Source: an optimization exercise on an open RTL-to-GDS flow (aim: small area). Production flows keep margins and buffers that such runs may drop.
The RTL was checked by simulation tests, not by an equivalence proof against the original design.
Not every run is shown, and edits may drop behaviour that the tests do not exercise.
No activity file was given, so power comes from the tool's default toggle rates.

==> flow/design.v <==
`timescale 1ns / 1ps
module countdisplay_VGA(
    input clk,
    input rst,
    input [1:0]btn,
    input [1:0]btn2,
    input [1:0]count_light,
    input [3:0]count_55_0,
    input [3:0]count_55_1,
    input [3:0]turn_left_en,
    output [2:0] r,
    output [2:0] g,
    output [1:0] b,
    output hs,
    output vs
    );
    function [9:0] add10; input [9:0] a; input [9:0] b; integer i; reg c; begin
        c = 1'b0;
        for (i = 0; i < 10; i = i + 1) begin add10[i] = a[i] ^ b[i] ^ c; c = (a[i] & b[i]) | (c & (a[i] ^ b[i])); end
    end endfunction
    function [9:0] sub10; input [9:0] a; input [9:0] b; integer i; reg c; begin
        c = 1'b0;   
        for (i = 0; i < 10; i = i + 1) begin sub10[i] = a[i] ^ b[i] ^ c; c = (~a[i] & b[i]) | (c & ~(a[i] ^ b[i])); end
    end endfunction
    function [9:0] inc10; input [9:0] a; integer i; reg c; begin
        c = 1'b1;
        for (i = 0; i < 10; i = i + 1) begin inc10[i] = a[i] ^ c; c = a[i] & c; end
    end endfunction
    function lt10; input [9:0] a; input [9:0] b; integer i; reg r; begin
        r = 1'b0;
        for (i = 0; i < 10; i = i + 1) r = (~a[i] & b[i]) | (~(a[i] ^ b[i]) & r);
        lt10 = r;
    end endfunction
    function inr; input [9:0] x; input [9:0] lo; input [9:0] hi; begin
        inr = ~lt10(x, lo) & ~lt10(hi, x);
    end endfunction
    function ltc7; input [6:0] a; input [6:0] b; begin ltc7 = lt10({3'd0, a}, {3'd0, b}); end endfunction
    function ltc8; input [7:0] a; input [7:0] b; begin ltc8 = lt10({2'd0, a}, {2'd0, b}); end endfunction
    function ltc9; input [8:0] a; input [8:0] b; begin ltc9 = lt10({1'd0, a}, {1'd0, b}); end endfunction
    function ltc10; input [9:0] a; input [9:0] b; begin ltc10 = lt10(a, b); end endfunction
    function [9:0] stepk; input [9:0] a; input s; integer i; reg c; begin
        c = s;
        for (i = 0; i < 10; i = i + 1) begin stepk[i] = a[i] ^ c; c = a[i] & c; end
    end endfunction
    reg [9:0] hcount, vcount;
    reg rr, gg;
    assign r = {3{rr}};
    assign g = {3{gg}};
    assign b = 2'b00;
    assign hs = ~lt10(hcount, 10'd96);
    assign vs = |vcount[9:1];
    wire [9:0] h = hcount;
    wire [9:0] v = vcount;
    wire h_end = hcount[9] & hcount[8] & (&hcount[4:0]);           
    wire v_end = vcount[9] & vcount[3];                             
    wire vs_rise = h_end && (vcount[9:1] == 9'd0) && vcount[0];    
    always @(posedge clk) hcount <= (!rst || h_end) ? 10'd0 : stepk(hcount, 1'b1);
    always @(posedge clk) vcount <= (!rst || (h_end && v_end)) ? 10'd0 : stepk(vcount, h_end);
    reg [4:0] hj, vj;
    always @(posedge clk) begin
        if (!rst) hj <= 5'd0;
        else hj <= {hj[3:0], ~hj[4]};
    end
    always @(posedge clk) begin
        if (!rst) vj <= 5'd0;
        else if (h_end) vj <= v_end ? 5'd0 : {vj[3:0], ~vj[4]};
    end
    wire hm = ~hj[4] & ~hj[2];    
    wire vm = ~vj[4] & ~vj[2];    
    wire [1:0] cl = count_light;
    wire red1 = ~btn[1];           
    wire red2 = ~btn2[1];
    wire go_d = (btn == 2'b11) && (cl == 2'b01);
    wire go_r = (btn2 == 2'b11) && (cl == 2'b10);
    wire go_l = (btn2 == 2'b11) && (cl == 2'b00);
    wire go_u = (btn == 2'b11) && (cl == 2'b11);
    reg [8:0] dc_k, tl0_k, uc_k, tl2_k;
    reg [9:0] rc_k, lc_k;
    reg [7:0] tl1_k, tl3_k, tr2_k, tr3_k;
    reg [6:0] tr0_k, tr1_k;
    wire dc_last = (&{dc_k[8], dc_k[7], dc_k[1], dc_k[0]}), tl0_last = (&{tl0_k[8], tl0_k[7], tl0_k[5], tl0_k[1], tl0_k[0]});
    wire dc_mv = go_d || (red1 && !ltc9(dc_k, 9'd14));
    wire grpA = vs_rise && !dc_last && (dc_mv || (red1 && !ltc9(tl0_k, 9'd14)));
    always @(posedge clk) dc_k  <= (!rst || (vs_rise && dc_last)) ? 9'd0 : stepk({1'b0, dc_k}, grpA && dc_mv);
    always @(posedge clk) tl0_k <= (!rst || (grpA && tl0_last)) ? 9'd0 : stepk({1'b0, tl0_k}, grpA);
    wire rc_last = (&{rc_k[9], rc_k[5], rc_k[4], rc_k[3], rc_k[2], rc_k[1]});
    wire rc_mv = go_r || (red2 && !ltc10(rc_k, 10'd16));
    wire grpF = vs_rise && !rc_last && (rc_mv || (red2 && !ltc8(tl1_k, 8'd16)));
    always @(posedge clk) rc_k  <= (!rst || (vs_rise && rc_last)) ? 10'd0 : stepk(rc_k, grpF && rc_mv);
    always @(posedge clk) tl1_k <= !rst ? 8'd0 : stepk({2'b0, tl1_k}, grpF && !(&{tl1_k[7], tl1_k[5], tl1_k[4], tl1_k[3], tl1_k[2], tl1_k[0]}));
    wire lc_last = (&{lc_k[9], lc_k[5], lc_k[4], lc_k[2], lc_k[1]}), tl3_last = (&{tl3_k[7], tl3_k[6], tl3_k[3], tl3_k[0]});
    wire lc_mv = go_l || (red2 && !ltc10(lc_k, 10'd24));
    wire grpG = vs_rise && !lc_last && (lc_mv || (red2 && !ltc8(tl3_k, 8'd12)));
    always @(posedge clk) lc_k  <= (!rst || (vs_rise && lc_last)) ? 10'd0 : stepk(lc_k, grpG && lc_mv);
    always @(posedge clk) tl3_k <= (!rst || (grpG && tl3_last)) ? 8'd0 : stepk({2'b0, tl3_k}, grpG);
    wire uc_last = (&{uc_k[8], uc_k[7], uc_k[3], uc_k[1], uc_k[0]}), tl2_last = (&{tl2_k[8], tl2_k[5], tl2_k[0]});
    wire uc_mv = go_u || (red1 && !ltc9(uc_k, 9'd9));
    wire grpH = vs_rise && !uc_last && (uc_mv || (red1 && !ltc9(tl2_k, 9'd9)));
    always @(posedge clk) uc_k  <= (!rst || (vs_rise && uc_last)) ? 9'd0 : stepk({1'b0, uc_k}, grpH && uc_mv);
    always @(posedge clk) tl2_k <= (!rst || (grpH && tl2_last)) ? 9'd0 : stepk({1'b0, tl2_k}, grpH);
    wire tr0_st = vs_rise && (!turn_left_en[0] || !ltc7(tr0_k, 7'd22));
    wire tr1_st = vs_rise && (!turn_left_en[1] || !ltc7(tr1_k, 7'd8));
    wire tr2_st = vs_rise && (!turn_left_en[2] || !ltc8(tr2_k, 8'd8));
    wire tr3_st = vs_rise && (!turn_left_en[3] || !ltc8(tr3_k, 8'd9));
    always @(posedge clk) tr0_k <= (!rst || (tr0_st && (&{tr0_k[6]}))) ? 7'd0 : stepk({3'b0, tr0_k}, tr0_st);
    always @(posedge clk) tr1_k <= (!rst || (tr1_st && (&{tr1_k[6], tr1_k[5], tr1_k[3], tr1_k[1]}))) ? 7'd0 : stepk({3'b0, tr1_k}, tr1_st);
    always @(posedge clk) tr2_k <= (!rst || (tr2_st && (&{tr2_k[7], tr2_k[6], tr2_k[4], tr2_k[1], tr2_k[0]}))) ? 8'd0 : stepk({2'b0, tr2_k}, tr2_st);
    always @(posedge clk) tr3_k <= (!rst || (tr3_st && (&{tr3_k[7], tr3_k[1], tr3_k[0]}))) ? 8'd0 : stepk({2'b0, tr3_k}, tr3_st);
    wire early = (hcount == 10'd0);
    wire [9:0] bx_v   = h | ({10{early}} & v);
    wire [9:0] bx_nvh = h | ({10{early}} & ~{1'b0, v[9:1]});
    wire [9:0] bx_v2  = h | ({10{early}} & {v[8:0], 1'b0});
    wire [9:0] bx_nv2 = h | ({10{early}} & ~{v[8:0], 1'b0});
    wire [9:0] tr0_op = {3'd0, tr0_k};
    wire [9:0] tr0_s = sub10(bx_nvh, tr0_op);
    wire tr0_h = (inr(tr0_s, 10'd670, 10'd673));
    wire [9:0] tr0_t = ~tr0_s;
    wire tr0_vt = ((ltc7(tr0_k, 7'd32)) && (inr(tr0_t, 10'd224, 10'd225) | inr(tr0_t, 10'd227, 10'd228) | inr(tr0_t, 10'd230, 10'd231))) | ((!ltc7(tr0_k, 7'd32)) && (inr(v, 10'd384, 10'd387) | inr(v, 10'd390, 10'd393) | inr(v, 10'd396, 10'd399)));
    reg tr0_vr;
    always @(posedge clk) if (early) tr0_vr <= tr0_vt;
    wire tr0_hit = tr0_h & tr0_vr;
    wire [9:0] tr2_op = {2'd0, tr2_k};
    wire [9:0] tr2_s = add10(bx_nvh, tr2_op);
    wire tr2_h = (inr(tr2_s, 10'd240, 10'd243));
    wire [9:0] tr2_t = ~tr2_s;
    wire tr2_vt = ((ltc8(tr2_k, 8'd28)) && (inr(tr2_t, 10'd47, 10'd48) | inr(tr2_t, 10'd50, 10'd51) | inr(tr2_t, 10'd53, 10'd54) | inr(tr2_t, 10'd56, 10'd57))) | ((!ltc8(tr2_k, 8'd28)) && (inr(v, 10'd150, 10'd153) | inr(v, 10'd156, 10'd159) | inr(v, 10'd162, 10'd165) | inr(v, 10'd168, 10'd171)));
    reg tr2_vr;
    always @(posedge clk) if (early) tr2_vr <= tr2_vt;
    wire tr2_hit = tr2_h & tr2_vr;
    wire [9:0] tr3_op = {1'd0, tr3_k, 1'b0};
    wire [9:0] tr3_s = sub10(bx_v2, tr3_op);
    wire tr3_h = ((ltc8(tr3_k, 8'd38)) && (inr(tr3_s, 10'd202, 10'd205) | inr(tr3_s, 10'd208, 10'd211) | inr(tr3_s, 10'd214, 10'd217) | inr(tr3_s, 10'd220, 10'd223))) | ((!ltc8(tr3_k, 8'd38)) && (inr(h, 10'd278, 10'd281) | inr(h, 10'd284, 10'd287) | inr(h, 10'd290, 10'd293) | inr(h, 10'd296, 10'd299)));
    wire [9:0] tr3_t = {1'b0, tr3_s[9:1]};
    wire tr3_vt = ((inr(tr3_t, 10'd400, 10'd403)) & (v[9] | v[8]));
    reg tr3_vr;
    always @(posedge clk) if (early) tr3_vr <= tr3_vt;
    wire tr3_hit = tr3_h & tr3_vr;
    wire [9:0] tl3_op = {1'd0, tl3_k, 1'b0};
    wire [9:0] tl3_s = sub10(bx_nv2, tl3_op);
    wire tl3_h = ((ltc8(tl3_k, 8'd142)) && (inr(tl3_s, 10'd202, 10'd205) | inr(tl3_s, 10'd208, 10'd211) | inr(tl3_s, 10'd214, 10'd217))) | ((!ltc8(tl3_k, 8'd142)) && (inr(h, 10'd486, 10'd489) | inr(h, 10'd492, 10'd495) | inr(h, 10'd498, 10'd501)));
    wire [9:0] tl3_t = {1'b0, ~tl3_s[9:1]};
    wire tl3_vt = (inr(tl3_t, 10'd290, 10'd293));
    reg tl3_vr;
    always @(posedge clk) if (early) tl3_vr <= tl3_vt;
    wire tl3_hit = tl3_h & tl3_vr;
    wire [9:0] tl0_op = {1'd0, tl0_k};
    wire [9:0] tl0_s = add10(bx_v, tl0_op);
    wire tl0_h = ((ltc9(tl0_k, 9'd28)) && (inr(h, 10'd471, 10'd474))) | ((!ltc9(tl0_k, 9'd28)) && (inr(tl0_s, 10'd499, 10'd502)));
    wire [9:0] tl0_t = tl0_s;
    wire tl0_vt = ((ltc9(tl0_k, 9'd178)) && (inr(tl0_t, 10'd418, 10'd421) | inr(tl0_t, 10'd424, 10'd427) | inr(tl0_t, 10'd430, 10'd433))) | ((!ltc9(tl0_k, 9'd178)) && (inr(v, 10'd240, 10'd243) | inr(v, 10'd246, 10'd249) | inr(v, 10'd252, 10'd255)));
    reg tl0_vr;
    always @(posedge clk) if (early) tl0_vr <= tl0_vt;
    wire tl0_hit = tl0_h & tl0_vr;
    wire [9:0] tl1_op = (ltc8(tl1_k, 8'd25)) ? {2'd0, tl1_k} : {1'd0, tl1_k, 1'b0};
    wire [9:0] tl1_s = add10(bx_nv2, tl1_op);
    wire tl1_h = ((ltc8(tl1_k, 8'd25)) && (inr(tl1_s, 10'd715, 10'd718) | inr(tl1_s, 10'd721, 10'd724) | inr(tl1_s, 10'd727, 10'd730))) | ((!ltc8(tl1_k, 8'd25)) && (inr(tl1_s, 10'd740, 10'd743) | inr(tl1_s, 10'd746, 10'd749) | inr(tl1_s, 10'd752, 10'd755)));
    wire [9:0] tl1_t = {1'b0, ~tl1_s[9:1]};
    wire tl1_vt = ((ltc8(tl1_k, 8'd25)) && (inr(v, 10'd240, 10'd243))) | ((!ltc8(tl1_k, 8'd25)) && (inr(tl1_t, 10'd215, 10'd218)));
    reg tl1_vr;
    always @(posedge clk) if (early) tl1_vr <= tl1_vt;
    wire tl1_hit = tl1_h & tl1_vr;
    wire [9:0] tl2_op = (ltc9(tl2_k, 9'd202)) ? {tl2_k[8:0],1'b0} : {1'd0, tl2_k};
    wire [9:0] tl2_s = sub10(bx_v2, tl2_op);
    wire tl2_h = ((ltc9(tl2_k, 9'd78)) && (inr(h, 10'd445, 10'd448))) | ((!ltc9(tl2_k, 9'd78) && ltc9(tl2_k, 9'd202)) && (inr(tl2_s, 10'd289, 10'd292))) | ((!ltc9(tl2_k, 9'd202)) && (inr(tl2_s, 10'd491, 10'd494)));
    wire [9:0] tl2_t = {1'b0, tl2_s[9:1]};
    wire tl2_vt = ((ltc9(tl2_k, 9'd202)) && (inr(tl2_t, 10'd100, 10'd103) | inr(tl2_t, 10'd106, 10'd109) | inr(tl2_t, 10'd112, 10'd115))) | ((!ltc9(tl2_k, 9'd202)) && (inr(v, 10'd302, 10'd305) | inr(v, 10'd308, 10'd311) | inr(v, 10'd314, 10'd317)));
    reg tl2_vr;
    always @(posedge clk) if (early) tl2_vr <= tl2_vt;
    wire tl2_hit = tl2_h & tl2_vr;
    wire [9:0] tr1_op = {2'd0, tr1_k, 1'b0};
    wire [9:0] tr1_s = add10(bx_v2, tr1_op);
    wire tr1_h = ((ltc7(tr1_k, 7'd36)) && (inr(tr1_s, 10'd715, 10'd718) | inr(tr1_s, 10'd721, 10'd724) | inr(tr1_s, 10'd733, 10'd736))) | ((!ltc7(tr1_k, 7'd36)) && (inr(h, 10'd643, 10'd646) | inr(h, 10'd649, 10'd652) | inr(h, 10'd661, 10'd664)));
    wire [9:0] tr1_t = {1'b0, tr1_s[9:1]};
    wire tr1_vt = (inr(tr1_t, 10'd135, 10'd138));
    reg tr1_vr;
    always @(posedge clk) if (early) tr1_vr <= tr1_vt;
    wire tr1_hit = tr1_h & tr1_vr;
    wire turn_hit = ~early & (tr0_hit | tr2_hit | tr3_hit | tl3_hit | tl0_hit | tl1_hit | tl2_hit | tr1_hit);
    wire dc_h = (inr(h, 10'd488, 10'd491) | inr(h, 10'd503, 10'd506) | inr(h, 10'd518, 10'd521) | inr(h, 10'd608, 10'd611) | inr(h, 10'd623, 10'd626) | inr(h, 10'd638, 10'd641));
    wire [9:0] dc_v0 = add10(v, {1'd0, dc_k});
    wire dc_v = (inr(dc_v0, 10'd418, 10'd421) | inr(dc_v0, 10'd424, 10'd427) | inr(dc_v0, 10'd430, 10'd433) | inr(dc_v0, 10'd436, 10'd439));
    wire dc_hit = dc_h & dc_v;
    wire uc_h = (inr(h, 10'd278, 10'd281) | inr(h, 10'd293, 10'd296) | inr(h, 10'd308, 10'd311) | inr(h, 10'd408, 10'd411) | inr(h, 10'd423, 10'd426) | inr(h, 10'd438, 10'd441));
    wire [9:0] uc_v0 = sub10(v, {1'd0, uc_k});
    wire uc_v = (inr(uc_v0, 10'd94, 10'd97) | inr(uc_v0, 10'd100, 10'd103) | inr(uc_v0, 10'd106, 10'd109) | inr(uc_v0, 10'd112, 10'd115));
    wire uc_hit = uc_h & uc_v;
    wire [9:0] rc_h0 = add10(h, rc_k);
    wire rc_h = (inr(rc_h0, 10'd715, 10'd718) | inr(rc_h0, 10'd721, 10'd724) | inr(rc_h0, 10'd727, 10'd730) | inr(rc_h0, 10'd733, 10'd736));
    wire rc_v = (inr(v, 10'd172, 10'd175) | inr(v, 10'd182, 10'd185) | inr(v, 10'd192, 10'd195) | inr(v, 10'd212, 10'd215) | inr(v, 10'd222, 10'd225) | inr(v, 10'd232, 10'd235));
    wire rc_hit = rc_h & rc_v;
    wire [9:0] lc_h0 = sub10(h, lc_k);
    wire lc_h = (inr(lc_h0, 10'd196, 10'd199) | inr(lc_h0, 10'd202, 10'd205) | inr(lc_h0, 10'd208, 10'd211) | inr(lc_h0, 10'd214, 10'd217));
    wire lc_v = (inr(v, 10'd319, 10'd322) | inr(v, 10'd329, 10'd332) | inr(v, 10'd339, 10'd342) | inr(v, 10'd359, 10'd362) | inr(v, 10'd369, 10'd372) | inr(v, 10'd379, 10'd382));
    wire lc_hit = lc_h & lc_v;
    wire car_hit = turn_hit | dc_hit | uc_hit | rc_hit | lc_hit;
    wire arrow_hit = (((v == 10'd104)) && ((h == 10'd522) || (h == 10'd642)))
      || (((v == 10'd105)) && (inr(h, 10'd521, 10'd523) || inr(h, 10'd641, 10'd643)))
      || (((v == 10'd106) || inr(v, 10'd109, 10'd114)) && (inr(h, 10'd520, 10'd524) || inr(h, 10'd640, 10'd644)))
      || (((v == 10'd107)) && (inr(h, 10'd519, 10'd525) || inr(h, 10'd639, 10'd645)))
      || (((v == 10'd108)) && (inr(h, 10'd518, 10'd526) || inr(h, 10'd638, 10'd646)))
      || (((v == 10'd163) || (v == 10'd171) || (v == 10'd223) || (v == 10'd231)) && ((h == 10'd220)))
      || (((v == 10'd164) || (v == 10'd170) || (v == 10'd224) || (v == 10'd230)) && (inr(h, 10'd220, 10'd221)))
      || (((v == 10'd165) || (v == 10'd169) || (v == 10'd225) || (v == 10'd229)) && (inr(h, 10'd214, 10'd222)))
      || (((v == 10'd166) || (v == 10'd168) || (v == 10'd226) || (v == 10'd228)) && (inr(h, 10'd214, 10'd223)))
      || (((v == 10'd167) || (v == 10'd227)) && (inr(h, 10'd214, 10'd224)))
      || (((v == 10'd178) || (v == 10'd251)) && ((h == 10'd726)))
      || (((v == 10'd179) || (v == 10'd250)) && (inr(h, 10'd725, 10'd727)))
      || (((v == 10'd180) || (v == 10'd246) || (v == 10'd249)) && (inr(h, 10'd724, 10'd728)))
      || (((v == 10'd181) || (v == 10'd248)) && (inr(h, 10'd723, 10'd729)))
      || (((v == 10'd182) || (v == 10'd247)) && (inr(h, 10'd722, 10'd730)))
      || (((v == 10'd183)) && (inr(h, 10'd725, 10'd728)))
      || (((v == 10'd184)) && (inr(h, 10'd724, 10'd727)))
      || (((v == 10'd185)) && (inr(h, 10'd722, 10'd725)))
      || (((v == 10'd186)) && (inr(h, 10'd722, 10'd725) || (h == 10'd730)))
      || (((v == 10'd187)) && (inr(h, 10'd721, 10'd724) || inr(h, 10'd730, 10'd731)))
      || (((v == 10'd188) || (v == 10'd192) || (v == 10'd237) || (v == 10'd241)) && (inr(h, 10'd715, 10'd732)))
      || (((v == 10'd189) || (v == 10'd191) || (v == 10'd238) || (v == 10'd240)) && (inr(h, 10'd715, 10'd733)))
      || (((v == 10'd190) || (v == 10'd239)) && (inr(h, 10'd715, 10'd734)))
      || (((v == 10'd193) || (v == 10'd236)) && (inr(h, 10'd730, 10'd731)))
      || (((v == 10'd194) || (v == 10'd235)) && ((h == 10'd730)))
      || (((v == 10'd242)) && (inr(h, 10'd720, 10'd724) || inr(h, 10'd730, 10'd731)))
      || (((v == 10'd243)) && (inr(h, 10'd721, 10'd725) || (h == 10'd730)))
      || (((v == 10'd244)) && (inr(h, 10'd722, 10'd726)))
      || (((v == 10'd245)) && (inr(h, 10'd723, 10'd727)))
      || (((v == 10'd308) || (v == 10'd381)) && ((h == 10'd209)))
      || (((v == 10'd309) || (v == 10'd380)) && (inr(h, 10'd208, 10'd209)))
      || (((v == 10'd310)) && (inr(h, 10'd207, 10'd224)))
      || (((v == 10'd311)) && (inr(h, 10'd206, 10'd224) || (h == 10'd719)))
      || (((v == 10'd312)) && (inr(h, 10'd205, 10'd224) || inr(h, 10'd718, 10'd719)))
      || (((v == 10'd313)) && (inr(h, 10'd206, 10'd224) || inr(h, 10'd717, 10'd725)))
      || (((v == 10'd314)) && (inr(h, 10'd207, 10'd224) || inr(h, 10'd716, 10'd725)))
      || (((v == 10'd315)) && (inr(h, 10'd208, 10'd209) || inr(h, 10'd215, 10'd219) || inr(h, 10'd715, 10'd725)))
      || (((v == 10'd316)) && ((h == 10'd209) || inr(h, 10'd214, 10'd218) || inr(h, 10'd716, 10'd725)))
      || (((v == 10'd317)) && (inr(h, 10'd213, 10'd217) || inr(h, 10'd717, 10'd725)))
      || (((v == 10'd318)) && (inr(h, 10'd212, 10'd216) || inr(h, 10'd718, 10'd719)))
      || (((v == 10'd319)) && (inr(h, 10'd211, 10'd215) || (h == 10'd719)))
      || (((v == 10'd320) || (v == 10'd369)) && (inr(h, 10'd209, 10'd217)))
      || (((v == 10'd321) || (v == 10'd368)) && (inr(h, 10'd210, 10'd216)))
      || (((v == 10'd322) || (v == 10'd367) || (v == 10'd370)) && (inr(h, 10'd211, 10'd215)))
      || (((v == 10'd323) || (v == 10'd366)) && (inr(h, 10'd212, 10'd214)))
      || (((v == 10'd324) || (v == 10'd365)) && ((h == 10'd213)))
      || (((v == 10'd371)) && (inr(h, 10'd212, 10'd216) || (h == 10'd719)))
      || (((v == 10'd372)) && (inr(h, 10'd213, 10'd217) || inr(h, 10'd718, 10'd719)))
      || (((v == 10'd373)) && ((h == 10'd209) || inr(h, 10'd214, 10'd218) || inr(h, 10'd717, 10'd725)))
      || (((v == 10'd374)) && (inr(h, 10'd208, 10'd209) || inr(h, 10'd215, 10'd219) || inr(h, 10'd716, 10'd725)))
      || (((v == 10'd375)) && (inr(h, 10'd207, 10'd224) || inr(h, 10'd715, 10'd725)))
      || (((v == 10'd376)) && (inr(h, 10'd206, 10'd224) || inr(h, 10'd716, 10'd725)))
      || (((v == 10'd377)) && (inr(h, 10'd205, 10'd224) || inr(h, 10'd717, 10'd725)))
      || (((v == 10'd378)) && (inr(h, 10'd206, 10'd224) || inr(h, 10'd718, 10'd719)))
      || (((v == 10'd379)) && (inr(h, 10'd207, 10'd224) || (h == 10'd719)))
      || (((v == 10'd416)) && (inr(h, 10'd279, 10'd283) || inr(h, 10'd399, 10'd403) || (h == 10'd531) || (h == 10'd640)))
      || (((v == 10'd417)) && (inr(h, 10'd279, 10'd283) || inr(h, 10'd399, 10'd403) || inr(h, 10'd530, 10'd532) || inr(h, 10'd639, 10'd641) || (h == 10'd649)))
      || (((v == 10'd418)) && (inr(h, 10'd279, 10'd283) || inr(h, 10'd399, 10'd403) || (h == 10'd522) || inr(h, 10'd529, 10'd533) || inr(h, 10'd638, 10'd642) || inr(h, 10'd649, 10'd650)))
      || (((v == 10'd419)) && (inr(h, 10'd279, 10'd283) || inr(h, 10'd399, 10'd403) || inr(h, 10'd521, 10'd522) || inr(h, 10'd528, 10'd534) || inr(h, 10'd637, 10'd643) || inr(h, 10'd649, 10'd651)))
      || (((v == 10'd420)) && (inr(h, 10'd279, 10'd283) || inr(h, 10'd399, 10'd403) || inr(h, 10'd521, 10'd523) || inr(h, 10'd527, 10'd535) || inr(h, 10'd636, 10'd644) || inr(h, 10'd649, 10'd652)))
      || (((v == 10'd421)) && (inr(h, 10'd279, 10'd283) || inr(h, 10'd399, 10'd403) || inr(h, 10'd519, 10'd523) || inr(h, 10'd529, 10'd533) || inr(h, 10'd638, 10'd642) || inr(h, 10'd648, 10'd653)))
      || (((v == 10'd422)) && (inr(h, 10'd277, 10'd285) || inr(h, 10'd397, 10'd405) || inr(h, 10'd518, 10'd524) || inr(h, 10'd529, 10'd533) || inr(h, 10'd638, 10'd642) || inr(h, 10'd647, 10'd654)))
      || (((v == 10'd423)) && (inr(h, 10'd278, 10'd284) || inr(h, 10'd398, 10'd404) || inr(h, 10'd517, 10'd525) || inr(h, 10'd529, 10'd533) || inr(h, 10'd638, 10'd642) || inr(h, 10'd646, 10'd655)))
      || (((v == 10'd424)) && (inr(h, 10'd279, 10'd283) || inr(h, 10'd399, 10'd403) || inr(h, 10'd516, 10'd526) || inr(h, 10'd529, 10'd533) || inr(h, 10'd638, 10'd642) || inr(h, 10'd645, 10'd654)))
      || (((v == 10'd425)) && (inr(h, 10'd280, 10'd282) || inr(h, 10'd400, 10'd402) || inr(h, 10'd517, 10'd527) || inr(h, 10'd529, 10'd533) || inr(h, 10'd638, 10'd642) || inr(h, 10'd644, 10'd653)))
      || (((v == 10'd426)) && ((h == 10'd281) || (h == 10'd401) || inr(h, 10'd518, 10'd522) || inr(h, 10'd524, 10'd533) || inr(h, 10'd638, 10'd647) || inr(h, 10'd649, 10'd652)))
      || (((v == 10'd427)) && (inr(h, 10'd519, 10'd522) || inr(h, 10'd525, 10'd533) || inr(h, 10'd638, 10'd646) || inr(h, 10'd649, 10'd651)))
      || (((v == 10'd428)) && (inr(h, 10'd520, 10'd522) || inr(h, 10'd526, 10'd533) || inr(h, 10'd638, 10'd645) || inr(h, 10'd649, 10'd650)))
      || (((v == 10'd429)) && (inr(h, 10'd521, 10'd522) || inr(h, 10'd527, 10'd533) || inr(h, 10'd638, 10'd644) || (h == 10'd649)))
      || (((v == 10'd430)) && ((h == 10'd522) || inr(h, 10'd528, 10'd533) || inr(h, 10'd638, 10'd643)))
      || ((inr(v, 10'd431, 10'd435)) && (inr(h, 10'd529, 10'd533) || inr(h, 10'd638, 10'd642)));
    function le5; input [4:0] a; input [4:0] c; integer i; reg r; begin
        r = 1'b1;
        for (i = 0; i < 5; i = i + 1) r = (~a[i] & c[i]) | (~(a[i] ^ c[i]) & r);
        le5 = r;
    end endfunction
    function in5; input [4:0] x; input [4:0] lo; input [4:0] hi; begin
        in5 = le5(lo, x) & le5(x, hi);
    end endfunction
    function glyph;
        input [3:0] d;
        input [4:0] x;
        input [4:0] y;
        reg T, U, M, L, B, Lc, Cc, Rc, one;
        reg [9:0] dd;
        begin
            T = le5(y, 5'd2); U = in5(y, 5'd3, 5'd8); M = in5(y, 5'd9, 5'd10);
            L = in5(y, 5'd11, 5'd16); B = in5(y, 5'd17, 5'd19);
            Lc = le5(x, 5'd4); Cc = in5(x, 5'd10, 5'd14); Rc = in5(x, 5'd15, 5'd19);
            one = ((y == 5'd0) & Cc) | ((y == 5'd1) & in5(x, 5'd6, 5'd14)) | ((y == 5'd2) & in5(x, 5'd3, 5'd14))
                | (in5(y, 5'd3, 5'd17) & Cc) | (in5(y, 5'd18, 5'd19) & in5(x, 5'd5, 5'd19));
            dd = 10'd0;
            case (d)
            4'd0: dd[0] = 1'b1; 4'd1: dd[1] = 1'b1; 4'd2: dd[2] = 1'b1; 4'd3: dd[3] = 1'b1; 4'd4: dd[4] = 1'b1;
            4'd5: dd[5] = 1'b1; 4'd6: dd[6] = 1'b1; 4'd7: dd[7] = 1'b1; 4'd8: dd[8] = 1'b1; 4'd9: dd[9] = 1'b1;
            default: dd = 10'd0;
            endcase
            glyph = ((dd[0] | dd[2] | dd[3] | dd[5] | dd[6] | dd[7] | dd[8] | dd[9]) & T)
                  | ((dd[2] | dd[3] | dd[4] | dd[5] | dd[6] | dd[8] | dd[9]) & M)
                  | ((dd[0] | dd[2] | dd[3] | dd[5] | dd[6] | dd[8]) & B)
                  | ((dd[0] | dd[4] | dd[5] | dd[6] | dd[8] | dd[9]) & U & Lc)
                  | ((dd[0] | dd[2] | dd[3] | dd[7] | dd[8] | dd[9]) & U & Rc)
                  | ((dd[0] | dd[2] | dd[6] | dd[8]) & L & Lc)
                  | ((dd[0] | dd[3] | dd[5] | dd[6] | dd[7] | dd[8] | dd[9]) & L & Rc)
                  | (dd[0] & M & Lc)
                  | ((dd[0] | dd[7]) & M & Rc)
                  | ((dd[7] | dd[9]) & B & Rc)
                  | (dd[4] & (((T | U) & (Lc | Cc)) | ((L | B) & Cc)))
                  | (dd[1] & one);
        end
    endfunction
    wire t = cl[0];
    wire [4:0] P = t ? h[4:0] : v[4:0];
    wire [4:0] Q = t ? v[4:0] : h[4:0];
    reg rowin, inL, inR; reg [4:0] yc, xcL, xcR;
    always @* begin
        case (cl)
        2'b01: begin rowin = inr(v, 10'd360, 10'd379); inL = inr(h, 10'd500, 10'd519); inR = inr(h, 10'd470, 10'd489); yc = 5'd24; xcL = 5'd12; xcR = 5'd10; end
        2'b11: begin rowin = inr(v, 10'd170, 10'd189); inL = inr(h, 10'd380, 10'd399); inR = inr(h, 10'd350, 10'd369); yc = 5'd22; xcL = 5'd4;  xcR = 5'd2;  end
        2'b10: begin rowin = inr(h, 10'd620, 10'd639); inL = inr(v, 10'd195, 10'd214); inR = inr(v, 10'd225, 10'd244); yc = 5'd20; xcL = 5'd23; xcR = 5'd21; end
        default: begin rowin = inr(h, 10'd273, 10'd292); inL = inr(v, 10'd350, 10'd369); inR = inr(v, 10'd380, 10'd399); yc = 5'd15; xcL = 5'd18; xcR = 5'd16; end
        endcase
    end
    function [4:0] add5; input [4:0] a; input [4:0] b; integer i; reg c; begin
        c = 1'b0;
        for (i = 0; i < 5; i = i + 1) begin add5[i] = a[i] ^ b[i] ^ c; c = (a[i] & b[i]) | (c & (a[i] ^ b[i])); end
    end endfunction
    wire [4:0] y = add5(Q, yc);
    wire [4:0] x = add5(t ? P : ~P, inL ? xcL : xcR);
    wire [3:0] dsel = inL ? count_55_0 : count_55_1;
    wire digit_hit = rowin & (inL | inR) & glyph(dsel, x, y);
    wire v390_410 = inr(v, 10'd390, 10'd410);
    wire a0 = v390_410 & (inr(h, 10'd470, 10'd490) | inr(h, 10'd500, 10'd520));
    wire c0 = v390_410 & inr(h, 10'd530, 10'd550);
    wire h663_683 = inr(h, 10'd663, 10'd683);
    wire a1 = h663_683 & (inr(v, 10'd225, 10'd245) | inr(v, 10'd255, 10'd275));
    wire c1 = h663_683 & inr(v, 10'd195, 10'd215);
    wire v140_160 = inr(v, 10'd140, 10'd160);
    wire a2 = v140_160 & (inr(h, 10'd380, 10'd400) | inr(h, 10'd410, 10'd430));
    wire c2 = v140_160 & inr(h, 10'd350, 10'd370);
    wire h243_263 = inr(h, 10'd243, 10'd263);
    wire a3 = h243_263 & (inr(v, 10'd350, 10'd370) | inr(v, 10'd320, 10'd340));
    wire c3 = h243_263 & inr(v, 10'd380, 10'd400);
    wire hwide = inr(h, 10'd15, 10'd783);
    wire vtall = ~lt10(v, 10'd15);
    wire bl01 = (inr(v, 10'd405, 10'd415) | inr(v, 10'd120, 10'd130)) & hwide & hm;
    wire bl23 = (inr(h, 10'd230, 10'd240) | inr(h, 10'd700, 10'd710)) & vtall & vm;
    wire ylin = (inr(v, 10'd282, 10'd285) & (inr(h, 10'd15, 10'd230) | inr(h, 10'd710, 10'd775)))
            | (inr(h, 10'd465, 10'd468) & (inr(v, 10'd415, 10'd480) | inr(v, 10'd15, 10'd120)));
    wire dl = ((inr(v, 10'd206, 10'd209) | inr(v, 10'd345, 10'd348)) & hwide & hm & (lt10(h, 10'd230) | lt10(10'd700, h)))
            | ((inr(h, 10'd584, 10'd587) | inr(h, 10'd352, 10'd355)) & vtall & vm & (lt10(v, 10'd120) | lt10(10'd415, v)));
    wire b1ok = ~(btn[1] & ~btn[0]);
    wire b2ok = ~(btn2[1] & ~btn2[0]);
    reg s_hit, s_r, s_g;
    always @* begin
        s_hit = 1'b1; s_r = 1'b1; s_g = 1'b0;
        if (a0 && (cl != 2'b01 || b1ok)) begin s_r = (cl != 2'b01) | ~btn[1]; s_g = (cl == 2'b01) & btn[0]; end
        else if (c0) begin s_r = 1'b0; s_g = 1'b1; end
        else if (a1 && (cl != 2'b10 || b2ok)) begin s_r = (cl != 2'b10) | ~btn2[1]; s_g = (cl == 2'b10) & btn2[0]; end
        else if (c1) begin s_r = 1'b0; s_g = 1'b1; end
        else if (a2) begin s_r = (cl != 2'b11) | (btn == 2'b01) | (btn2 == 2'b01); s_g = (cl == 2'b11); end
        else if (c2) begin s_r = 1'b0; s_g = 1'b1; end
        else if (a3 && (cl != 2'b00 || b2ok)) begin s_r = (cl != 2'b00) | ~btn2[1]; s_g = (cl == 2'b00) & btn2[0]; end
        else if (c3) begin s_r = 1'b0; s_g = 1'b1; end
        else if (bl01 && b1ok) begin s_r = btn[0]; s_g = ~btn[1]; end
        else if (bl23 && b2ok) begin s_r = btn2[0]; s_g = ~btn2[1]; end
        else if (ylin) begin s_r = 1'b1; s_g = 1'b1; end
        else if (dl) begin s_r = 1'b1; s_g = 1'b0; end
        else s_hit = 1'b0;
    end
    wire r_next = s_hit ? s_r : car_hit;
    wire g_next = s_hit ? s_g : (!car_hit && (digit_hit || arrow_hit));
    always @(posedge clk) begin
        if (!rst) begin rr <= 1'b0; gg <= 1'b0; end
        else begin rr <= r_next; gg <= g_next; end
    end
endmodule
==> flow/run.sh <==
#!/bin/bash
# synth_recipe.tcl (not shown) runs the flow's synth.tcl, then flattens the netlist and writes it again
# the make line also repeats each setting of config.mk as NAME=value (left out here)
make -C /OpenROAD-flow-scripts/flow DESIGN_CONFIG=/design/flow/config.mk WORK_HOME=/design/flow/orfs CLKGATE_MAP_FILE= SYNTH_SCRIPT=/design/flow/synth_recipe.tcl finish
==> flow/config.mk <==
export PLATFORM = sky130hd
export DESIGN_NAME = countdisplay_VGA
export DESIGN_NICKNAME = countdisplay_VGA
export VERILOG_FILES = /design/flow/design.v
export SDC_FILE = /design/flow/constraint.sdc
export NUM_CORES = 4
export LEC_CHECK = 0
export ABC_AREA = 1
export CAP_MARGIN = 20
export CORE_MARGIN = 2
export CORE_UTILIZATION = 40
export CTS_BUF_LIST = sky130_fd_sc_hd__clkbuf_8
export SLEW_MARGIN = 20
export SYNTH_MEMORY_MAX_BITS = 65536
==> flow/constraint.sdc <==
create_clock -name core_clock -period 20.0 [get_ports {clk}]
set_input_delay 4.0000 -clock core_clock [delete_from_list [all_inputs] [get_ports {clk}]]
set_output_delay 4.0000 -clock core_clock [all_outputs]
set_load 0.01 [all_outputs]
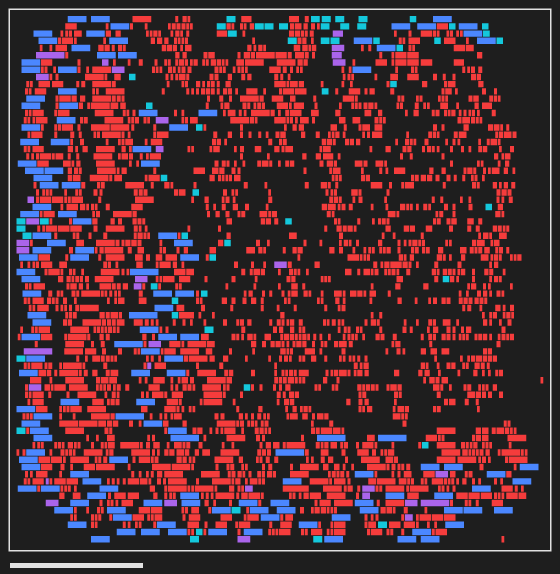
Figure 1: run 1, cell classes on the final placement.
Bar = 50 um.
legend:
  purple:
    class: clock drivers and dummy loads
    cells: 32
    share_of_their_area: 2.6%
  blue:
    class: registers
    cells: 142
    share_of_their_area: 18%
  red:
    class: remaining logic cells
    cells: 2168
    share_of_their_area: 77%
  cyan:
    class: remaining buffers and delay cells
    cells: 55
    share_of_their_area: 2.9%
Rows: 73
core area: 39460 um^2

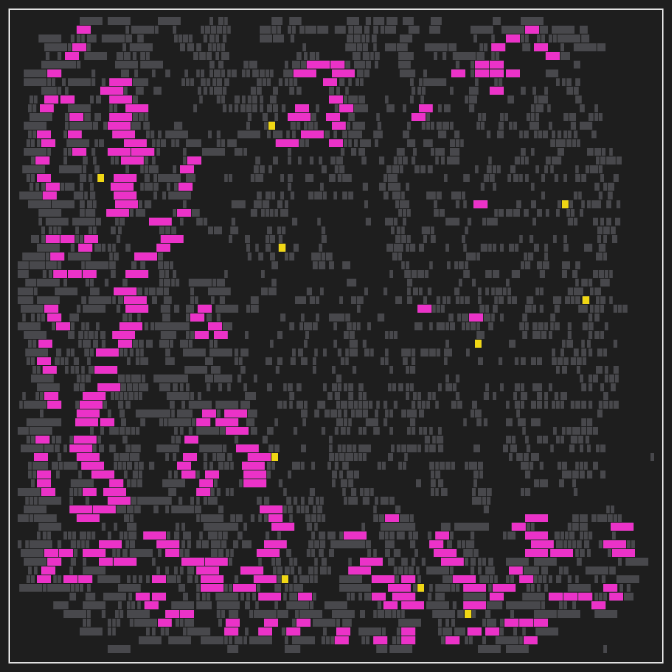
Figure 2: run 1, logic cells by family.
legend:
  magenta:
    family: fa/ha/maj cells
    cells: 232
    most_used: ha_1
    where: all over the die
  yellow:
    family: and/or cells
    cells: 10
    most_used: or2_2

==> qor.log, run 1 <==
[outcome] result of the run no timing/DRC/antenna violations
[global_route] aggregate global routing overflow 0
[critical_path] Crit Reg-Reg Endpoint rr
[logic_synthesis] number of standard cells after synthesis 2371
[power_and_ir_drop] switch share 32.46%
[cells_and_area] share of layout cells above drive strength 1 5.549%
[power_and_ir_drop] cell area power density 39.45 nW/um^2
[global_route] antenna violations before repair 2
[critical_path] setup slack of the most critical reg-to-reg path 12290 ps
[logic_synthesis] number of warning messages in the yosys log 1
[critical_path] buffer and inverter count on the worst path 4
[critical_path] slowest cell on the critical path clkdlybuf4s50_1
[cts] clock tree root buffer cell clkbuf_8
[power_and_ir_drop] sequential power 0.000290 W
[timing] final setup slack of the worst path 11450 ps
[cells_and_area] final cell count without fillers 2923
[cells_and_area] Nets 2636
[critical_path] endpoint class of the critical path register
[critical_path] max incr delay on CP 790 ps
[drt] via count normalized by instance count 5.737
[drt] Remaining DRCs 0
[timing] final hold violation count 0
[logic_synthesis] top-area cell type share of the netlist area 16.87%
[power_and_ir_drop] share of power burned in registers 42.8%
[logic_synthesis] share of flip-flops with an asynchronous set or reset after synthesis 0%
[timing] Clock Skew 20.77 ps
[cells_and_area] commonest cells after routing, fill and taps aside inv_1 (439), nand2_1 (365), nor2_1 (331)
[critical_path] CP required 20430 ps
[placed_design] Post-DP HPWL 52.91 mm
[drt] number of violations reported at the end of detailed-routing iteration 0 1669
[power_and_ir_drop] internal power summed over all cells 0.0004573 W
[floorplanning] Horiz. Die Dim 203.4 um
[logic_synthesis] #FFs+latches synth 142
[critical_path] Critical Path Source count_light[0]
[timing] remaining max-slew budget at the tightest pin 22.79%
[critical_path] startpoint kind of the worst setup timing path primary input
[critical_path] largest driver fanout on the critical path 26
[power_and_ir_drop] clock group total power 0.000259 W
[logic_synthesis] main area contributors after synthesis dfxtp_1 (17%), fa_1 (12%), ha_1 (11%)
[drt] wire per inst 22.90 um
[placed_design] I/O Buffers 27
[global_route] largest net degree at the start of global routing 38
[cts] total of cells resized after clock tree synthesis 0
[logic_synthesis] Synth cell types 66
[timing] Max Clk Rate 117.0 MHz
[critical_path] kind of critical path in2reg
[cells_and_area] Seq. cell area 2923 um^2
[run] max-capacitance violation count 0
[power_and_ir_drop] combinational cell power 0.000128 W
[cts] maximum buffer depth of the clock tree 2
[cells_and_area] multi-input logic area 10970 um^2
[critical_path] kind of cell adding the most delay to the critical path adder cells
[timing] final critical-path share of the clock period 42.75%
[floorplanning] area enclosed by the die boundary 41360 um^2
[critical_path] arrival time at the worst endpoint 8980 ps
[critical_path] cell chain of the critical path clkdlybuf4s50_1 > inv_1 > ha_1 > inv_1 > nand2_4 > nand2_2 > o32ai_1 > inv_1 > fa_1 > fa_1 > fa_1 > a21oi_1 > a21boi_0 > nand2_1 > nand4_1 > o211ai_1 > nand3b_1 > nand2_1 > a21oi_1 > nand3_1 > nand2_1 > nand2_1 > nand2_1 > a21oi_2
[cts] clock insertion delay at the later pin of the skew report 550 ps
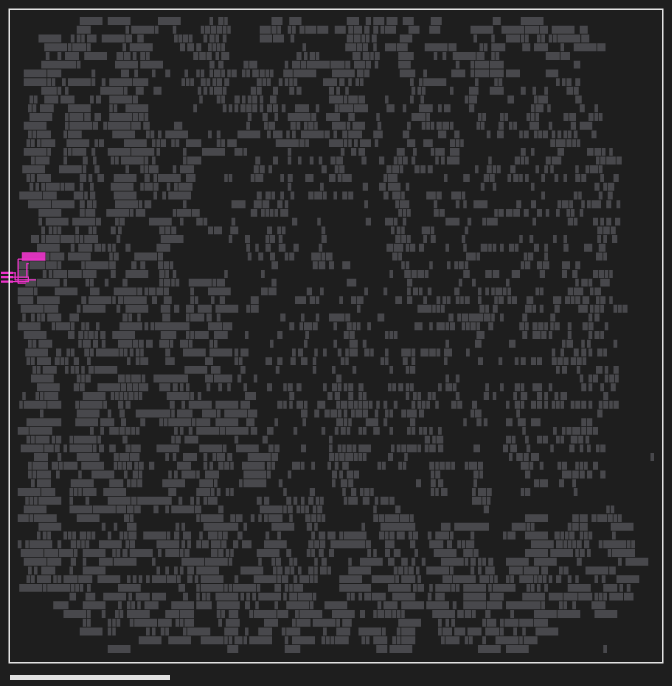
Figure 3: run 1, I/O nets highlighted.
Bar = 50 um.
legend:
  magenta:
    port: r
    bits: 3
    direction: output
    edge: left
    end_cells: 1
    buffers: 3
    wire: 44.2 um

[run 1: synth_stat cells (8+ instances only)]
library cell	n
buf_2	24
buf_4	12
nor2_1	331
o22ai_1	16
nand3b_1	8
nand3_1	154
nor3_1	54
a21oi_1	85
nand4_1	49
o21ai_1	12
o31ai_1	22
xnor2_1	22
nand2_1	365
nand2_2	14
dfxtp_1	134
inv_1	438
nor2_2	11
o21ai_0	171
o211ai_1	15
edfxtp_1	8
clkbuf_1	21
nor4_1	23
ha_1	137
o2111ai_1	11
fa_1	95
inv_2	11
a31oi_1	22
[run 1: layer usage]
metal	wire length (um)	track usage [%]
met5	13	0
met4	4547	19.99
met3	5203	7.430
met2	29560	51.45
met1	27600	40.95
[run 1: logic make-up after synthesis]
family / share of synthesized area (%)
and+or+nand+nor: 29.07
buffers and inverters: 12.67
AOI/OAI and AO/OA: 15.51
adders and majority gates: 22.74
DFF: 18.38
xor gates and xnor gates: 1.598
other: 0.02359
[run 1: state kept, by name (all words and copies together) (netlist names), 5 cells and up]
signal / cells
tr0_k: 7
hcount: 10
tl3_k: 8
uc_k: 9
vj: 5
tr2_k: 8
lc_k: 10
tl0_k: 9
tl2_k: 9
tr1_k: 7
tr3_k: 8
dc_k: 9
rc_k: 10
vcount: 10
hj: 5
tl1_k: 8
[run 1: worst min path at each step]
| stage | start | endpoint | slack, ps | cells after the start |
|---|---|---|---|---|
| final | hj[4] | hj[0] | 410 | 1 |
| after detailed placement | hj[3] | hj[4] | 400 | 2 |
| after global routing | hj[4] | hj[0] | 430 | 1 |
| after global placement | hj[3] | hj[4] | 390 | 2 |
| after CTS | hj[3] | hj[4] | 420 | 2 |
| after floorplan | hj[0] | hj[1] | 390 | 2 |
[run 1: area by class of cell]
class / instances / share of cell area [%]
clock buffer: 18 / 1.443
antenna: 1 / 0.01458
clock inverter: 14 / 1.050
multi-input combinational: 1714 / 63.89
inverter: 454 / 9.944
tap: 525 / 3.827
sequential: 142 / 17.03
timing repair buffer: 55 / 2.799
[run 1: through the flow]
stage               area [um^2]  hold WS, ps  power [W]
CTS                       17160        422.9  0.0006882
finish                    17160        410.2  0.0006771
detailed placement        16730        400.3  0.0004224
floorplan                 15900        390.5  0.0003836
global placement          16730        393.7  0.0004215
global route              17160        433.8  0.0007138
## Run 2: files that changed since run 1, shown whole
==> flow/design.v <==
`timescale 1ns / 1ps
module countdisplay_VGA(
    input clk,
    input rst,
    input [1:0]btn,
    input [1:0]btn2,
    input [1:0]count_light,
    input [3:0]count_55_0,
    input [3:0]count_55_1,
    input [3:0]turn_left_en,
    output [2:0] r,
    output [2:0] g,
    output [1:0] b,
    output hs,
    output vs
    );
    function [9:0] add10; input [9:0] a; input [9:0] b; integer i; reg c; begin
        c = 1'b0;
        for (i = 0; i < 10; i = i + 1) begin add10[i] = a[i] ^ b[i] ^ c; c = (a[i] & b[i]) | (c & (a[i] ^ b[i])); end
    end endfunction
    function [9:0] sub10; input [9:0] a; input [9:0] b; integer i; reg c; begin
        c = 1'b0;   
        for (i = 0; i < 10; i = i + 1) begin sub10[i] = a[i] ^ b[i] ^ c; c = (~a[i] & b[i]) | (c & ~(a[i] ^ b[i])); end
    end endfunction
    function [9:0] inc10; input [9:0] a; integer i; reg c; begin
        c = 1'b1;
        for (i = 0; i < 10; i = i + 1) begin inc10[i] = a[i] ^ c; c = a[i] & c; end
    end endfunction
    function lt10; input [9:0] a; input [9:0] b; integer i; reg r; begin
        r = 1'b0;
        for (i = 0; i < 10; i = i + 1) r = (~a[i] & b[i]) | (~(a[i] ^ b[i]) & r);
        lt10 = r;
    end endfunction
    function inr; input [9:0] x; input [9:0] lo; input [9:0] hi; begin
        inr = ~lt10(x, lo) & ~lt10(hi, x);
    end endfunction
    function ltc7; input [6:0] a; input [6:0] b; begin ltc7 = lt10({3'd0, a}, {3'd0, b}); end endfunction
    function ltc8; input [7:0] a; input [7:0] b; begin ltc8 = lt10({2'd0, a}, {2'd0, b}); end endfunction
    function ltc9; input [8:0] a; input [8:0] b; begin ltc9 = lt10({1'd0, a}, {1'd0, b}); end endfunction
    function ltc10; input [9:0] a; input [9:0] b; begin ltc10 = lt10(a, b); end endfunction
    function [9:0] stepk; input [9:0] a; input s; integer i; reg c; begin
        c = s;
        for (i = 0; i < 10; i = i + 1) begin stepk[i] = a[i] ^ c; c = a[i] & c; end
    end endfunction
    reg [9:0] hcount, vcount;
    reg rr, gg;
    assign r = {3{rr}};
    assign g = {3{gg}};
    assign b = 2'b00;
    assign hs = ~lt10(hcount, 10'd96);
    assign vs = |vcount[9:1];
    wire [9:0] h = hcount;
    wire [9:0] v = vcount;
    wire h_end = hcount[9] & hcount[8] & (&hcount[4:0]);           
    wire v_end = vcount[9] & vcount[3];                             
    wire vs_rise = h_end && (vcount[9:1] == 9'd0) && vcount[0];    
    always @(posedge clk) hcount <= (!rst || h_end) ? 10'd0 : stepk(hcount, 1'b1);
    always @(posedge clk) vcount <= (!rst || (h_end && v_end)) ? 10'd0 : stepk(vcount, h_end);
    reg [4:0] hj, vj;
    always @(posedge clk) begin
        if (!rst) hj <= 5'd0;
        else hj <= {hj[3:0], ~hj[4]};
    end
    always @(posedge clk) begin
        if (!rst) vj <= 5'd0;
        else if (h_end) vj <= v_end ? 5'd0 : {vj[3:0], ~vj[4]};
    end
    wire hm = ~hj[4] & ~hj[2];    
    wire vm = ~vj[4] & ~vj[2];    
    wire [1:0] cl = count_light;
    wire red1 = ~btn[1];           
    wire red2 = ~btn2[1];
    wire go_d = (btn == 2'b11) && (cl == 2'b01);
    wire go_r = (btn2 == 2'b11) && (cl == 2'b10);
    wire go_l = (btn2 == 2'b11) && (cl == 2'b00);
    wire go_u = (btn == 2'b11) && (cl == 2'b11);
    reg [6:0] tr0_k;    
    reg [6:0] tr1_k;    
    reg [7:0] tr2_k;    
    reg [7:0] tr3_k;    
    reg [8:0] tl0_k;    
    reg [7:0] tl1_k;    
    reg [8:0] tl2_k;    
    reg [7:0] tl3_k;    
    reg [8:0] dc_k;    
    reg [8:0] uc_k;    
    reg [9:0] rc_k;    
    reg [9:0] lc_k;    
    wire dc_last = (&{dc_k[8], dc_k[7], dc_k[6], dc_k[4], dc_k[0]}), tl0_last = (&{tl0_k[8], tl0_k[7], tl0_k[6], tl0_k[5], tl0_k[4], tl0_k[0]});
    wire dc_mv = go_d || (red1 && !ltc9(dc_k, 9'd92));
    wire grpA = vs_rise && !dc_last && (dc_mv || (red1 && !ltc9(tl0_k, 9'd92)));
    always @(posedge clk) dc_k <= (!rst || (vs_rise && dc_last)) ? 9'd78 : stepk({1'd0, dc_k}, grpA && dc_mv);
    always @(posedge clk) tl0_k <= (!rst || (grpA && tl0_last)) ? 9'd78 : stepk({1'd0, tl0_k}, grpA);
    wire rc_last = (&{rc_k[9], rc_k[8], rc_k[6], rc_k[5], rc_k[0]});
    wire rc_mv = go_r || (red2 && !ltc10(rc_k, 10'd307));
    wire grpF = vs_rise && !rc_last && (rc_mv || (red2 && !ltc8(tl1_k, 8'd55)));
    always @(posedge clk) rc_k <= (!rst || (vs_rise && rc_last)) ? 10'd291 : stepk(rc_k, grpF && rc_mv);
    always @(posedge clk) tl1_k <= (!rst) ? 8'd39 : stepk({2'd0, tl1_k}, grpF && !(&{tl1_k[7], tl1_k[6], tl1_k[5], tl1_k[2]}));
    wire lc_last = (&{lc_k[9], lc_k[8]}), tl3_last = (&{tl3_k[7], tl3_k[6], tl3_k[5], tl3_k[1], tl3_k[0]});
    wire lc_mv = go_l || (red2 && !ltc10(lc_k, 10'd226));
    wire grpG = vs_rise && !lc_last && (lc_mv || (red2 && !ltc8(tl3_k, 8'd38)));
    always @(posedge clk) lc_k <= (!rst || (vs_rise && lc_last)) ? 10'd202 : stepk(lc_k, grpG && lc_mv);
    always @(posedge clk) tl3_k <= (!rst || (grpG && tl3_last)) ? 8'd26 : stepk({2'd0, tl3_k}, grpG);
    wire uc_last = (&{uc_k[8], uc_k[7], uc_k[6], uc_k[5], uc_k[3], uc_k[0]}), tl2_last = (&{tl2_k[8], tl2_k[6], tl2_k[4], tl2_k[2], tl2_k[1], tl2_k[0]});
    wire uc_mv = go_u || (red1 && !ltc9(uc_k, 9'd103));
    wire grpH = vs_rise && !uc_last && (uc_mv || (red1 && !ltc9(tl2_k, 9'd63)));
    always @(posedge clk) uc_k <= (!rst || (vs_rise && uc_last)) ? 9'd94 : stepk({1'd0, uc_k}, grpH && uc_mv);
    always @(posedge clk) tl2_k <= (!rst || (grpH && tl2_last)) ? 9'd54 : stepk({1'd0, tl2_k}, grpH);
    wire tr0_st = vs_rise && (!turn_left_en[0] || !ltc7(tr0_k, 7'd54));
    always @(posedge clk) tr0_k <= (!rst || (tr0_st && (&{tr0_k[6], tr0_k[5]}))) ? 7'd32 : stepk({3'd0, tr0_k}, tr0_st);
    wire tr1_st = vs_rise && (!turn_left_en[1] || !ltc7(tr1_k, 7'd20));
    always @(posedge clk) tr1_k <= (!rst || (tr1_st && (&{tr1_k[6], tr1_k[5], tr1_k[4], tr1_k[2], tr1_k[1]}))) ? 7'd12 : stepk({3'd0, tr1_k}, tr1_st);
    wire tr2_st = vs_rise && (!turn_left_en[2] || !ltc8(tr2_k, 8'd44));
    always @(posedge clk) tr2_k <= (!rst || (tr2_st && (&{tr2_k[7], tr2_k[6], tr2_k[5], tr2_k[4], tr2_k[2], tr2_k[1], tr2_k[0]}))) ? 8'd36 : stepk({2'd0, tr2_k}, tr2_st);
    wire tr3_st = vs_rise && (!turn_left_en[3] || !ltc8(tr3_k, 8'd99));
    always @(posedge clk) tr3_k <= (!rst || (tr3_st && (&{tr3_k[7], tr3_k[6], tr3_k[4], tr3_k[3], tr3_k[2], tr3_k[0]}))) ? 8'd90 : stepk({2'd0, tr3_k}, tr3_st);
    wire early = (hcount == 10'd0);
    wire [9:0] bx_v   = h | ({10{early}} & v);
    wire [9:0] bx_nvh = h | ({10{early}} & ~{1'b0, v[9:1]});
    wire [9:0] bx_v2  = h | ({10{early}} & {v[8:0], 1'b0});
    wire [9:0] bx_nv2 = h | ({10{early}} & ~{v[8:0], 1'b0});
    wire [9:0] tr0_op = {3'd0, tr0_k};
    wire [9:0] tr0_s = sub10(bx_nvh, tr0_op);
    wire [9:0] tr0_t = ~tr0_s;
    wire tr0_h = (inr(tr0_s, 10'd638, 10'd641));
    wire tr0_v = ((ltc7(tr0_k, 7'd64)) && (inr(tr0_t, 10'd256, 10'd257) | inr(tr0_t, 10'd259, 10'd260) | inr(tr0_t, 10'd262, 10'd263)))
        | ((!ltc7(tr0_k, 7'd64)) && (inr(v, 10'd384, 10'd387) | inr(v, 10'd390, 10'd393) | inr(v, 10'd396, 10'd399)));
    reg tr0_vr;
    always @(posedge clk) if (early) tr0_vr <= tr0_v;
    wire tr0_hit = tr0_h & tr0_vr;
    wire [9:0] tr1_op = {2'd0, tr1_k, 1'b0};
    wire [9:0] tr1_s = add10(bx_v2, tr1_op);
    wire [9:0] tr1_t = {1'b0, tr1_s[9:1]};
    wire tr1_h = ((ltc7(tr1_k, 7'd48)) && (inr(tr1_s, 10'd739, 10'd742) | inr(tr1_s, 10'd745, 10'd748) | inr(tr1_s, 10'd757, 10'd760)))
        | ((!ltc7(tr1_k, 7'd48)) && (inr(h, 10'd643, 10'd646) | inr(h, 10'd649, 10'd652) | inr(h, 10'd661, 10'd664)));
    wire tr1_v = (inr(tr1_t, 10'd147, 10'd150));
    reg tr1_vr;
    always @(posedge clk) if (early) tr1_vr <= tr1_v;
    wire tr1_hit = tr1_h & tr1_vr;
    wire [9:0] tr2_op = {2'd0, tr2_k};
    wire [9:0] tr2_s = add10(bx_nvh, tr2_op);
    wire [9:0] tr2_t = ~tr2_s;
    wire tr2_h = (inr(tr2_s, 10'd276, 10'd279));
    wire tr2_v = ((ltc8(tr2_k, 8'd64)) && (inr(tr2_t, 10'd11, 10'd12) | inr(tr2_t, 10'd14, 10'd15) | inr(tr2_t, 10'd17, 10'd18) | inr(tr2_t, 10'd20, 10'd21)))
        | ((!ltc8(tr2_k, 8'd64)) && (inr(v, 10'd150, 10'd153) | inr(v, 10'd156, 10'd159) | inr(v, 10'd162, 10'd165) | inr(v, 10'd168, 10'd171)));
    reg tr2_vr;
    always @(posedge clk) if (early) tr2_vr <= tr2_v;
    wire tr2_hit = tr2_h & tr2_vr;
    wire [9:0] tr3_op = {1'd0, tr3_k, 1'b0};
    wire [9:0] tr3_s = sub10(bx_v2, tr3_op);
    wire [9:0] tr3_t = {1'b0, tr3_s[9:1]};
    wire tr3_h = ((ltc8(tr3_k, 8'd128)) && (inr(tr3_s, 10'd22, 10'd25) | inr(tr3_s, 10'd28, 10'd31) | inr(tr3_s, 10'd34, 10'd37) | inr(tr3_s, 10'd40, 10'd43)))
        | ((!ltc8(tr3_k, 8'd128)) && (inr(h, 10'd278, 10'd281) | inr(h, 10'd284, 10'd287) | inr(h, 10'd290, 10'd293) | inr(h, 10'd296, 10'd299)));
    wire tr3_v = ((inr(tr3_t, 10'd310, 10'd313)) & (v[9] | v[8]));
    reg tr3_vr;
    always @(posedge clk) if (early) tr3_vr <= tr3_v;
    wire tr3_hit = tr3_h & tr3_vr;
    wire [9:0] tl0_op = {1'd0, tl0_k};
    wire [9:0] tl0_s = add10(bx_v, tl0_op);
    wire [9:0] tl0_t = tl0_s;
    wire tl0_h = ((ltc9(tl0_k, 9'd106)) && (inr(h, 10'd471, 10'd474)))
        | ((!ltc9(tl0_k, 9'd106)) && (inr(tl0_s, 10'd577, 10'd580)));
    wire tl0_v = ((ltc9(tl0_k, 9'd256)) && (inr(tl0_t, 10'd496, 10'd499) | inr(tl0_t, 10'd502, 10'd505) | inr(tl0_t, 10'd508, 10'd511)))
        | ((!ltc9(tl0_k, 9'd256)) && (inr(v, 10'd240, 10'd243) | inr(v, 10'd246, 10'd249) | inr(v, 10'd252, 10'd255)));
    reg tl0_vr;
    always @(posedge clk) if (early) tl0_vr <= tl0_v;
    wire tl0_hit = tl0_h & tl0_vr;
    wire [9:0] tl1_op = (ltc8(tl1_k, 8'd64)) ? {2'd0, tl1_k} : {1'd0, tl1_k, 1'b0};
    wire [9:0] tl1_s = add10(bx_nv2, tl1_op);
    wire [9:0] tl1_t = {1'b0, ~tl1_s[9:1]};
    wire tl1_h = ((ltc8(tl1_k, 8'd64)) && (inr(tl1_s, 10'd754, 10'd757) | inr(tl1_s, 10'd760, 10'd763) | inr(tl1_s, 10'd766, 10'd769)))
        | ((!ltc8(tl1_k, 8'd64)) && (inr(tl1_s, 10'd818, 10'd821) | inr(tl1_s, 10'd824, 10'd827) | inr(tl1_s, 10'd830, 10'd833)));
    wire tl1_v = ((ltc8(tl1_k, 8'd64)) && (inr(v, 10'd240, 10'd243)))
        | ((!ltc8(tl1_k, 8'd64)) && (inr(tl1_t, 10'd176, 10'd179)));
    reg tl1_vr;
    always @(posedge clk) if (early) tl1_vr <= tl1_v;
    wire tl1_hit = tl1_h & tl1_vr;
    wire [9:0] tl2_op = (ltc9(tl2_k, 9'd256)) ? {tl2_k[8:0], 1'b0} : {1'd0, tl2_k};
    wire [9:0] tl2_s = sub10(bx_v2, tl2_op);
    wire [9:0] tl2_t = {1'b0, tl2_s[9:1]};
    wire tl2_h = ((ltc9(tl2_k, 9'd132)) && (inr(h, 10'd445, 10'd448)))
        | ((!ltc9(tl2_k, 9'd132) && ltc9(tl2_k, 9'd256)) && (inr(tl2_s, 10'd181, 10'd184)))
        | ((!ltc9(tl2_k, 9'd256)) && (inr(tl2_s, 10'd437, 10'd440)));
    wire tl2_v = ((ltc9(tl2_k, 9'd256)) && (inr(tl2_t, 10'd46, 10'd49) | inr(tl2_t, 10'd52, 10'd55) | inr(tl2_t, 10'd58, 10'd61)))
        | ((!ltc9(tl2_k, 9'd256)) && (inr(v, 10'd302, 10'd305) | inr(v, 10'd308, 10'd311) | inr(v, 10'd314, 10'd317)));
    reg tl2_vr;
    always @(posedge clk) if (early) tl2_vr <= tl2_v;
    wire tl2_hit = tl2_h & tl2_vr;
    wire [9:0] tl3_op = {1'd0, tl3_k, 1'b0};
    wire [9:0] tl3_s = sub10(bx_nv2, tl3_op);
    wire [9:0] tl3_t = {1'b0, ~tl3_s[9:1]};
    wire tl3_h = ((ltc8(tl3_k, 8'd168)) && (inr(tl3_s, 10'd150, 10'd153) | inr(tl3_s, 10'd156, 10'd159) | inr(tl3_s, 10'd162, 10'd165)))
        | ((!ltc8(tl3_k, 8'd168)) && (inr(h, 10'd486, 10'd489) | inr(h, 10'd492, 10'd495) | inr(h, 10'd498, 10'd501)));
    wire tl3_v = (inr(tl3_t, 10'd316, 10'd319));
    reg tl3_vr;
    always @(posedge clk) if (early) tl3_vr <= tl3_v;
    wire tl3_hit = tl3_h & tl3_vr;
    wire [9:0] dc_s = add10(v, {1'd0, dc_k});
    wire dc_h = (inr(h, 10'd488, 10'd491) | inr(h, 10'd503, 10'd506) | inr(h, 10'd518, 10'd521) | inr(h, 10'd608, 10'd611) | inr(h, 10'd623, 10'd626) | inr(h, 10'd638, 10'd641));
    wire dc_v = (inr(dc_s, 10'd496, 10'd499) | inr(dc_s, 10'd502, 10'd505) | inr(dc_s, 10'd508, 10'd511) | inr(dc_s, 10'd514, 10'd517));
    wire dc_hit = dc_h & dc_v;
    wire [9:0] uc_s = sub10(v, {1'd0, uc_k});
    wire uc_h = (inr(h, 10'd278, 10'd281) | inr(h, 10'd293, 10'd296) | inr(h, 10'd308, 10'd311) | inr(h, 10'd408, 10'd411) | inr(h, 10'd423, 10'd426) | inr(h, 10'd438, 10'd441));
    wire uc_v = (~lt10(10'd3, uc_s) | inr(uc_s, 10'd6, 10'd9) | inr(uc_s, 10'd12, 10'd15) | inr(uc_s, 10'd18, 10'd21));
    wire uc_hit = uc_h & uc_v;
    wire [9:0] rc_s = add10(h, rc_k);
    wire rc_h = (~lt10(10'd3, rc_s) | inr(rc_s, 10'd1006, 10'd1009) | inr(rc_s, 10'd1012, 10'd1015) | inr(rc_s, 10'd1018, 10'd1021));
    wire rc_v = (inr(v, 10'd172, 10'd175) | inr(v, 10'd182, 10'd185) | inr(v, 10'd192, 10'd195) | inr(v, 10'd212, 10'd215) | inr(v, 10'd222, 10'd225) | inr(v, 10'd232, 10'd235));
    wire rc_hit = rc_h & rc_v;
    wire [9:0] lc_s = sub10(h, lc_k);
    wire lc_h = (~lt10(10'd3, lc_s) | inr(lc_s, 10'd6, 10'd9) | inr(lc_s, 10'd12, 10'd15) | inr(lc_s, 10'd1018, 10'd1021));
    wire lc_v = (inr(v, 10'd319, 10'd322) | inr(v, 10'd329, 10'd332) | inr(v, 10'd339, 10'd342) | inr(v, 10'd359, 10'd362) | inr(v, 10'd369, 10'd372) | inr(v, 10'd379, 10'd382));
    wire lc_hit = lc_h & lc_v;
    wire car_hit = (~early & (tr0_hit | tr1_hit | tr2_hit | tr3_hit | tl0_hit | tl1_hit | tl2_hit | tl3_hit)) | dc_hit | uc_hit | rc_hit | lc_hit;
    wire arrow_hit = (((v == 10'd104)) && ((h == 10'd522) || (h == 10'd642)))
      || (((v == 10'd105)) && (inr(h, 10'd521, 10'd523) || inr(h, 10'd641, 10'd643)))
      || (((v == 10'd106) || inr(v, 10'd109, 10'd114)) && (inr(h, 10'd520, 10'd524) || inr(h, 10'd640, 10'd644)))
      || (((v == 10'd107)) && (inr(h, 10'd519, 10'd525) || inr(h, 10'd639, 10'd645)))
      || (((v == 10'd108)) && (inr(h, 10'd518, 10'd526) || inr(h, 10'd638, 10'd646)))
      || (((v == 10'd163) || (v == 10'd171) || (v == 10'd223) || (v == 10'd231)) && ((h == 10'd220)))
      || (((v == 10'd164) || (v == 10'd170) || (v == 10'd224) || (v == 10'd230)) && (inr(h, 10'd220, 10'd221)))
      || (((v == 10'd165) || (v == 10'd169) || (v == 10'd225) || (v == 10'd229)) && (inr(h, 10'd214, 10'd222)))
      || (((v == 10'd166) || (v == 10'd168) || (v == 10'd226) || (v == 10'd228)) && (inr(h, 10'd214, 10'd223)))
      || (((v == 10'd167) || (v == 10'd227)) && (inr(h, 10'd214, 10'd224)))
      || (((v == 10'd178) || (v == 10'd251)) && ((h == 10'd726)))
      || (((v == 10'd179) || (v == 10'd250)) && (inr(h, 10'd725, 10'd727)))
      || (((v == 10'd180) || (v == 10'd246) || (v == 10'd249)) && (inr(h, 10'd724, 10'd728)))
      || (((v == 10'd181) || (v == 10'd248)) && (inr(h, 10'd723, 10'd729)))
      || (((v == 10'd182) || (v == 10'd247)) && (inr(h, 10'd722, 10'd730)))
      || (((v == 10'd183)) && (inr(h, 10'd725, 10'd728)))
      || (((v == 10'd184)) && (inr(h, 10'd724, 10'd727)))
      || (((v == 10'd185)) && (inr(h, 10'd722, 10'd725)))
      || (((v == 10'd186)) && (inr(h, 10'd722, 10'd725) || (h == 10'd730)))
      || (((v == 10'd187)) && (inr(h, 10'd721, 10'd724) || inr(h, 10'd730, 10'd731)))
      || (((v == 10'd188) || (v == 10'd192) || (v == 10'd237) || (v == 10'd241)) && (inr(h, 10'd715, 10'd732)))
      || (((v == 10'd189) || (v == 10'd191) || (v == 10'd238) || (v == 10'd240)) && (inr(h, 10'd715, 10'd733)))
      || (((v == 10'd190) || (v == 10'd239)) && (inr(h, 10'd715, 10'd734)))
      || (((v == 10'd193) || (v == 10'd236)) && (inr(h, 10'd730, 10'd731)))
      || (((v == 10'd194) || (v == 10'd235)) && ((h == 10'd730)))
      || (((v == 10'd242)) && (inr(h, 10'd720, 10'd724) || inr(h, 10'd730, 10'd731)))
      || (((v == 10'd243)) && (inr(h, 10'd721, 10'd725) || (h == 10'd730)))
      || (((v == 10'd244)) && (inr(h, 10'd722, 10'd726)))
      || (((v == 10'd245)) && (inr(h, 10'd723, 10'd727)))
      || (((v == 10'd308) || (v == 10'd381)) && ((h == 10'd209)))
      || (((v == 10'd309) || (v == 10'd380)) && (inr(h, 10'd208, 10'd209)))
      || (((v == 10'd310)) && (inr(h, 10'd207, 10'd224)))
      || (((v == 10'd311)) && (inr(h, 10'd206, 10'd224) || (h == 10'd719)))
      || (((v == 10'd312)) && (inr(h, 10'd205, 10'd224) || inr(h, 10'd718, 10'd719)))
      || (((v == 10'd313)) && (inr(h, 10'd206, 10'd224) || inr(h, 10'd717, 10'd725)))
      || (((v == 10'd314)) && (inr(h, 10'd207, 10'd224) || inr(h, 10'd716, 10'd725)))
      || (((v == 10'd315)) && (inr(h, 10'd208, 10'd209) || inr(h, 10'd215, 10'd219) || inr(h, 10'd715, 10'd725)))
      || (((v == 10'd316)) && ((h == 10'd209) || inr(h, 10'd214, 10'd218) || inr(h, 10'd716, 10'd725)))
      || (((v == 10'd317)) && (inr(h, 10'd213, 10'd217) || inr(h, 10'd717, 10'd725)))
      || (((v == 10'd318)) && (inr(h, 10'd212, 10'd216) || inr(h, 10'd718, 10'd719)))
      || (((v == 10'd319)) && (inr(h, 10'd211, 10'd215) || (h == 10'd719)))
      || (((v == 10'd320) || (v == 10'd369)) && (inr(h, 10'd209, 10'd217)))
      || (((v == 10'd321) || (v == 10'd368)) && (inr(h, 10'd210, 10'd216)))
      || (((v == 10'd322) || (v == 10'd367) || (v == 10'd370)) && (inr(h, 10'd211, 10'd215)))
      || (((v == 10'd323) || (v == 10'd366)) && (inr(h, 10'd212, 10'd214)))
      || (((v == 10'd324) || (v == 10'd365)) && ((h == 10'd213)))
      || (((v == 10'd371)) && (inr(h, 10'd212, 10'd216) || (h == 10'd719)))
      || (((v == 10'd372)) && (inr(h, 10'd213, 10'd217) || inr(h, 10'd718, 10'd719)))
      || (((v == 10'd373)) && ((h == 10'd209) || inr(h, 10'd214, 10'd218) || inr(h, 10'd717, 10'd725)))
      || (((v == 10'd374)) && (inr(h, 10'd208, 10'd209) || inr(h, 10'd215, 10'd219) || inr(h, 10'd716, 10'd725)))
      || (((v == 10'd375)) && (inr(h, 10'd207, 10'd224) || inr(h, 10'd715, 10'd725)))
      || (((v == 10'd376)) && (inr(h, 10'd206, 10'd224) || inr(h, 10'd716, 10'd725)))
      || (((v == 10'd377)) && (inr(h, 10'd205, 10'd224) || inr(h, 10'd717, 10'd725)))
      || (((v == 10'd378)) && (inr(h, 10'd206, 10'd224) || inr(h, 10'd718, 10'd719)))
      || (((v == 10'd379)) && (inr(h, 10'd207, 10'd224) || (h == 10'd719)))
      || (((v == 10'd416)) && (inr(h, 10'd279, 10'd283) || inr(h, 10'd399, 10'd403) || (h == 10'd531) || (h == 10'd640)))
      || (((v == 10'd417)) && (inr(h, 10'd279, 10'd283) || inr(h, 10'd399, 10'd403) || inr(h, 10'd530, 10'd532) || inr(h, 10'd639, 10'd641) || (h == 10'd649)))
      || (((v == 10'd418)) && (inr(h, 10'd279, 10'd283) || inr(h, 10'd399, 10'd403) || (h == 10'd522) || inr(h, 10'd529, 10'd533) || inr(h, 10'd638, 10'd642) || inr(h, 10'd649, 10'd650)))
      || (((v == 10'd419)) && (inr(h, 10'd279, 10'd283) || inr(h, 10'd399, 10'd403) || inr(h, 10'd521, 10'd522) || inr(h, 10'd528, 10'd534) || inr(h, 10'd637, 10'd643) || inr(h, 10'd649, 10'd651)))
      || (((v == 10'd420)) && (inr(h, 10'd279, 10'd283) || inr(h, 10'd399, 10'd403) || inr(h, 10'd521, 10'd523) || inr(h, 10'd527, 10'd535) || inr(h, 10'd636, 10'd644) || inr(h, 10'd649, 10'd652)))
      || (((v == 10'd421)) && (inr(h, 10'd279, 10'd283) || inr(h, 10'd399, 10'd403) || inr(h, 10'd519, 10'd523) || inr(h, 10'd529, 10'd533) || inr(h, 10'd638, 10'd642) || inr(h, 10'd648, 10'd653)))
      || (((v == 10'd422)) && (inr(h, 10'd277, 10'd285) || inr(h, 10'd397, 10'd405) || inr(h, 10'd518, 10'd524) || inr(h, 10'd529, 10'd533) || inr(h, 10'd638, 10'd642) || inr(h, 10'd647, 10'd654)))
      || (((v == 10'd423)) && (inr(h, 10'd278, 10'd284) || inr(h, 10'd398, 10'd404) || inr(h, 10'd517, 10'd525) || inr(h, 10'd529, 10'd533) || inr(h, 10'd638, 10'd642) || inr(h, 10'd646, 10'd655)))
      || (((v == 10'd424)) && (inr(h, 10'd279, 10'd283) || inr(h, 10'd399, 10'd403) || inr(h, 10'd516, 10'd526) || inr(h, 10'd529, 10'd533) || inr(h, 10'd638, 10'd642) || inr(h, 10'd645, 10'd654)))
      || (((v == 10'd425)) && (inr(h, 10'd280, 10'd282) || inr(h, 10'd400, 10'd402) || inr(h, 10'd517, 10'd527) || inr(h, 10'd529, 10'd533) || inr(h, 10'd638, 10'd642) || inr(h, 10'd644, 10'd653)))
      || (((v == 10'd426)) && ((h == 10'd281) || (h == 10'd401) || inr(h, 10'd518, 10'd522) || inr(h, 10'd524, 10'd533) || inr(h, 10'd638, 10'd647) || inr(h, 10'd649, 10'd652)))
      || (((v == 10'd427)) && (inr(h, 10'd519, 10'd522) || inr(h, 10'd525, 10'd533) || inr(h, 10'd638, 10'd646) || inr(h, 10'd649, 10'd651)))
      || (((v == 10'd428)) && (inr(h, 10'd520, 10'd522) || inr(h, 10'd526, 10'd533) || inr(h, 10'd638, 10'd645) || inr(h, 10'd649, 10'd650)))
      || (((v == 10'd429)) && (inr(h, 10'd521, 10'd522) || inr(h, 10'd527, 10'd533) || inr(h, 10'd638, 10'd644) || (h == 10'd649)))
      || (((v == 10'd430)) && ((h == 10'd522) || inr(h, 10'd528, 10'd533) || inr(h, 10'd638, 10'd643)))
      || ((inr(v, 10'd431, 10'd435)) && (inr(h, 10'd529, 10'd533) || inr(h, 10'd638, 10'd642)));
    function le5; input [4:0] a; input [4:0] c; integer i; reg r; begin
        r = 1'b1;
        for (i = 0; i < 5; i = i + 1) r = (~a[i] & c[i]) | (~(a[i] ^ c[i]) & r);
        le5 = r;
    end endfunction
    function in5; input [4:0] x; input [4:0] lo; input [4:0] hi; begin
        in5 = le5(lo, x) & le5(x, hi);
    end endfunction
    function glyph;
        input [3:0] d;
        input [4:0] x;
        input [4:0] y;
        reg T, U, M, L, B, Lc, Cc, Rc, one;
        reg [9:0] dd;
        begin
            T = le5(y, 5'd2); U = in5(y, 5'd3, 5'd8); M = in5(y, 5'd9, 5'd10);
            L = in5(y, 5'd11, 5'd16); B = in5(y, 5'd17, 5'd19);
            Lc = le5(x, 5'd4); Cc = in5(x, 5'd10, 5'd14); Rc = in5(x, 5'd15, 5'd19);
            one = ((y == 5'd0) & Cc) | ((y == 5'd1) & in5(x, 5'd6, 5'd14)) | ((y == 5'd2) & in5(x, 5'd3, 5'd14))
                | (in5(y, 5'd3, 5'd17) & Cc) | (in5(y, 5'd18, 5'd19) & in5(x, 5'd5, 5'd19));
            dd = 10'd0;
            case (d)
            4'd0: dd[0] = 1'b1; 4'd1: dd[1] = 1'b1; 4'd2: dd[2] = 1'b1; 4'd3: dd[3] = 1'b1; 4'd4: dd[4] = 1'b1;
            4'd5: dd[5] = 1'b1; 4'd6: dd[6] = 1'b1; 4'd7: dd[7] = 1'b1; 4'd8: dd[8] = 1'b1; 4'd9: dd[9] = 1'b1;
            default: dd = 10'd0;
            endcase
            glyph = ((dd[0] | dd[2] | dd[3] | dd[5] | dd[6] | dd[7] | dd[8] | dd[9]) & T)
                  | ((dd[2] | dd[3] | dd[4] | dd[5] | dd[6] | dd[8] | dd[9]) & M)
                  | ((dd[0] | dd[2] | dd[3] | dd[5] | dd[6] | dd[8]) & B)
                  | ((dd[0] | dd[4] | dd[5] | dd[6] | dd[8] | dd[9]) & U & Lc)
                  | ((dd[0] | dd[2] | dd[3] | dd[7] | dd[8] | dd[9]) & U & Rc)
                  | ((dd[0] | dd[2] | dd[6] | dd[8]) & L & Lc)
                  | ((dd[0] | dd[3] | dd[5] | dd[6] | dd[7] | dd[8] | dd[9]) & L & Rc)
                  | (dd[0] & M & Lc)
                  | ((dd[0] | dd[7]) & M & Rc)
                  | ((dd[7] | dd[9]) & B & Rc)
                  | (dd[4] & (((T | U) & (Lc | Cc)) | ((L | B) & Cc)))
                  | (dd[1] & one);
        end
    endfunction
    wire t = cl[0];
    wire [4:0] P = t ? h[4:0] : v[4:0];
    wire [4:0] Q = t ? v[4:0] : h[4:0];
    reg rowin, inL, inR; reg [4:0] yc, xcL, xcR;
    always @* begin
        case (cl)
        2'b01: begin rowin = inr(v, 10'd360, 10'd379); inL = inr(h, 10'd500, 10'd519); inR = inr(h, 10'd470, 10'd489); yc = 5'd24; xcL = 5'd12; xcR = 5'd10; end
        2'b11: begin rowin = inr(v, 10'd170, 10'd189); inL = inr(h, 10'd380, 10'd399); inR = inr(h, 10'd350, 10'd369); yc = 5'd22; xcL = 5'd4;  xcR = 5'd2;  end
        2'b10: begin rowin = inr(h, 10'd620, 10'd639); inL = inr(v, 10'd195, 10'd214); inR = inr(v, 10'd225, 10'd244); yc = 5'd20; xcL = 5'd23; xcR = 5'd21; end
        default: begin rowin = inr(h, 10'd273, 10'd292); inL = inr(v, 10'd350, 10'd369); inR = inr(v, 10'd380, 10'd399); yc = 5'd15; xcL = 5'd18; xcR = 5'd16; end
        endcase
    end
    function [4:0] add5; input [4:0] a; input [4:0] b; integer i; reg c; begin
        c = 1'b0;
        for (i = 0; i < 5; i = i + 1) begin add5[i] = a[i] ^ b[i] ^ c; c = (a[i] & b[i]) | (c & (a[i] ^ b[i])); end
    end endfunction
    wire [4:0] y = add5(Q, yc);
    wire [4:0] x = add5(t ? P : ~P, inL ? xcL : xcR);
    wire [3:0] dsel = inL ? count_55_0 : count_55_1;
    wire digit_hit = rowin & (inL | inR) & glyph(dsel, x, y);
    wire v390_410 = inr(v, 10'd390, 10'd410);
    wire a0 = v390_410 & (inr(h, 10'd470, 10'd490) | inr(h, 10'd500, 10'd520));
    wire c0 = v390_410 & inr(h, 10'd530, 10'd550);
    wire h663_683 = inr(h, 10'd663, 10'd683);
    wire a1 = h663_683 & (inr(v, 10'd225, 10'd245) | inr(v, 10'd255, 10'd275));
    wire c1 = h663_683 & inr(v, 10'd195, 10'd215);
    wire v140_160 = inr(v, 10'd140, 10'd160);
    wire a2 = v140_160 & (inr(h, 10'd380, 10'd400) | inr(h, 10'd410, 10'd430));
    wire c2 = v140_160 & inr(h, 10'd350, 10'd370);
    wire h243_263 = inr(h, 10'd243, 10'd263);
    wire a3 = h243_263 & (inr(v, 10'd350, 10'd370) | inr(v, 10'd320, 10'd340));
    wire c3 = h243_263 & inr(v, 10'd380, 10'd400);
    wire hwide = inr(h, 10'd15, 10'd783);
    wire vtall = ~lt10(v, 10'd15);
    wire bl01 = (inr(v, 10'd405, 10'd415) | inr(v, 10'd120, 10'd130)) & hwide & hm;
    wire bl23 = (inr(h, 10'd230, 10'd240) | inr(h, 10'd700, 10'd710)) & vtall & vm;
    wire ylin = (inr(v, 10'd282, 10'd285) & (inr(h, 10'd15, 10'd230) | inr(h, 10'd710, 10'd775)))
            | (inr(h, 10'd465, 10'd468) & (inr(v, 10'd415, 10'd480) | inr(v, 10'd15, 10'd120)));
    wire dl = ((inr(v, 10'd206, 10'd209) | inr(v, 10'd345, 10'd348)) & hwide & hm & (lt10(h, 10'd230) | lt10(10'd700, h)))
            | ((inr(h, 10'd584, 10'd587) | inr(h, 10'd352, 10'd355)) & vtall & vm & (lt10(v, 10'd120) | lt10(10'd415, v)));
    wire b1ok = ~(btn[1] & ~btn[0]);
    wire b2ok = ~(btn2[1] & ~btn2[0]);
    reg s_hit, s_r, s_g;
    always @* begin
        s_hit = 1'b1; s_r = 1'b1; s_g = 1'b0;
        if (a0 && (cl != 2'b01 || b1ok)) begin s_r = (cl != 2'b01) | ~btn[1]; s_g = (cl == 2'b01) & btn[0]; end
        else if (c0) begin s_r = 1'b0; s_g = 1'b1; end
        else if (a1 && (cl != 2'b10 || b2ok)) begin s_r = (cl != 2'b10) | ~btn2[1]; s_g = (cl == 2'b10) & btn2[0]; end
        else if (c1) begin s_r = 1'b0; s_g = 1'b1; end
        else if (a2) begin s_r = (cl != 2'b11) | (btn == 2'b01) | (btn2 == 2'b01); s_g = (cl == 2'b11); end
        else if (c2) begin s_r = 1'b0; s_g = 1'b1; end
        else if (a3 && (cl != 2'b00 || b2ok)) begin s_r = (cl != 2'b00) | ~btn2[1]; s_g = (cl == 2'b00) & btn2[0]; end
        else if (c3) begin s_r = 1'b0; s_g = 1'b1; end
        else if (bl01 && b1ok) begin s_r = btn[0]; s_g = ~btn[1]; end
        else if (bl23 && b2ok) begin s_r = btn2[0]; s_g = ~btn2[1]; end
        else if (ylin) begin s_r = 1'b1; s_g = 1'b1; end
        else if (dl) begin s_r = 1'b1; s_g = 1'b0; end
        else s_hit = 1'b0;
    end
    wire r_next = s_hit ? s_r : car_hit;
    wire g_next = s_hit ? s_g : (!car_hit && (digit_hit || arrow_hit));
    always @(posedge clk) begin
        if (!rst) begin rr <= 1'b0; gg <= 1'b0; end
        else begin rr <= r_next; gg <= g_next; end
    end
endmodule
==> flow/config.mk <==
export PLATFORM = sky130hd
export DESIGN_NAME = countdisplay_VGA
export DESIGN_NICKNAME = countdisplay_VGA
export VERILOG_FILES = /design/flow/design.v
export SDC_FILE = /design/flow/constraint.sdc
export NUM_CORES = 4
export LEC_CHECK = 0
export ABC_AREA = 1
export CAP_MARGIN = 0
export CORE_MARGIN = 2
export CORE_UTILIZATION = 40
export CTS_BUF_LIST = sky130_fd_sc_hd__clkbuf_8
export SLEW_MARGIN = 0
export SYNTH_MEMORY_MAX_BITS = 65536
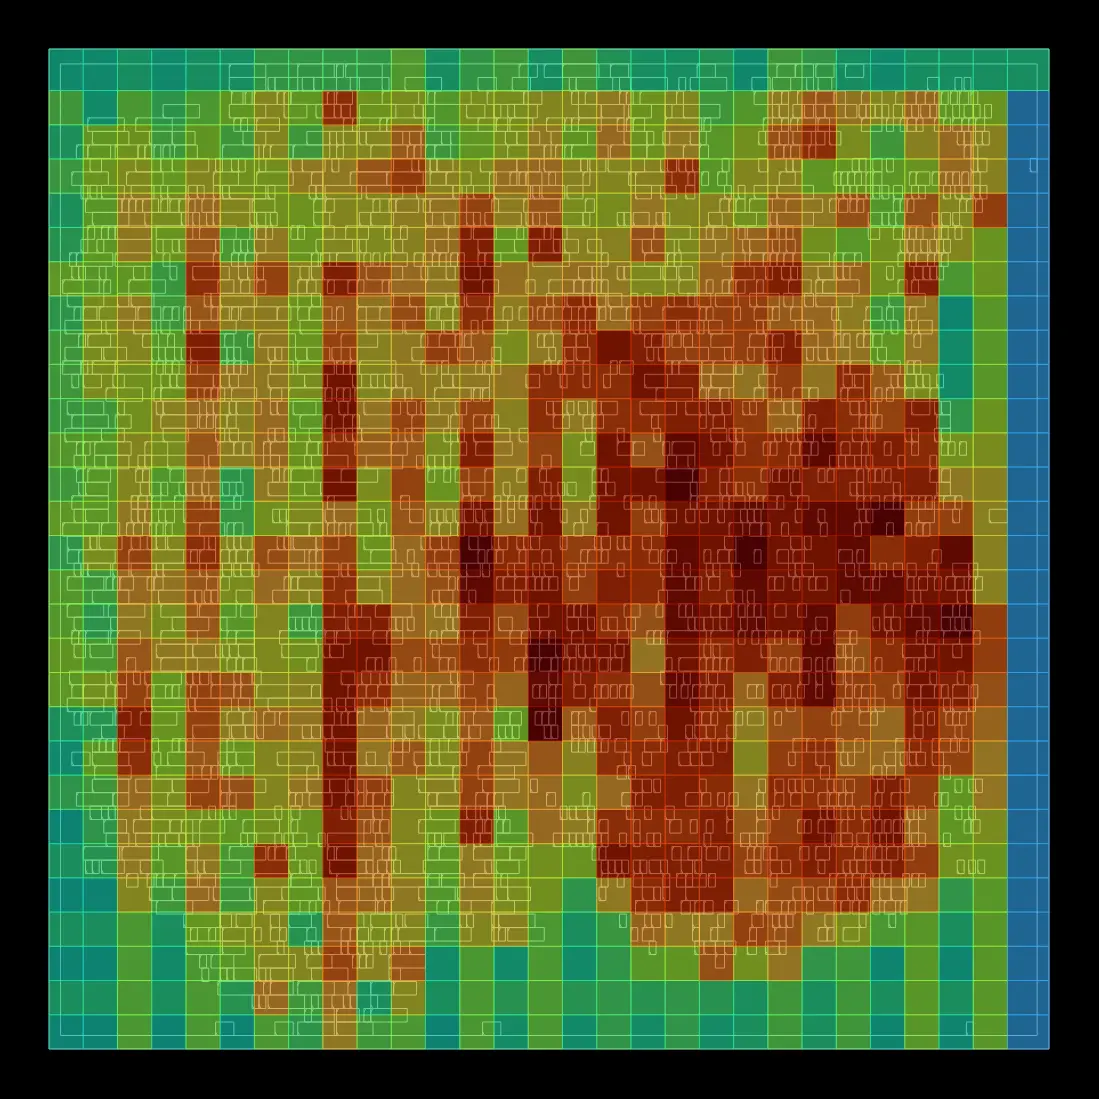
Figure 4: run 2, routing congestion.
M1 GR Usage: 39.07%
met2 track demand over resource in global routing: 48.74%
GRT Max-Usage Layer: met2
core utilization of the finished layout: 43.69%

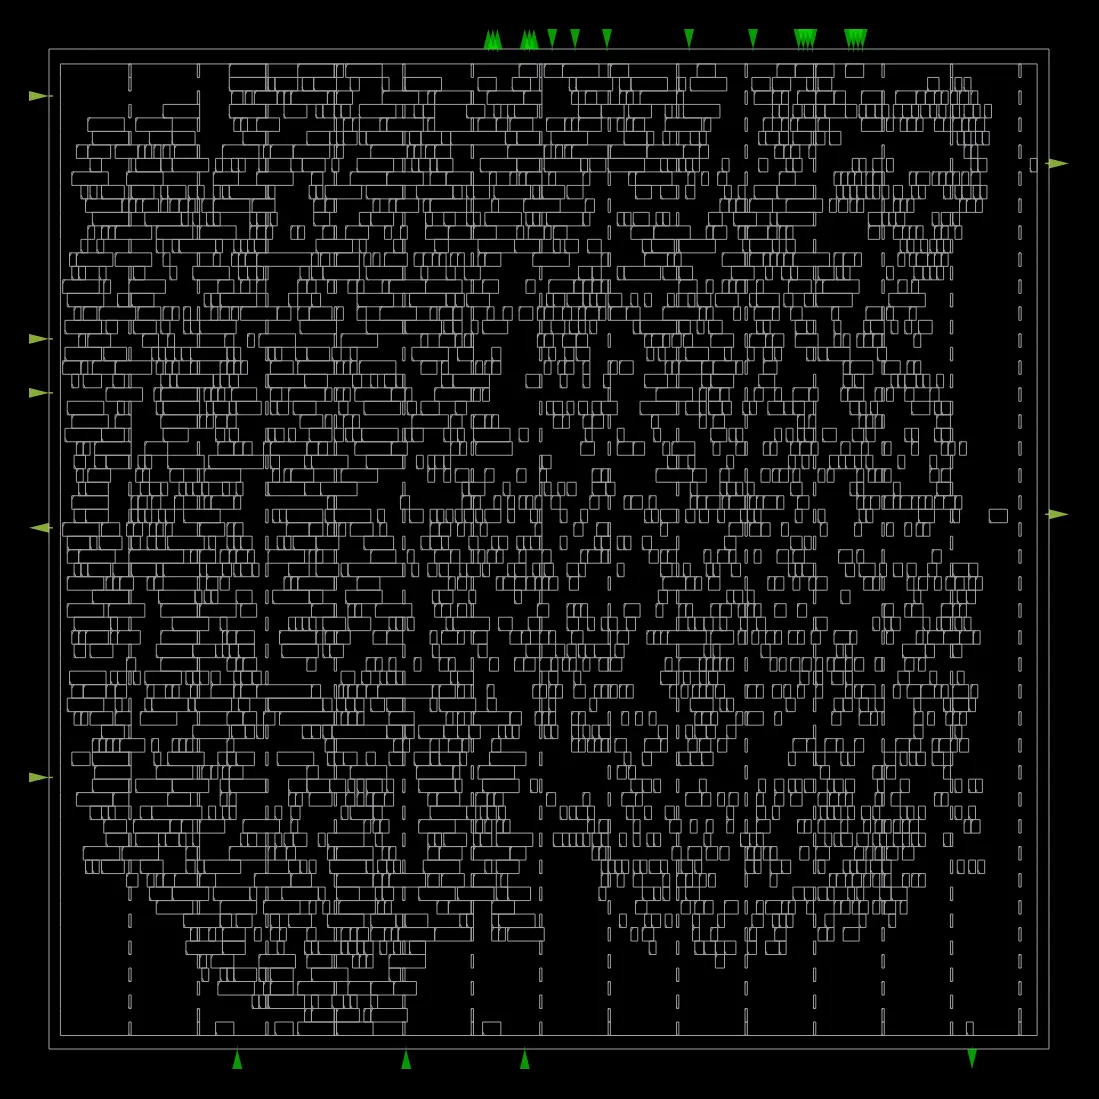
Figure 5: run 2, placement view.
count of fill cells added during filler insertion: 4188
number of well taps: 518
core area: 38560 um^2

==> run 2 against run 1 <==
Maximum frequency decreased by 5.1%. Highest routed layer unchanged. Die area decreased by 1.8%. Final cell count decreased by 2.8%. First-iteration DRC count rose by 15%. Non-clock buffer count decreased by 1. Largest power group unchanged. Final area down 1.9%. Via count decreased by 1.9%. Register-to-register slack worse by 130 ps. Sequential power hardly changed. Critical path type unchanged. Hold slack improved by 14 ps. Total power up 0.83%. Clock skew is 5.6 ps higher.
==> qor.log, run 2 <==
[logic_synthesis] most numerous cell in the Yosys netlist nand2_1 [was inv_1]
[logic_synthesis] Synth cell types 71 [was 66]
[drt] via count normalized by instance count 5.790 [was 5.737]
[cells_and_area] Nets 2556 [was 2636]
[cts] H-tree level count 4 [unchanged]
[floorplanning] effective utilization at floorplan 40.50% [was 40.29%]
[timing] minimum period implied by the final worst setup slack 9006 ps [was 8550 ps]
[cells_and_area] commonest cells after routing, fill and taps aside nand2_1 (402), inv_1 (381), nor2_1 (296) [was inv_1 (439), nand2_1 (365), nor2_1 (331)]
[logic_synthesis] biggest area consumer among synthesized cells dfxtp_1 [unchanged]
[power_and_ir_drop] leakage component of the power 7.823 nW [was 7.989 nW]
[timing] total of endpoints with negative setup slack in the final report 0 [unchanged]
[power_and_ir_drop] share of power burned in registers 42.5% [was 42.8%]
[critical_path] buffer and inverter count on the worst path 5 [was 4]
[placed_design] Final GP Congestion 1.018 [was 1.050]
[power_and_ir_drop] switch share 33.24% [was 32.46%]
[worst_hold_path] hold crit path type reg2reg [unchanged]
[logic_synthesis] top cells by instance count after synthesis nand2_1 (402), inv_1 (380), nor2_1 (296), o21ai_0 (152), ha_1 (135) [was inv_1 (438), nand2_1 (365), nor2_1 (331), o21ai_0 (171), nand3_1 (154)]
[power_and_ir_drop] reported net switching power 0.0002269 W [was 0.0002198 W]
[logic_synthesis] share of flip-flops with an asynchronous set or reset after synthesis 0% [unchanged]
[logic_synthesis] #FFs+latches synth 142 [unchanged]
[cts] number of buffers created by CTS 17 [unchanged]
[cells_and_area] share of layout cells above drive strength 1 7.118% [was 5.549%]
[global_route] largest net degree at the start of global routing 39 [was 38]
[logic_synthesis] number of warning messages in the yosys log 1 [unchanged]
[critical_path] arrival time at the worst endpoint 9370 ps [was 8980 ps]
[logic_synthesis] most used flip-flop cell after synthesis dfxtp_1 [unchanged]
[critical_path] endpoint class of the critical path register [unchanged]
[timing] final critical-path share of the clock period 45.03% [was 42.75%]
[worst_hold_path] Hold Crit Start hj[0] [was hj[4]]
[cts] maximum buffer depth of the clock tree 2 [unchanged]
[logic_synthesis] proportion of synthesized chip area in sequential cells 18.72% [was 18.38%]
[logic_synthesis] main area contributors after synthesis dfxtp_1 (17%), fa_1 (12%), ha_1 (11%) [unchanged]
[logic_synthesis] average cell area after synthesis 6.812 um^2 [was 6.706 um^2]
[floorplanning] Rows 72 [was 73]
[drt] vias post-DR 16450 [was 16770]
[critical_path] CP required 20360 ps [was 20430 ps]
[timing] remaining max-slew budget at the tightest pin 13.20% [was 22.79%]
[drt] router iterations before antenna repair 6 [unchanged]
[power_and_ir_drop] internal power summed over all cells 0.0004558 W [was 0.0004573 W]
[cts] total of cells resized after clock tree synthesis 0 [unchanged]
[outcome] result of the run no timing/DRC/antenna violations [unchanged]
[floorplanning] Horiz. Die Dim 201.6 um [was 203.4 um]
[run] max-capacitance violation count 0 [unchanged]
[timing] Slew @ Worst Pin 1288 ps [was 1148 ps]
[cells_and_area] most common cell after layout, fill and taps aside nand2_1 [was inv_1]
[drt] final wirelength 62.65 mm [was 66.93 mm]
[floorplanning] y dimension of the die 201.6 um [was 203.4 um]
[timing] unrepaired setup endpoints after global routing false [unchanged]
[critical_path] Critical Path Source count_light[0] [unchanged]
[global_route] global-route wire length before repair 95.61 mm [was 100.1 mm]
[cts] clock insertion delay at the later pin of the skew report 500 ps [was 550 ps]
[critical_path] slowest cell on the critical path clkdlybuf4s50_1 [unchanged]
[critical_path] kind of critical path in2reg [unchanged]
[critical_path] Crit Reg-Reg Endpoint rr [unchanged]
[drt] Remaining DRCs 0 [unchanged]
[logic_synthesis] top-area cell type share of the netlist area 17.18% [was 16.87%]
[critical_path] max incr delay on CP 950 ps [was 790 ps]
[timing] Clock Skew 26.39 ps [was 20.77 ps]
[floorplanning] area enclosed by the die boundary 40630 um^2 [was 41360 um^2]
[floorplanning] top-level port count 30 [unchanged]
[logic_synthesis] number of standard cells after synthesis 2292 [was 2371]
[critical_path] CP endpoint gg [unchanged]
[power_and_ir_drop] cell area power density 40.53 nW/um^2 [was 39.45 nW/um^2]
[critical_path] startpoint kind of the worst setup timing path primary input [unchanged]
[critical_path] reg-to-reg critical path startpoint hcount[9] [was hcount[1]]
[cells_and_area] synth-to-layout area growth 7.878% [was 7.948%]
[timing] final hold violation count 0 [unchanged]
[global_route] aggregate global routing overflow 0 [unchanged]
[cts] clock edge transition at the registers on the reported setup and hold paths 100 ps [about the same]
[cts] number of clock sinks 142 [unchanged]
[global_route] Total Routing Usage GR 30.85% [was 32.77%]
[cts] CTS Hold Buffers Added 0 [unchanged]
[drt] number of violations reported at the end of detailed-routing iteration 0 1912 [was 1669]
[global_route] antenna violations before repair 2 [unchanged]
[timing] Setup TNS Final 0 ps [unchanged]
[cts] CTS tree built [unchanged]
[cts] clock tree root buffer cell clkbuf_8 [unchanged]
[power_and_ir_drop] Worst VDD drop 0.00006370 V [was 0.00008031 V]
[placed_design] I/O Buffers 27 [unchanged]
[critical_path] kind of cell adding the most delay to the critical path adder cells [unchanged]
[timing] Max Clk Rate 111.0 MHz [was 117.0 MHz]
[logic_synthesis] number of flops mapped to enable cells by yosys 8 [unchanged]
[critical_path] largest driver fanout on the critical path 25 [was 26]
[placed_design] Post-DP HPWL 49.50 mm [was 52.91 mm]
[critical_path] Crit. path cell count 29 [was 24]
[drt] wire per inst 22.06 um [was 22.90 um]
[critical_path] setup slack of the most critical reg-to-reg path 12160 ps [was 12290 ps]
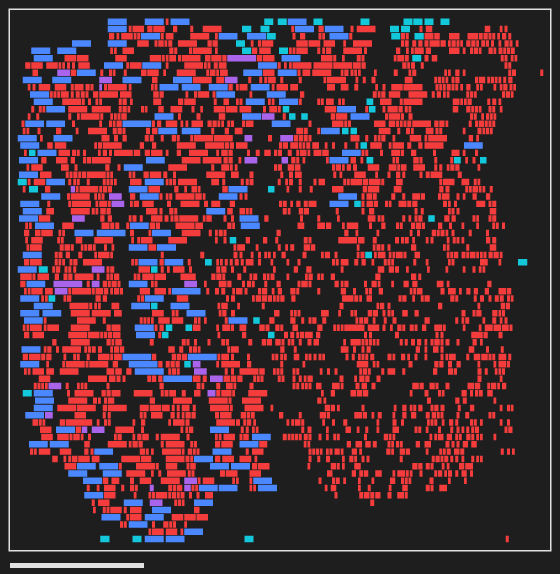
Figure 6: run 2, cell classes on the final placement.
Bar = 50 um.
legend:
  purple:
    class: clock drivers and dummy loads
    cells: 31
    share_of_their_area: 2.4%
  red:
    class: remaining logic cells
    cells: 2091
    share_of_their_area: 77%
  cyan:
    class: remaining buffers and delay cells
    cells: 54
    share_of_their_area: 2.9%
  blue:
    class: registers
    cells: 142
    share_of_their_area: 18%

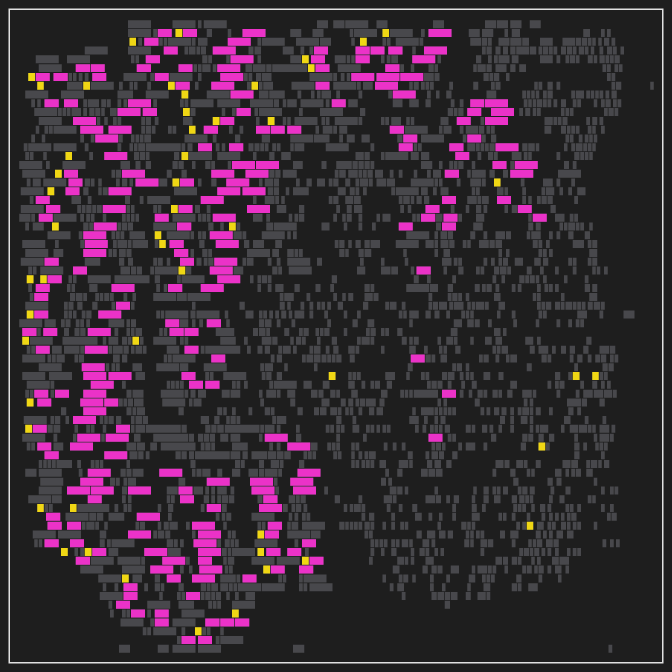
Figure 7: run 2, logic cells by family.
legend:
  magenta:
    family: fa/ha/maj cells
    cells: 230
    most_used: ha_1
  yellow:
    family: and/or cells
    cells: 51
    most_used: or2_2

-- run 2: layer usage --
layer	up-vias	part of all wire [%]	GRT usage, %
li1	7548	-	-
met1	7736	40	39.07
met2	902	44	48.74
met3	257	9.8	6.997
met4	2	5.6	16.86
met5	-	0.021	0
-- run 2: tightest hold or removal path, delay by kind of cell (launching register included) --
family / cells / cell delay (ps)
and+or+nand+nor: 1 / 50
DFF: 1 / 320
buffers and inverters: 1 / 40
-- run 2: layout make-up --
| class | count | area [um^2] |
|---|---|---|
| clock buffers | 18 | 247.7 |
| fillers | 4188 | 21710 |
| repair buffers | 54 | 473.0 |
| clock inverters | 13 | 138.9 |
| well taps | 518 | 648.1 |
| inverters | 401 | 1505 |
| multi-input cells | 1690 | 10900 |
| flip-flops and latches | 142 | 2923 |
| diodes | 4 | 10.01 |
-- run 2: power by group through the flow --
stage,clock [W],sequential [W],combinational [W]
after floorplan,0,0.000296,0.000111
after global placement,0,0.000296,0.000152
after detailed placement,0,0.000297,0.000154
after CTS,0.000243,0.000290,0.000155
after global routing,0.000252,0.000290,0.000178
final,0.000236,0.000290,0.000157
-- run 2: how the worst min path moves through the flow --
stage / slack, ps / end / cells after the start
after floorplan: 390 / hj[1] / 2
after global placement: 400 / hj[4] / 2
after detailed placement: 400 / hj[2] / 2
after CTS: 430 / hj[1] / 2
after global routing: 440 / hj[0] / 1
final: 420 / hj[1] / 2
-- run 2: stage by stage --
| step | setup slack [ps] | instance area [um^2] | hold slack [ps] | power [W] | std cells |
|---|---|---|---|---|---|
| after global placement | 10650 | 16450 | 399.8 | 0.0004482 | 2805 |
| after CTS | 11070 | 16830 | 428.3 | 0.0006887 | 2836 |
| after floorplan | 12190 | 15620 | 390.5 | 0.0004072 | 2293 |
| after detailed placement | 10520 | 16450 | 402.7 | 0.0004510 | 2805 |
| after global routing | 10420 | 16830 | 442.6 | 0.0007203 | 2836 |
| final | 10990 | 16840 | 423.9 | 0.0006827 | 2840 |
-- run 2: cell families after synthesis --
family                   synth area share, %
AND/OR/NAND/NOR                        29.64
buffers and inverters                  11.60
AO/OA/AOI/OAI                          15.07
adder cells (fa/ha/maj)                23.00
flip-flops                             18.72
XOR/XNOR                               1.795
multiplexers                          0.1442
other                                0.02402
Figure 8. I/O nets highlighted (run 2).
Bar = 50 um.
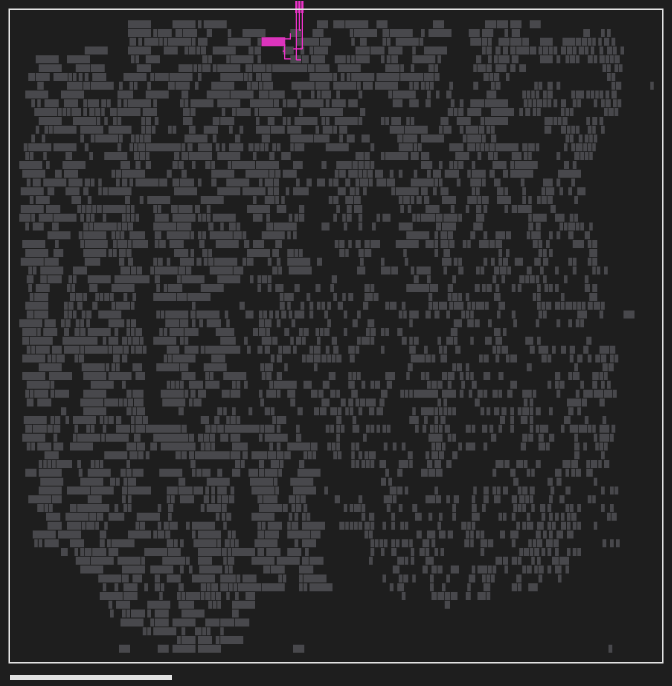

==> run 2 -> run 3 <==
--- a/flow/design.v
+++ b/flow/design.v
@@ -119,6 +119,10 @@
     wire [9:0] bx_nvh = h | ({10{early}} & ~{1'b0, v[9:1]});
     wire [9:0] bx_v2  = h | ({10{early}} & {v[8:0], 1'b0});
     wire [9:0] bx_nv2 = h | ({10{early}} & ~{v[8:0], 1'b0});
+    wire [9:0] rc_s = add10(bx_v, early ? {1'd0, dc_k} : rc_k);
+    wire [9:0] lc_s = sub10(bx_v, early ? {1'd0, uc_k} : lc_k);
+    wire [9:0] dc_s = rc_s;    
+    wire [9:0] uc_s = lc_s;    
     wire [9:0] tr0_op = {3'd0, tr0_k};
     wire [9:0] tr0_s = sub10(bx_nvh, tr0_op);
     wire [9:0] tr0_t = ~tr0_s;
@@ -195,23 +199,23 @@
     reg tl3_vr;
     always @(posedge clk) if (early) tl3_vr <= tl3_v;
     wire tl3_hit = tl3_h & tl3_vr;
-    wire [9:0] dc_s = add10(v, {1'd0, dc_k});
     wire dc_h = (inr(h, 10'd488, 10'd491) | inr(h, 10'd503, 10'd506) | inr(h, 10'd518, 10'd521) | inr(h, 10'd608, 10'd611) | inr(h, 10'd623, 10'd626) | inr(h, 10'd638, 10'd641));
     wire dc_v = (inr(dc_s, 10'd496, 10'd499) | inr(dc_s, 10'd502, 10'd505) | inr(dc_s, 10'd508, 10'd511) | inr(dc_s, 10'd514, 10'd517));
-    wire dc_hit = dc_h & dc_v;
-    wire [9:0] uc_s = sub10(v, {1'd0, uc_k});
+    reg dc_vr;
+    always @(posedge clk) if (early) dc_vr <= dc_v;
+    wire dc_hit = dc_h & dc_vr;
     wire uc_h = (inr(h, 10'd278, 10'd281) | inr(h, 10'd293, 10'd296) | inr(h, 10'd308, 10'd311) | inr(h, 10'd408, 10'd411) | inr(h, 10'd423, 10'd426) | inr(h, 10'd438, 10'd441));
     wire uc_v = (~lt10(10'd3, uc_s) | inr(uc_s, 10'd6, 10'd9) | inr(uc_s, 10'd12, 10'd15) | inr(uc_s, 10'd18, 10'd21));
-    wire uc_hit = uc_h & uc_v;
-    wire [9:0] rc_s = add10(h, rc_k);
+    reg uc_vr;
+    always @(posedge clk) if (early) uc_vr <= uc_v;
+    wire uc_hit = uc_h & uc_vr;
     wire rc_h = (~lt10(10'd3, rc_s) | inr(rc_s, 10'd1006, 10'd1009) | inr(rc_s, 10'd1012, 10'd1015) | inr(rc_s, 10'd1018, 10'd1021));
     wire rc_v = (inr(v, 10'd172, 10'd175) | inr(v, 10'd182, 10'd185) | inr(v, 10'd192, 10'd195) | inr(v, 10'd212, 10'd215) | inr(v, 10'd222, 10'd225) | inr(v, 10'd232, 10'd235));
     wire rc_hit = rc_h & rc_v;
-    wire [9:0] lc_s = sub10(h, lc_k);
     wire lc_h = (~lt10(10'd3, lc_s) | inr(lc_s, 10'd6, 10'd9) | inr(lc_s, 10'd12, 10'd15) | inr(lc_s, 10'd1018, 10'd1021));
     wire lc_v = (inr(v, 10'd319, 10'd322) | inr(v, 10'd329, 10'd332) | inr(v, 10'd339, 10'd342) | inr(v, 10'd359, 10'd362) | inr(v, 10'd369, 10'd372) | inr(v, 10'd379, 10'd382));
     wire lc_hit = lc_h & lc_v;
-    wire car_hit = (~early & (tr0_hit | tr1_hit | tr2_hit | tr3_hit | tl0_hit | tl1_hit | tl2_hit | tl3_hit)) | dc_hit | uc_hit | rc_hit | lc_hit;
+    wire car_hit = (~early & (tr0_hit | tr1_hit | tr2_hit | tr3_hit | tl0_hit | tl1_hit | tl2_hit | tl3_hit | rc_hit | lc_hit)) | dc_hit | uc_hit;
     wire arrow_hit = (((v == 10'd104)) && ((h == 10'd522) || (h == 10'd642)))
       || (((v == 10'd105)) && (inr(h, 10'd521, 10'd523) || inr(h, 10'd641, 10'd643)))
       || (((v == 10'd106) || inr(v, 10'd109, 10'd114)) && (inr(h, 10'd520, 10'd524) || inr(h, 10'd640, 10'd644)))
--- a/flow/config.mk
+++ b/flow/config.mk
@@ -9,6 +9,6 @@
 export CAP_MARGIN = 0
 export CORE_MARGIN = 2
 export CORE_UTILIZATION = 40
-export CTS_BUF_LIST = sky130_fd_sc_hd__clkbuf_8
+export CTS_BUF_LIST = sky130_fd_sc_hd__clkbuf_4 sky130_fd_sc_hd__clkbuf_8
 export SLEW_MARGIN = 0
 export SYNTH_MEMORY_MAX_BITS = 65536
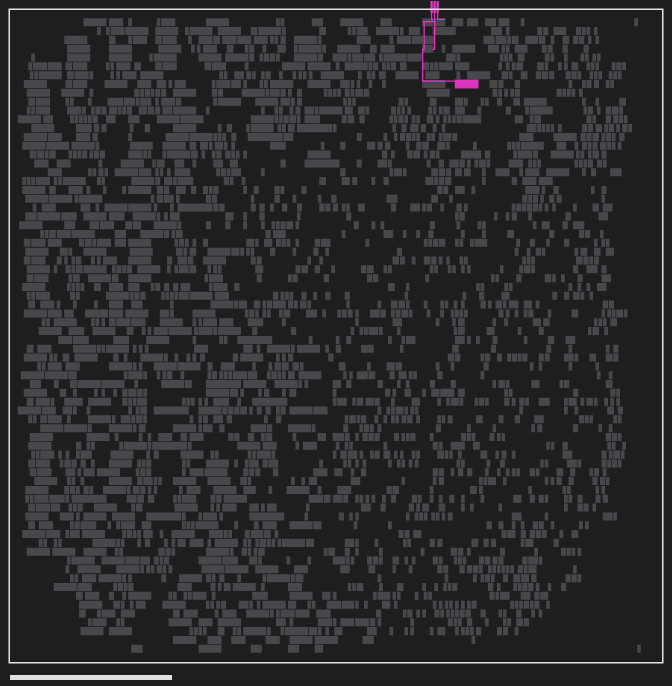
Figure 9: run 3, I/O nets highlighted.
Bar = 50 um.
top-level port count: 30
I/O Buffers: 27

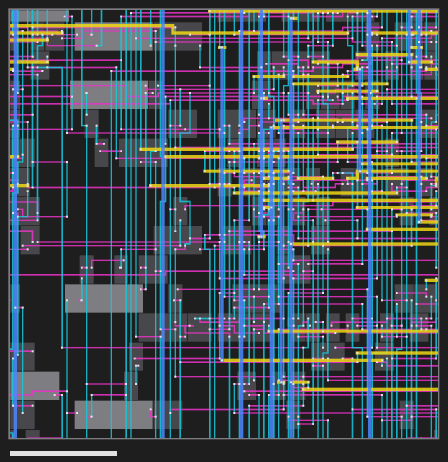
Figure 10: run 3, close-up of the layout.
Bar = 10 um. Region (80, 40) to (120, 80) um. Cells in grey, sequential cells in the stronger grey; small squares are vias.
legend:
  magenta:
    layer: M1
  yellow:
    layer: M3
  blue:
    layer: M4
  cyan:
    layer: M2
cells with their middle in the window: 95
netlist names of flops here include: hcount (3), vj (1)
sequential cells in the window: 4
most frequent: nand2_1 (21), nor2_1 (14), inv_1 (13)

==> run 3 against run 2 <==
Global-route usage rose by 1.4 points. Flip-flop and latch count increased by 2. Clock power barely moved. Die area decreased by 0.59%. Combinational power increased by 15%. Critical path depth decreased by 1. Final cell count shrank 0.28%. Wire length is 4.0% higher. Critical endpoint unchanged. Sequential share of layout area is 0.60 points higher. Non-clock buffer count shrank 12. Clock-buffer cell count rose by 2. Via count is 0.48% lower.
==> qor.log, run 3 <==
[outcome] result of the run no timing/DRC/antenna violations [unchanged]
[cts] H-tree level count 4 [unchanged]
[placed_design] Post-DP HPWL 51.82 mm [was 49.50 mm]
[logic_synthesis] most used flip-flop cell after synthesis dfxtp_1 [unchanged]
[logic_synthesis] #FFs+latches synth 144 [was 142]
[critical_path] CP required 20360 ps [about the same]
[timing] final hold violation count 0 [unchanged]
[cts] clock insertion delay at the later pin of the skew report 490 ps [was 500 ps]
[global_route] Total Routing Usage GR 32.29% [was 30.85%]
[timing] total of endpoints with negative setup slack in the final report 0 [unchanged]
[cells_and_area] commonest cells after routing, fill and taps aside nand2_1 (402), inv_1 (364), nor2_1 (301) [was nand2_1 (402), inv_1 (381), nor2_1 (296)]
[drt] wire per inst 23.00 um [was 22.06 um]
[placed_design] post-placement setup slack 10750 ps [was 10520 ps]
[critical_path] largest driver fanout on the critical path 24 [was 25]
[power_and_ir_drop] Worst VDD drop 0.00005800 V [was 0.00006370 V]
[critical_path] setup slack of the most critical reg-to-reg path 11930 ps [was 12160 ps]
[timing] remaining max-slew budget at the tightest pin 8.407% [was 13.20%]
[logic_synthesis] number of flops mapped to enable cells by yosys 10 [was 8]
[floorplanning] Horiz. Die Dim 201.0 um [was 201.6 um]
[cts] clock edge transition at the registers on the reported setup and hold paths 90 ps [was 100 ps]
[global_route] antenna violations before repair 1 [was 2]
[global_route] aggregate global routing overflow 0 [unchanged]
[timing] Setup TNS Final 0 ps [unchanged]
[critical_path] reg-to-reg critical path startpoint hcount[0] [was hcount[9]]
[floorplanning] area enclosed by the die boundary 40390 um^2 [was 40630 um^2]
[logic_synthesis] Synth cell types 68 [was 71]
[logic_synthesis] share of flip-flops with an asynchronous set or reset after synthesis 0% [unchanged]
[logic_synthesis] average cell area after synthesis 6.730 um^2 [was 6.812 um^2]
[drt] router iterations before antenna repair 8 [was 6]
[floorplanning] y dimension of the die 201.0 um [was 201.6 um]
[placed_design] placed cell areas 16210 um^2 [was 16450 um^2]
[power_and_ir_drop] total power of the final layout 0.0007138 W [was 0.0006827 W]
[power_and_ir_drop] reported net switching power 0.0002417 W [was 0.0002269 W]
[placed_design] placed insts 2799 [was 2805]
[cts] CTS Hold Buffers Added 0 [unchanged]
[power_and_ir_drop] cell area power density 42.96 nW/um^2 [was 40.53 nW/um^2]
[critical_path] startpoint kind of the worst setup timing path primary input [unchanged]
[timing] Clock Skew 17.66 ps [was 26.39 ps]
[critical_path] arrival time at the worst endpoint 9110 ps [was 9370 ps]
[drt] via count normalized by instance count 5.779 [was 5.790]
[cts] number of clock sinks 144 [was 142]
[drt] Remaining DRCs 0 [unchanged]
[drt] number of violations reported at the end of detailed-routing iteration 0 1226 [was 1912]
[logic_synthesis] number of standard cells after synthesis 2306 [was 2292]
[cells_and_area] final cell count without fillers 2832 [was 2840]
[critical_path] kind of critical path in2reg [unchanged]
[logic_synthesis] top cells by instance count after synthesis nand2_1 (402), inv_1 (364), nor2_1 (301), o21ai_0 (153), nand3_1 (149) [was nand2_1 (402), inv_1 (380), nor2_1 (296), o21ai_0 (152), ha_1 (135)]
[cells_and_area] share of layout cells above drive strength 1 6.615% [was 7.118%]
[drt] final wirelength 65.13 mm [was 62.65 mm]
[timing] Hold Worst Slack 415.1 ps [was 423.9 ps]
[cells_and_area] multi-input logic area 10780 um^2 [was 10900 um^2]
[worst_hold_path] hold crit path type reg2reg [unchanged]
[cells_and_area] Nets 2534 [was 2556]
[logic_synthesis] biggest area consumer among synthesized cells dfxtp_1 [unchanged]
[power_and_ir_drop] share of power burned in registers 41.3% [was 42.5%]
[logic_synthesis] number of warning messages in the yosys log 1 [unchanged]
[worst_hold_path] Hold Crit Start hj[0] [unchanged]
[global_route] global-route wire length before repair 98.63 mm [was 95.61 mm]
[timing] Max Clk Rate 114.2 MHz [was 111.0 MHz]
[global_route] largest net degree at the start of global routing 56 [was 39]
[power_and_ir_drop] internal power summed over all cells 0.0004721 W [was 0.0004558 W]
[timing] unrepaired setup endpoints after global routing false [unchanged]
[cts] clock tree root buffer cell clkbuf_8 [unchanged]
[timing] final setup slack of the worst path 11250 ps [was 10990 ps]
[run] max-capacitance violation count 0 [unchanged]
[cts] number of buffers created by CTS 17 [unchanged]
[cts] total of cells resized after clock tree synthesis 0 [unchanged]
[logic_synthesis] main area contributors after synthesis dfxtp_1 (17%), ha_1 (11%), fa_1 (10%) [was dfxtp_1 (17%), fa_1 (12%), ha_1 (11%)]
[cells_and_area] Seq. cell area 2983 um^2 [was 2923 um^2]
[floorplanning] effective utilization at floorplan 40.34% [was 40.50%]
[placed_design] Final GP Congestion 1.043 [was 1.018]
[cells_and_area] most common cell after layout, fill and taps aside nand2_1 [unchanged]
[drt] vias post-DR 16370 [was 16450]
[timing] minimum period implied by the final worst setup slack 8754 ps [was 9006 ps]
[timing] final critical-path share of the clock period 43.77% [was 45.03%]
[logic_synthesis] proportion of synthesized chip area in sequential cells 19.22% [was 18.72%]
[power_and_ir_drop] switch share 33.86% [was 33.24%]
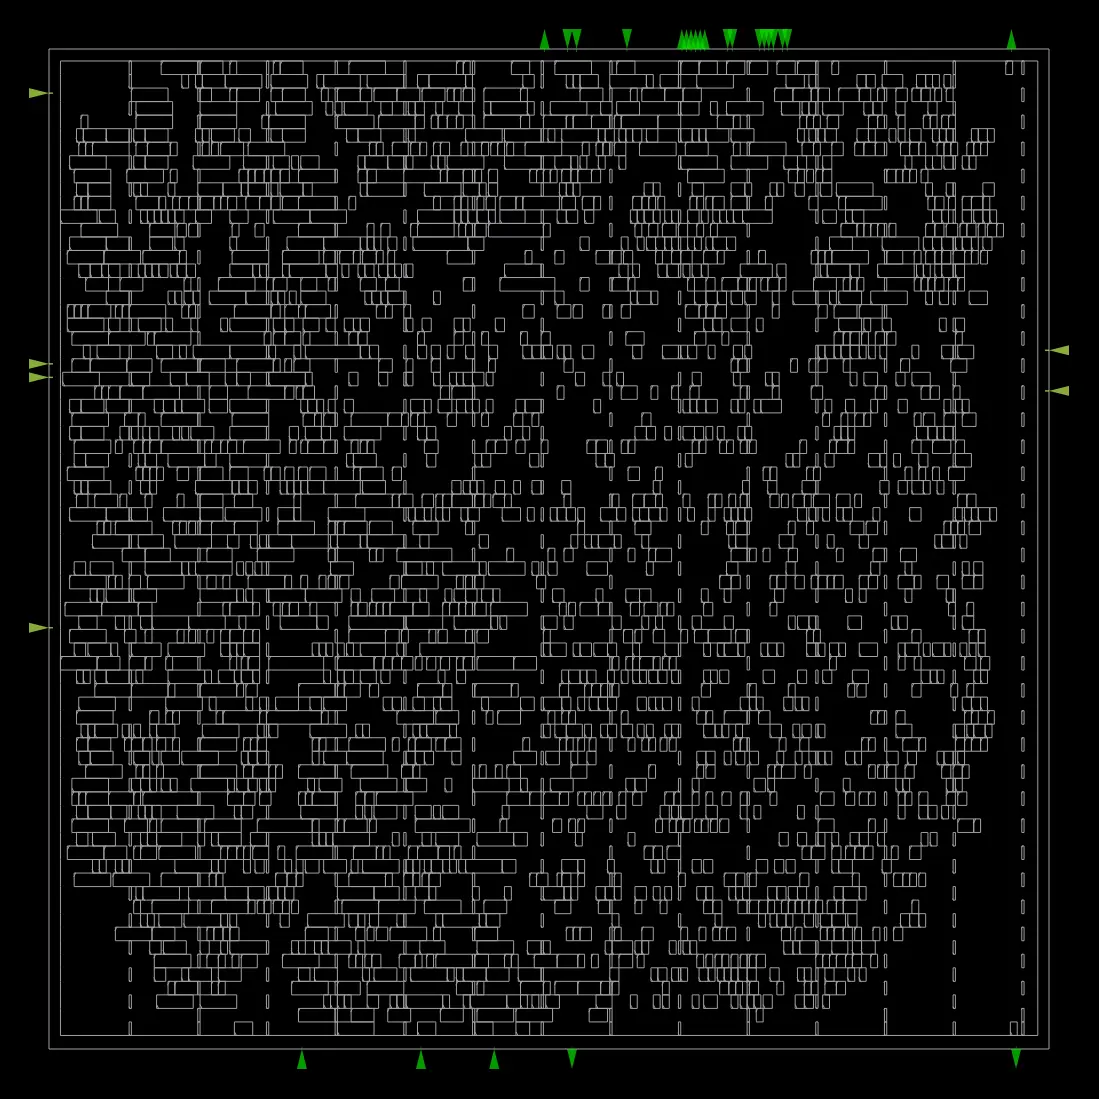
Figure 11: run 3, placement view.
count of fill cells added during filler insertion: 4166
sequential portion of the cell area: 17.95%

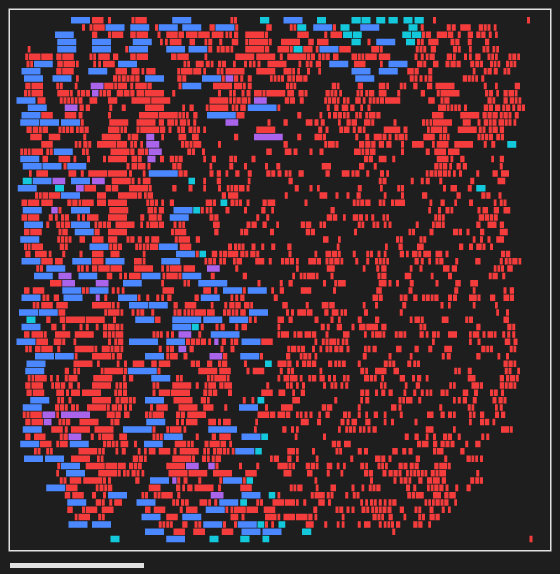
Figure 12: run 3, cell classes on the final placement.
Bar = 50 um.
Rows: 72
core area: 38470 um^2
cell area after layout: 16610 um^2
core utilization of the finished layout: 43.19%

## run 3: cell types whose count changed after synthesis, moves of 8 or more
cell	previous run	this run
nor3_1	55	42
mux2i_1	0	10
a21oi_1	68	95
inv_2	19	5
fa_1	95	79
a31oi_1	22	14
inv_1	380	364
nand3_1	126	149
buf_2	17	9
o2111ai_1	7	19
## run 3: routing by layer
layer  up-vias  wire, um  global-route usage [%]
li1       7608         -                       -
met1      7607     25650                   39.51
met2       900     28950                   51.20
met5         -         0                       0
met4         0      4838                   22.22
met3       251      5690                   6.445
## run 3: cells by family (layout without fill, tap and decap cells)
logic type | count (synthesis) | in the layout | synth area share (%)
flops | 144 | 144 | 19.22
xor+xnor | 28 | 28 | 1.580
buf+inv | 445 | 451 | 11.32
mux | 12 | 12 | 0.7901
fa+ha+maj | 214 | 214 | 21.08
other cells | 1 | 3 | 0.02416
compound gates | 393 | 393 | 15.22
simple gates | 1069 | 1069 | 30.77
## run 3: critical path: stages
cell             delay (ps)
clkdlybuf4s50_1         880
inv_1                   220
ha_1                    450
nor2_2                  220
nand3_4                 140
nand2_2                 240
nand3_1                 120
nand2_1                  80
inv_1                    50
fa_1                    410
fa_1                    400
fa_1                    470
inv_1                   120
o21ai_0                 130
a21oi_1                 150
nand3_1                 130
nand3_1                 110
nand3_1                  80
nand3_1                  90
nand2_1                  50
a21oi_1                 100
nand3_1                  70
nor2_1                   80
nand2_1                  80
nand2_1                  60
nand2_1                  40
nand2_1                  80
a21oi_2                  50
## run 3: cell type report
| cell class | count | area share [%] |
|---|---|---|
| Antenna cell | 1 | 0.01506 |
| Clock buffer | 20 | 1.581 |
| Clock inverter | 12 | 0.8133 |
| Inverter | 377 | 8.532 |
| Multi-Input combinational cell | 1718 | 64.90 |
| Sequential cell | 144 | 17.95 |
| Tap cell | 518 | 3.901 |
| Timing Repair Buffer | 42 | 2.304 |
## run 3: power by group through the flow
stage	Sequential, W	Combinational, W	Clock (W)
2_1_floorplan	0.000301	0.000130	0
3_3_place_gp	0.000301	0.000175	0
3_5_place_dp	0.000301	0.000179	0
4_1_cts	0.000295	0.000180	0.000246
5_1_grt	0.000295	0.000204	0.000255
6_report	0.000295	0.000181	0.000238
## run 3: final timing paths
check           to  depth (start not counted)
max             gg                         28
min          hj[1]                          2
max reg2reg     gg                         31
min reg2reg  hj[1]                          2
==> run 3 -> run 4 <==
--- a/flow/config.mk
+++ b/flow/config.mk
@@ -9,6 +9,6 @@
 export CAP_MARGIN = 0
 export CORE_MARGIN = 2
 export CORE_UTILIZATION = 40
-export CTS_BUF_LIST = sky130_fd_sc_hd__clkbuf_4 sky130_fd_sc_hd__clkbuf_8
+export CTS_BUF_LIST = sky130_fd_sc_hd__clkbuf_8
 export SLEW_MARGIN = 0
 export SYNTH_MEMORY_MAX_BITS = 65536
==> run 4 against run 3 <==
Register-to-register slack about the same. Final area about the same. Critical path type unchanged. Via count shrank 0.10%. Flip-flop and latch count unchanged. Setup slack better by 2.5 ps. Sequential power about the same. Non-clock buffer count did not move. Final cell count stayed put. Still clean on timing, DRC and antenna. Clock-buffer cell count decreased by 2.
==> qor.log, run 4 <==
[critical_path] CP required 20360 ps [about the same]
[power_and_ir_drop] share of power burned in registers 41.5% [was 41.3%]
[logic_synthesis] most used flip-flop cell after synthesis dfxtp_1 [unchanged]
[timing] Slew @ Worst Pin 1263 ps [was 1361 ps]
[cts] clock tree root buffer cell clkbuf_8 [unchanged]
[global_route] antenna violations before repair 1 [unchanged]
[logic_synthesis] average cell area after synthesis 6.730 um^2 [unchanged]
[cells_and_area] synth-to-layout area growth 7.015% [was 7.063%]
[logic_synthesis] post-synthesis mux area share 0.7901% [unchanged]
[logic_synthesis] combinational family with the most area after synthesis simple AND/OR/NAND/NOR gates [unchanged]
[logic_synthesis] simple-gate share of the synthesized area 30.77% [unchanged]
[drt] final wirelength 65.01 mm [was 65.13 mm]
[power_and_ir_drop] reported net switching power 0.0002410 W [was 0.0002417 W]
[cts] maximum buffer depth of the clock tree 2 [unchanged]
[outcome] result of the run no timing/DRC/antenna violations [unchanged]
[logic_synthesis] number of warning messages in the yosys log 1 [unchanged]
[critical_path] reg-to-reg critical path startpoint hcount[0] [unchanged]
[timing] minimum period implied by the final worst setup slack 8751 ps [was 8754 ps]
[worst_hold_path] number of cells traversed by the worst hold path 2 [unchanged]
[power_and_ir_drop] cell area power density 42.71 nW/um^2 [was 42.96 nW/um^2]
[logic_synthesis] #FFs+latches synth 144 [unchanged]
[timing] total of endpoints with negative setup slack in the final report 0 [unchanged]
[floorplanning] y dimension of the die 201.0 um [unchanged]
[logic_synthesis] biggest area consumer among synthesized cells dfxtp_1 [unchanged]
[critical_path] kind of critical path in2reg [unchanged]
[global_route] Total Routing Usage GR 32.29% [about the same]
[run] max-capacitance violation count 0 [unchanged]
[drt] wire per inst 22.96 um [was 23.00 um]
[critical_path] arrival time at the worst endpoint 9110 ps [about the same]
[timing] Clock Skew 17.82 ps [was 17.66 ps]
[floorplanning] core area 38470 um^2 [unchanged]
[timing] Max Clk Rate 114.3 MHz [was 114.2 MHz]
[logic_synthesis] most numerous cell in the Yosys netlist nand2_1 [unchanged]
[cts] CTS tree built [unchanged]
[timing] final hold violation count 0 [unchanged]
[logic_synthesis] number of standard cells after synthesis 2306 [unchanged]
[placed_design] Final GP Congestion 1.043 [unchanged]
[logic_synthesis] top-area cell type share of the netlist area 17.29% [unchanged]
[logic_synthesis] main area contributors after synthesis dfxtp_1 (17%), ha_1 (11%), fa_1 (10%) [unchanged]
[logic_synthesis] share of flip-flops with an asynchronous set or reset after synthesis 0% [unchanged]
[critical_path] buffer and inverter count on the worst path 4 [unchanged]
[floorplanning] Horiz. Die Dim 201.0 um [unchanged]
[logic_synthesis] Synth cell types 68 [unchanged]
[cells_and_area] core utilization of the finished layout 43.17% [was 43.19%]
[worst_hold_path] Min-Delay Endpoint hj[1] [unchanged]
[power_and_ir_drop] Worst VDD drop 0.00005843 V [was 0.00005800 V]
[worst_hold_path] Hold Crit Start hj[0] [unchanged]
[cts] clock insertion delay at the later pin of the skew report 490 ps [about the same]
[cells_and_area] most common cell after layout, fill and taps aside nand2_1 [unchanged]
[cells_and_area] share of layout cells above drive strength 1 6.528% [was 6.615%]
[timing] Setup TNS Final 0 ps [unchanged]
[timing] unrepaired setup endpoints after global routing false [unchanged]
[critical_path] max incr delay on CP 880 ps [about the same]
[cts] number of clock sinks 144 [unchanged]
[drt] Remaining DRCs 0 [unchanged]
[logic_synthesis] proportion of synthesized chip area in sequential cells 19.22% [unchanged]
[critical_path] endpoint class of the critical path register [unchanged]
[drt] vias post-DR 16350 [was 16370]
[placed_design] I/O Buffers 27 [unchanged]
[critical_path] slowest cell on the critical path clkdlybuf4s50_1 [unchanged]
run 4: cell count changes in the layout (fill, tap and decap cells not counted):
cell	change
clkbuf_4	-2
inv_1	+2
run 4: power groups by stage:
stage / clock network, W / logic (W) / registers, W
after floorplan: 0 / 0.000130 / 0.000301
after global placement: 0 / 0.000175 / 0.000301
after detailed placement: 0 / 0.000179 / 0.000301
after CTS: 0.000242 / 0.000180 / 0.000295
after global routing: 0.000251 / 0.000204 / 0.000295
final: 0.000234 / 0.000181 / 0.000295
run 4: layout make-up:
type                            count  area [um^2]  area share, %
Antenna cell                        1        2.502        0.01507
Sequential cell                   144         2983          17.96
Clock inverter                     14        142.6         0.8589
Timing Repair Buffer               42        382.9          2.305
Tap cell                          518        648.1          3.903
Multi-Input combinational cell   1718        10780          64.93
Clock buffer                       18        247.7          1.492
Inverter                          377         1418          8.536
run 4: worst max path at each step:
stage	from	endpoint	cells past startpoint
floorplan	count_light[0]	gg	31
global placement	count_light[0]	gg	28
detailed placement	count_light[0]	gg	28
CTS	count_light[0]	gg	28
global route	count_light[0]	gg	28
finish	count_light[0]	gg	28
run 4: layer usage:
metal / GRT usage (%) / up-vias / routed length, um
met1: 39.52 / 7615 / 25790
met3: 6.445 / 267 / 5478
li1: - / 7609 / -
met4: 22.22 / 0 / 4972
met5: 0 / - / 0
met2: 51.17 / 858 / 28770
run 4: cell families after synthesis:
family	Yosys count
compound gates	393
fa+ha+maj	214
buf+inv	445
mux	12
simple gates	1069
flops	144
xor+xnor	28
other cells	1
run 4: through the flow:
| step | setup slack [ps] | power [W] | cells | instance area, um^2 | hold WS (ps) |
|---|---|---|---|---|---|
| 2_1_floorplan | 12050 | 0.0004311 | 2307 | 15520 | 390.5 |
| 3_3_place_gp | 10880 | 0.0004762 | 2799 | 16210 | 395.3 |
| 3_5_place_dp | 10750 | 0.0004800 | 2799 | 16210 | 394.7 |
| 4_1_cts | 11300 | 0.0007163 | 2831 | 16600 | 417.5 |
| 5_1_grt | 10750 | 0.0007508 | 2831 | 16600 | 451.6 |
| 6_report | 11250 | 0.0007093 | 2832 | 16610 | 416.7 |
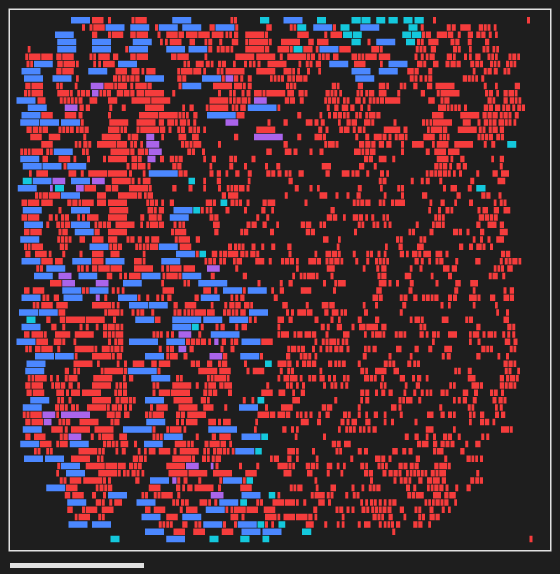
Figure 13: run 4, cell classes on the final placement.
Bar = 50 um.
legend:
  purple:
    class: clock drivers and dummy loads
    cells: 32
    share_of_their_area: 2.4%
  cyan:
    class: remaining buffers and delay cells
    cells: 42
    share_of_their_area: 2.4%
  blue:
    class: registers
    cells: 144
    share_of_their_area: 19%
  red:
    class: remaining logic cells
    cells: 2095
    share_of_their_area: 76%

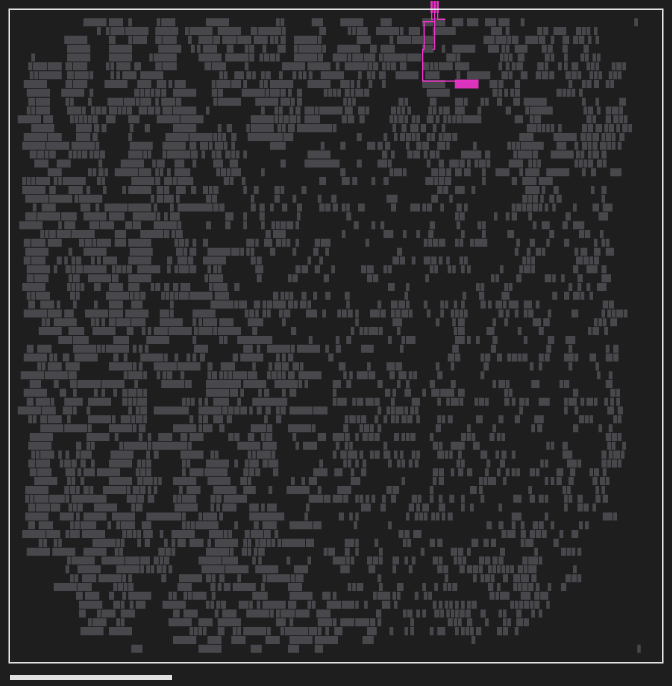
Figure 14: run 4, I/O nets highlighted.
Bar = 50 um.
legend:
  magenta:
    port: r
    bits: 3
    direction: output
    edge: top
    end_cells: 1
    buffers: 3
    wire: 59.9 um

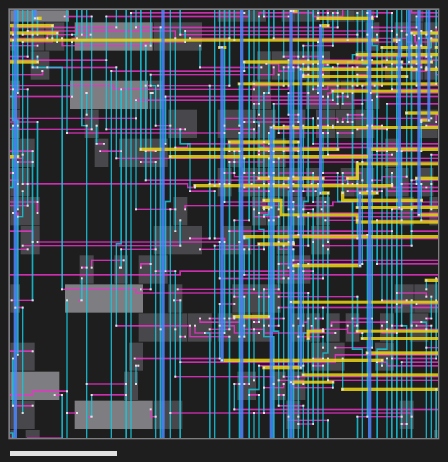
Figure 15: run 4, close-up of the layout.
Bar = 10 um. Region (80, 40) to (120, 80) um. Cells in grey, sequential cells in the stronger grey; small squares are vias.
legend:
  cyan:
    layer: M2
  magenta:
    layer: M1
  yellow:
    layer: M3
  blue:
    layer: M4
cells with their middle in the window: 95
netlist names of flops here include: hcount (3), vj (1)
sequential cells in the window: 4
most frequent: nand2_1 (21), nor2_1 (14), inv_1 (13)

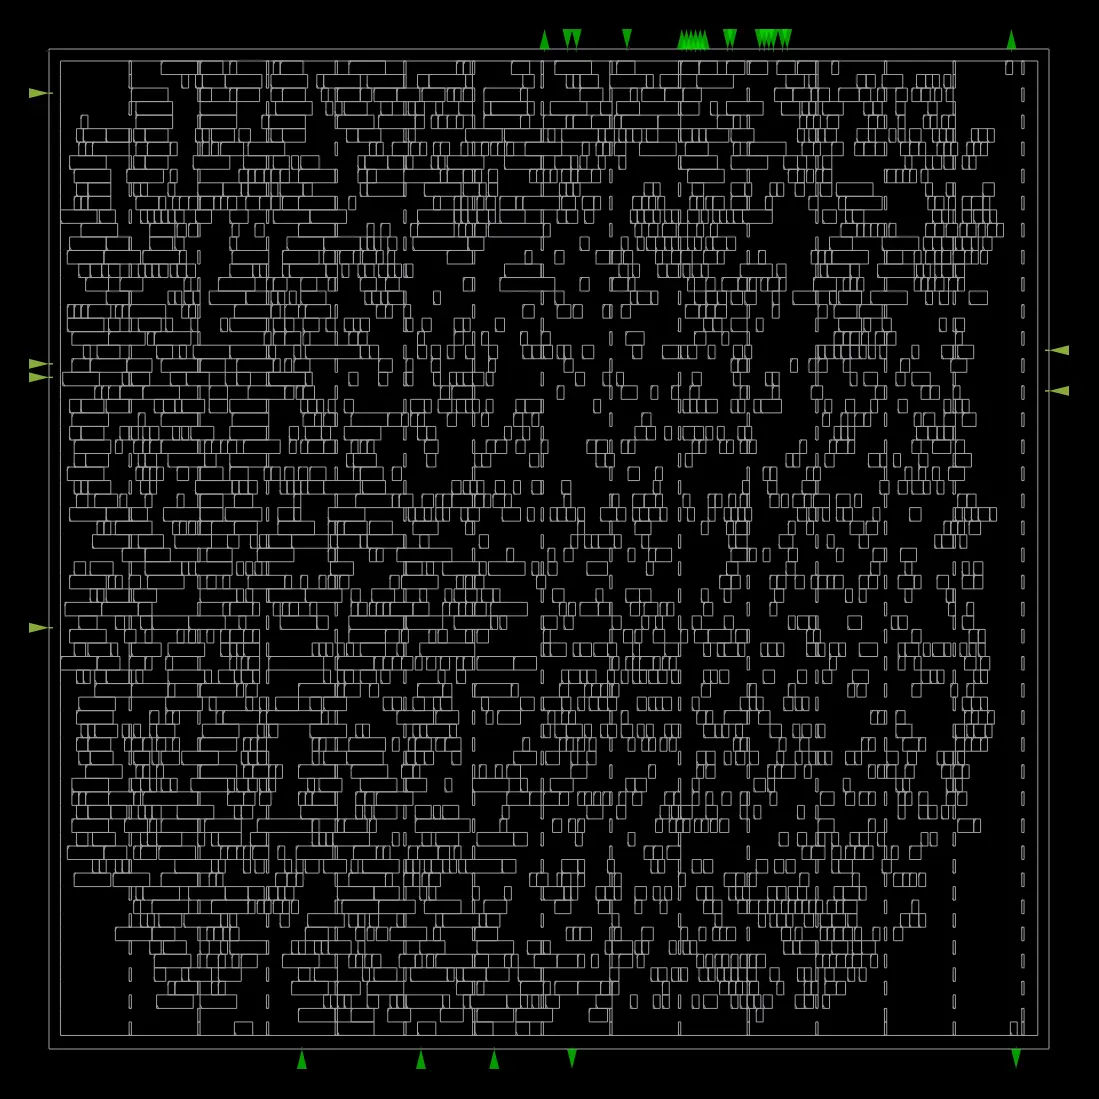
Figure 16: run 4, placement view.
sequential portion of the cell area: 17.96%
count of fill cells added during filler insertion: 4167

-- what the ideal ports hide --
The results above use ideal ports. As a check the final layouts listed here were re-extracted and re-timed, cells and wires unchanged. Step 1: set_driving_cell puts a clkbuf_16 on clk and a buf_2 on each other input, an assumption about the parent block. Step 2, shift: input delay + t, output delay - t, t = (earliest + latest rising clock arrival at the registers) / 2. This alone moves slack from input paths to output paths. a / b / c = ideal / step 1 / step 2; a / b = the first two.
run	t, ns	setup slack, ns	worst register clock-pin slew, ns	worst slew at a driven data input, ns	pins driven straight from the clock port
run 1	0.591	11.450 / 11.478 / 10.886	0.10 / 0.10	0.04	1
run 2	0.532	10.994 / 11.017 / 10.485	0.10 / 0.10	0.05	1
run 3	0.532	11.246 / 11.254 / 10.722	0.09 / 0.09	0.04	1
run 4	0.532	11.249 / 11.254 / 10.722	0.09 / 0.09	0.04	1
After both steps every run listed still meets setup and hold. For run 1, which loses most, drivers alone change the setup slack by +0.028 ns; drivers and shift together by -0.564 ns.
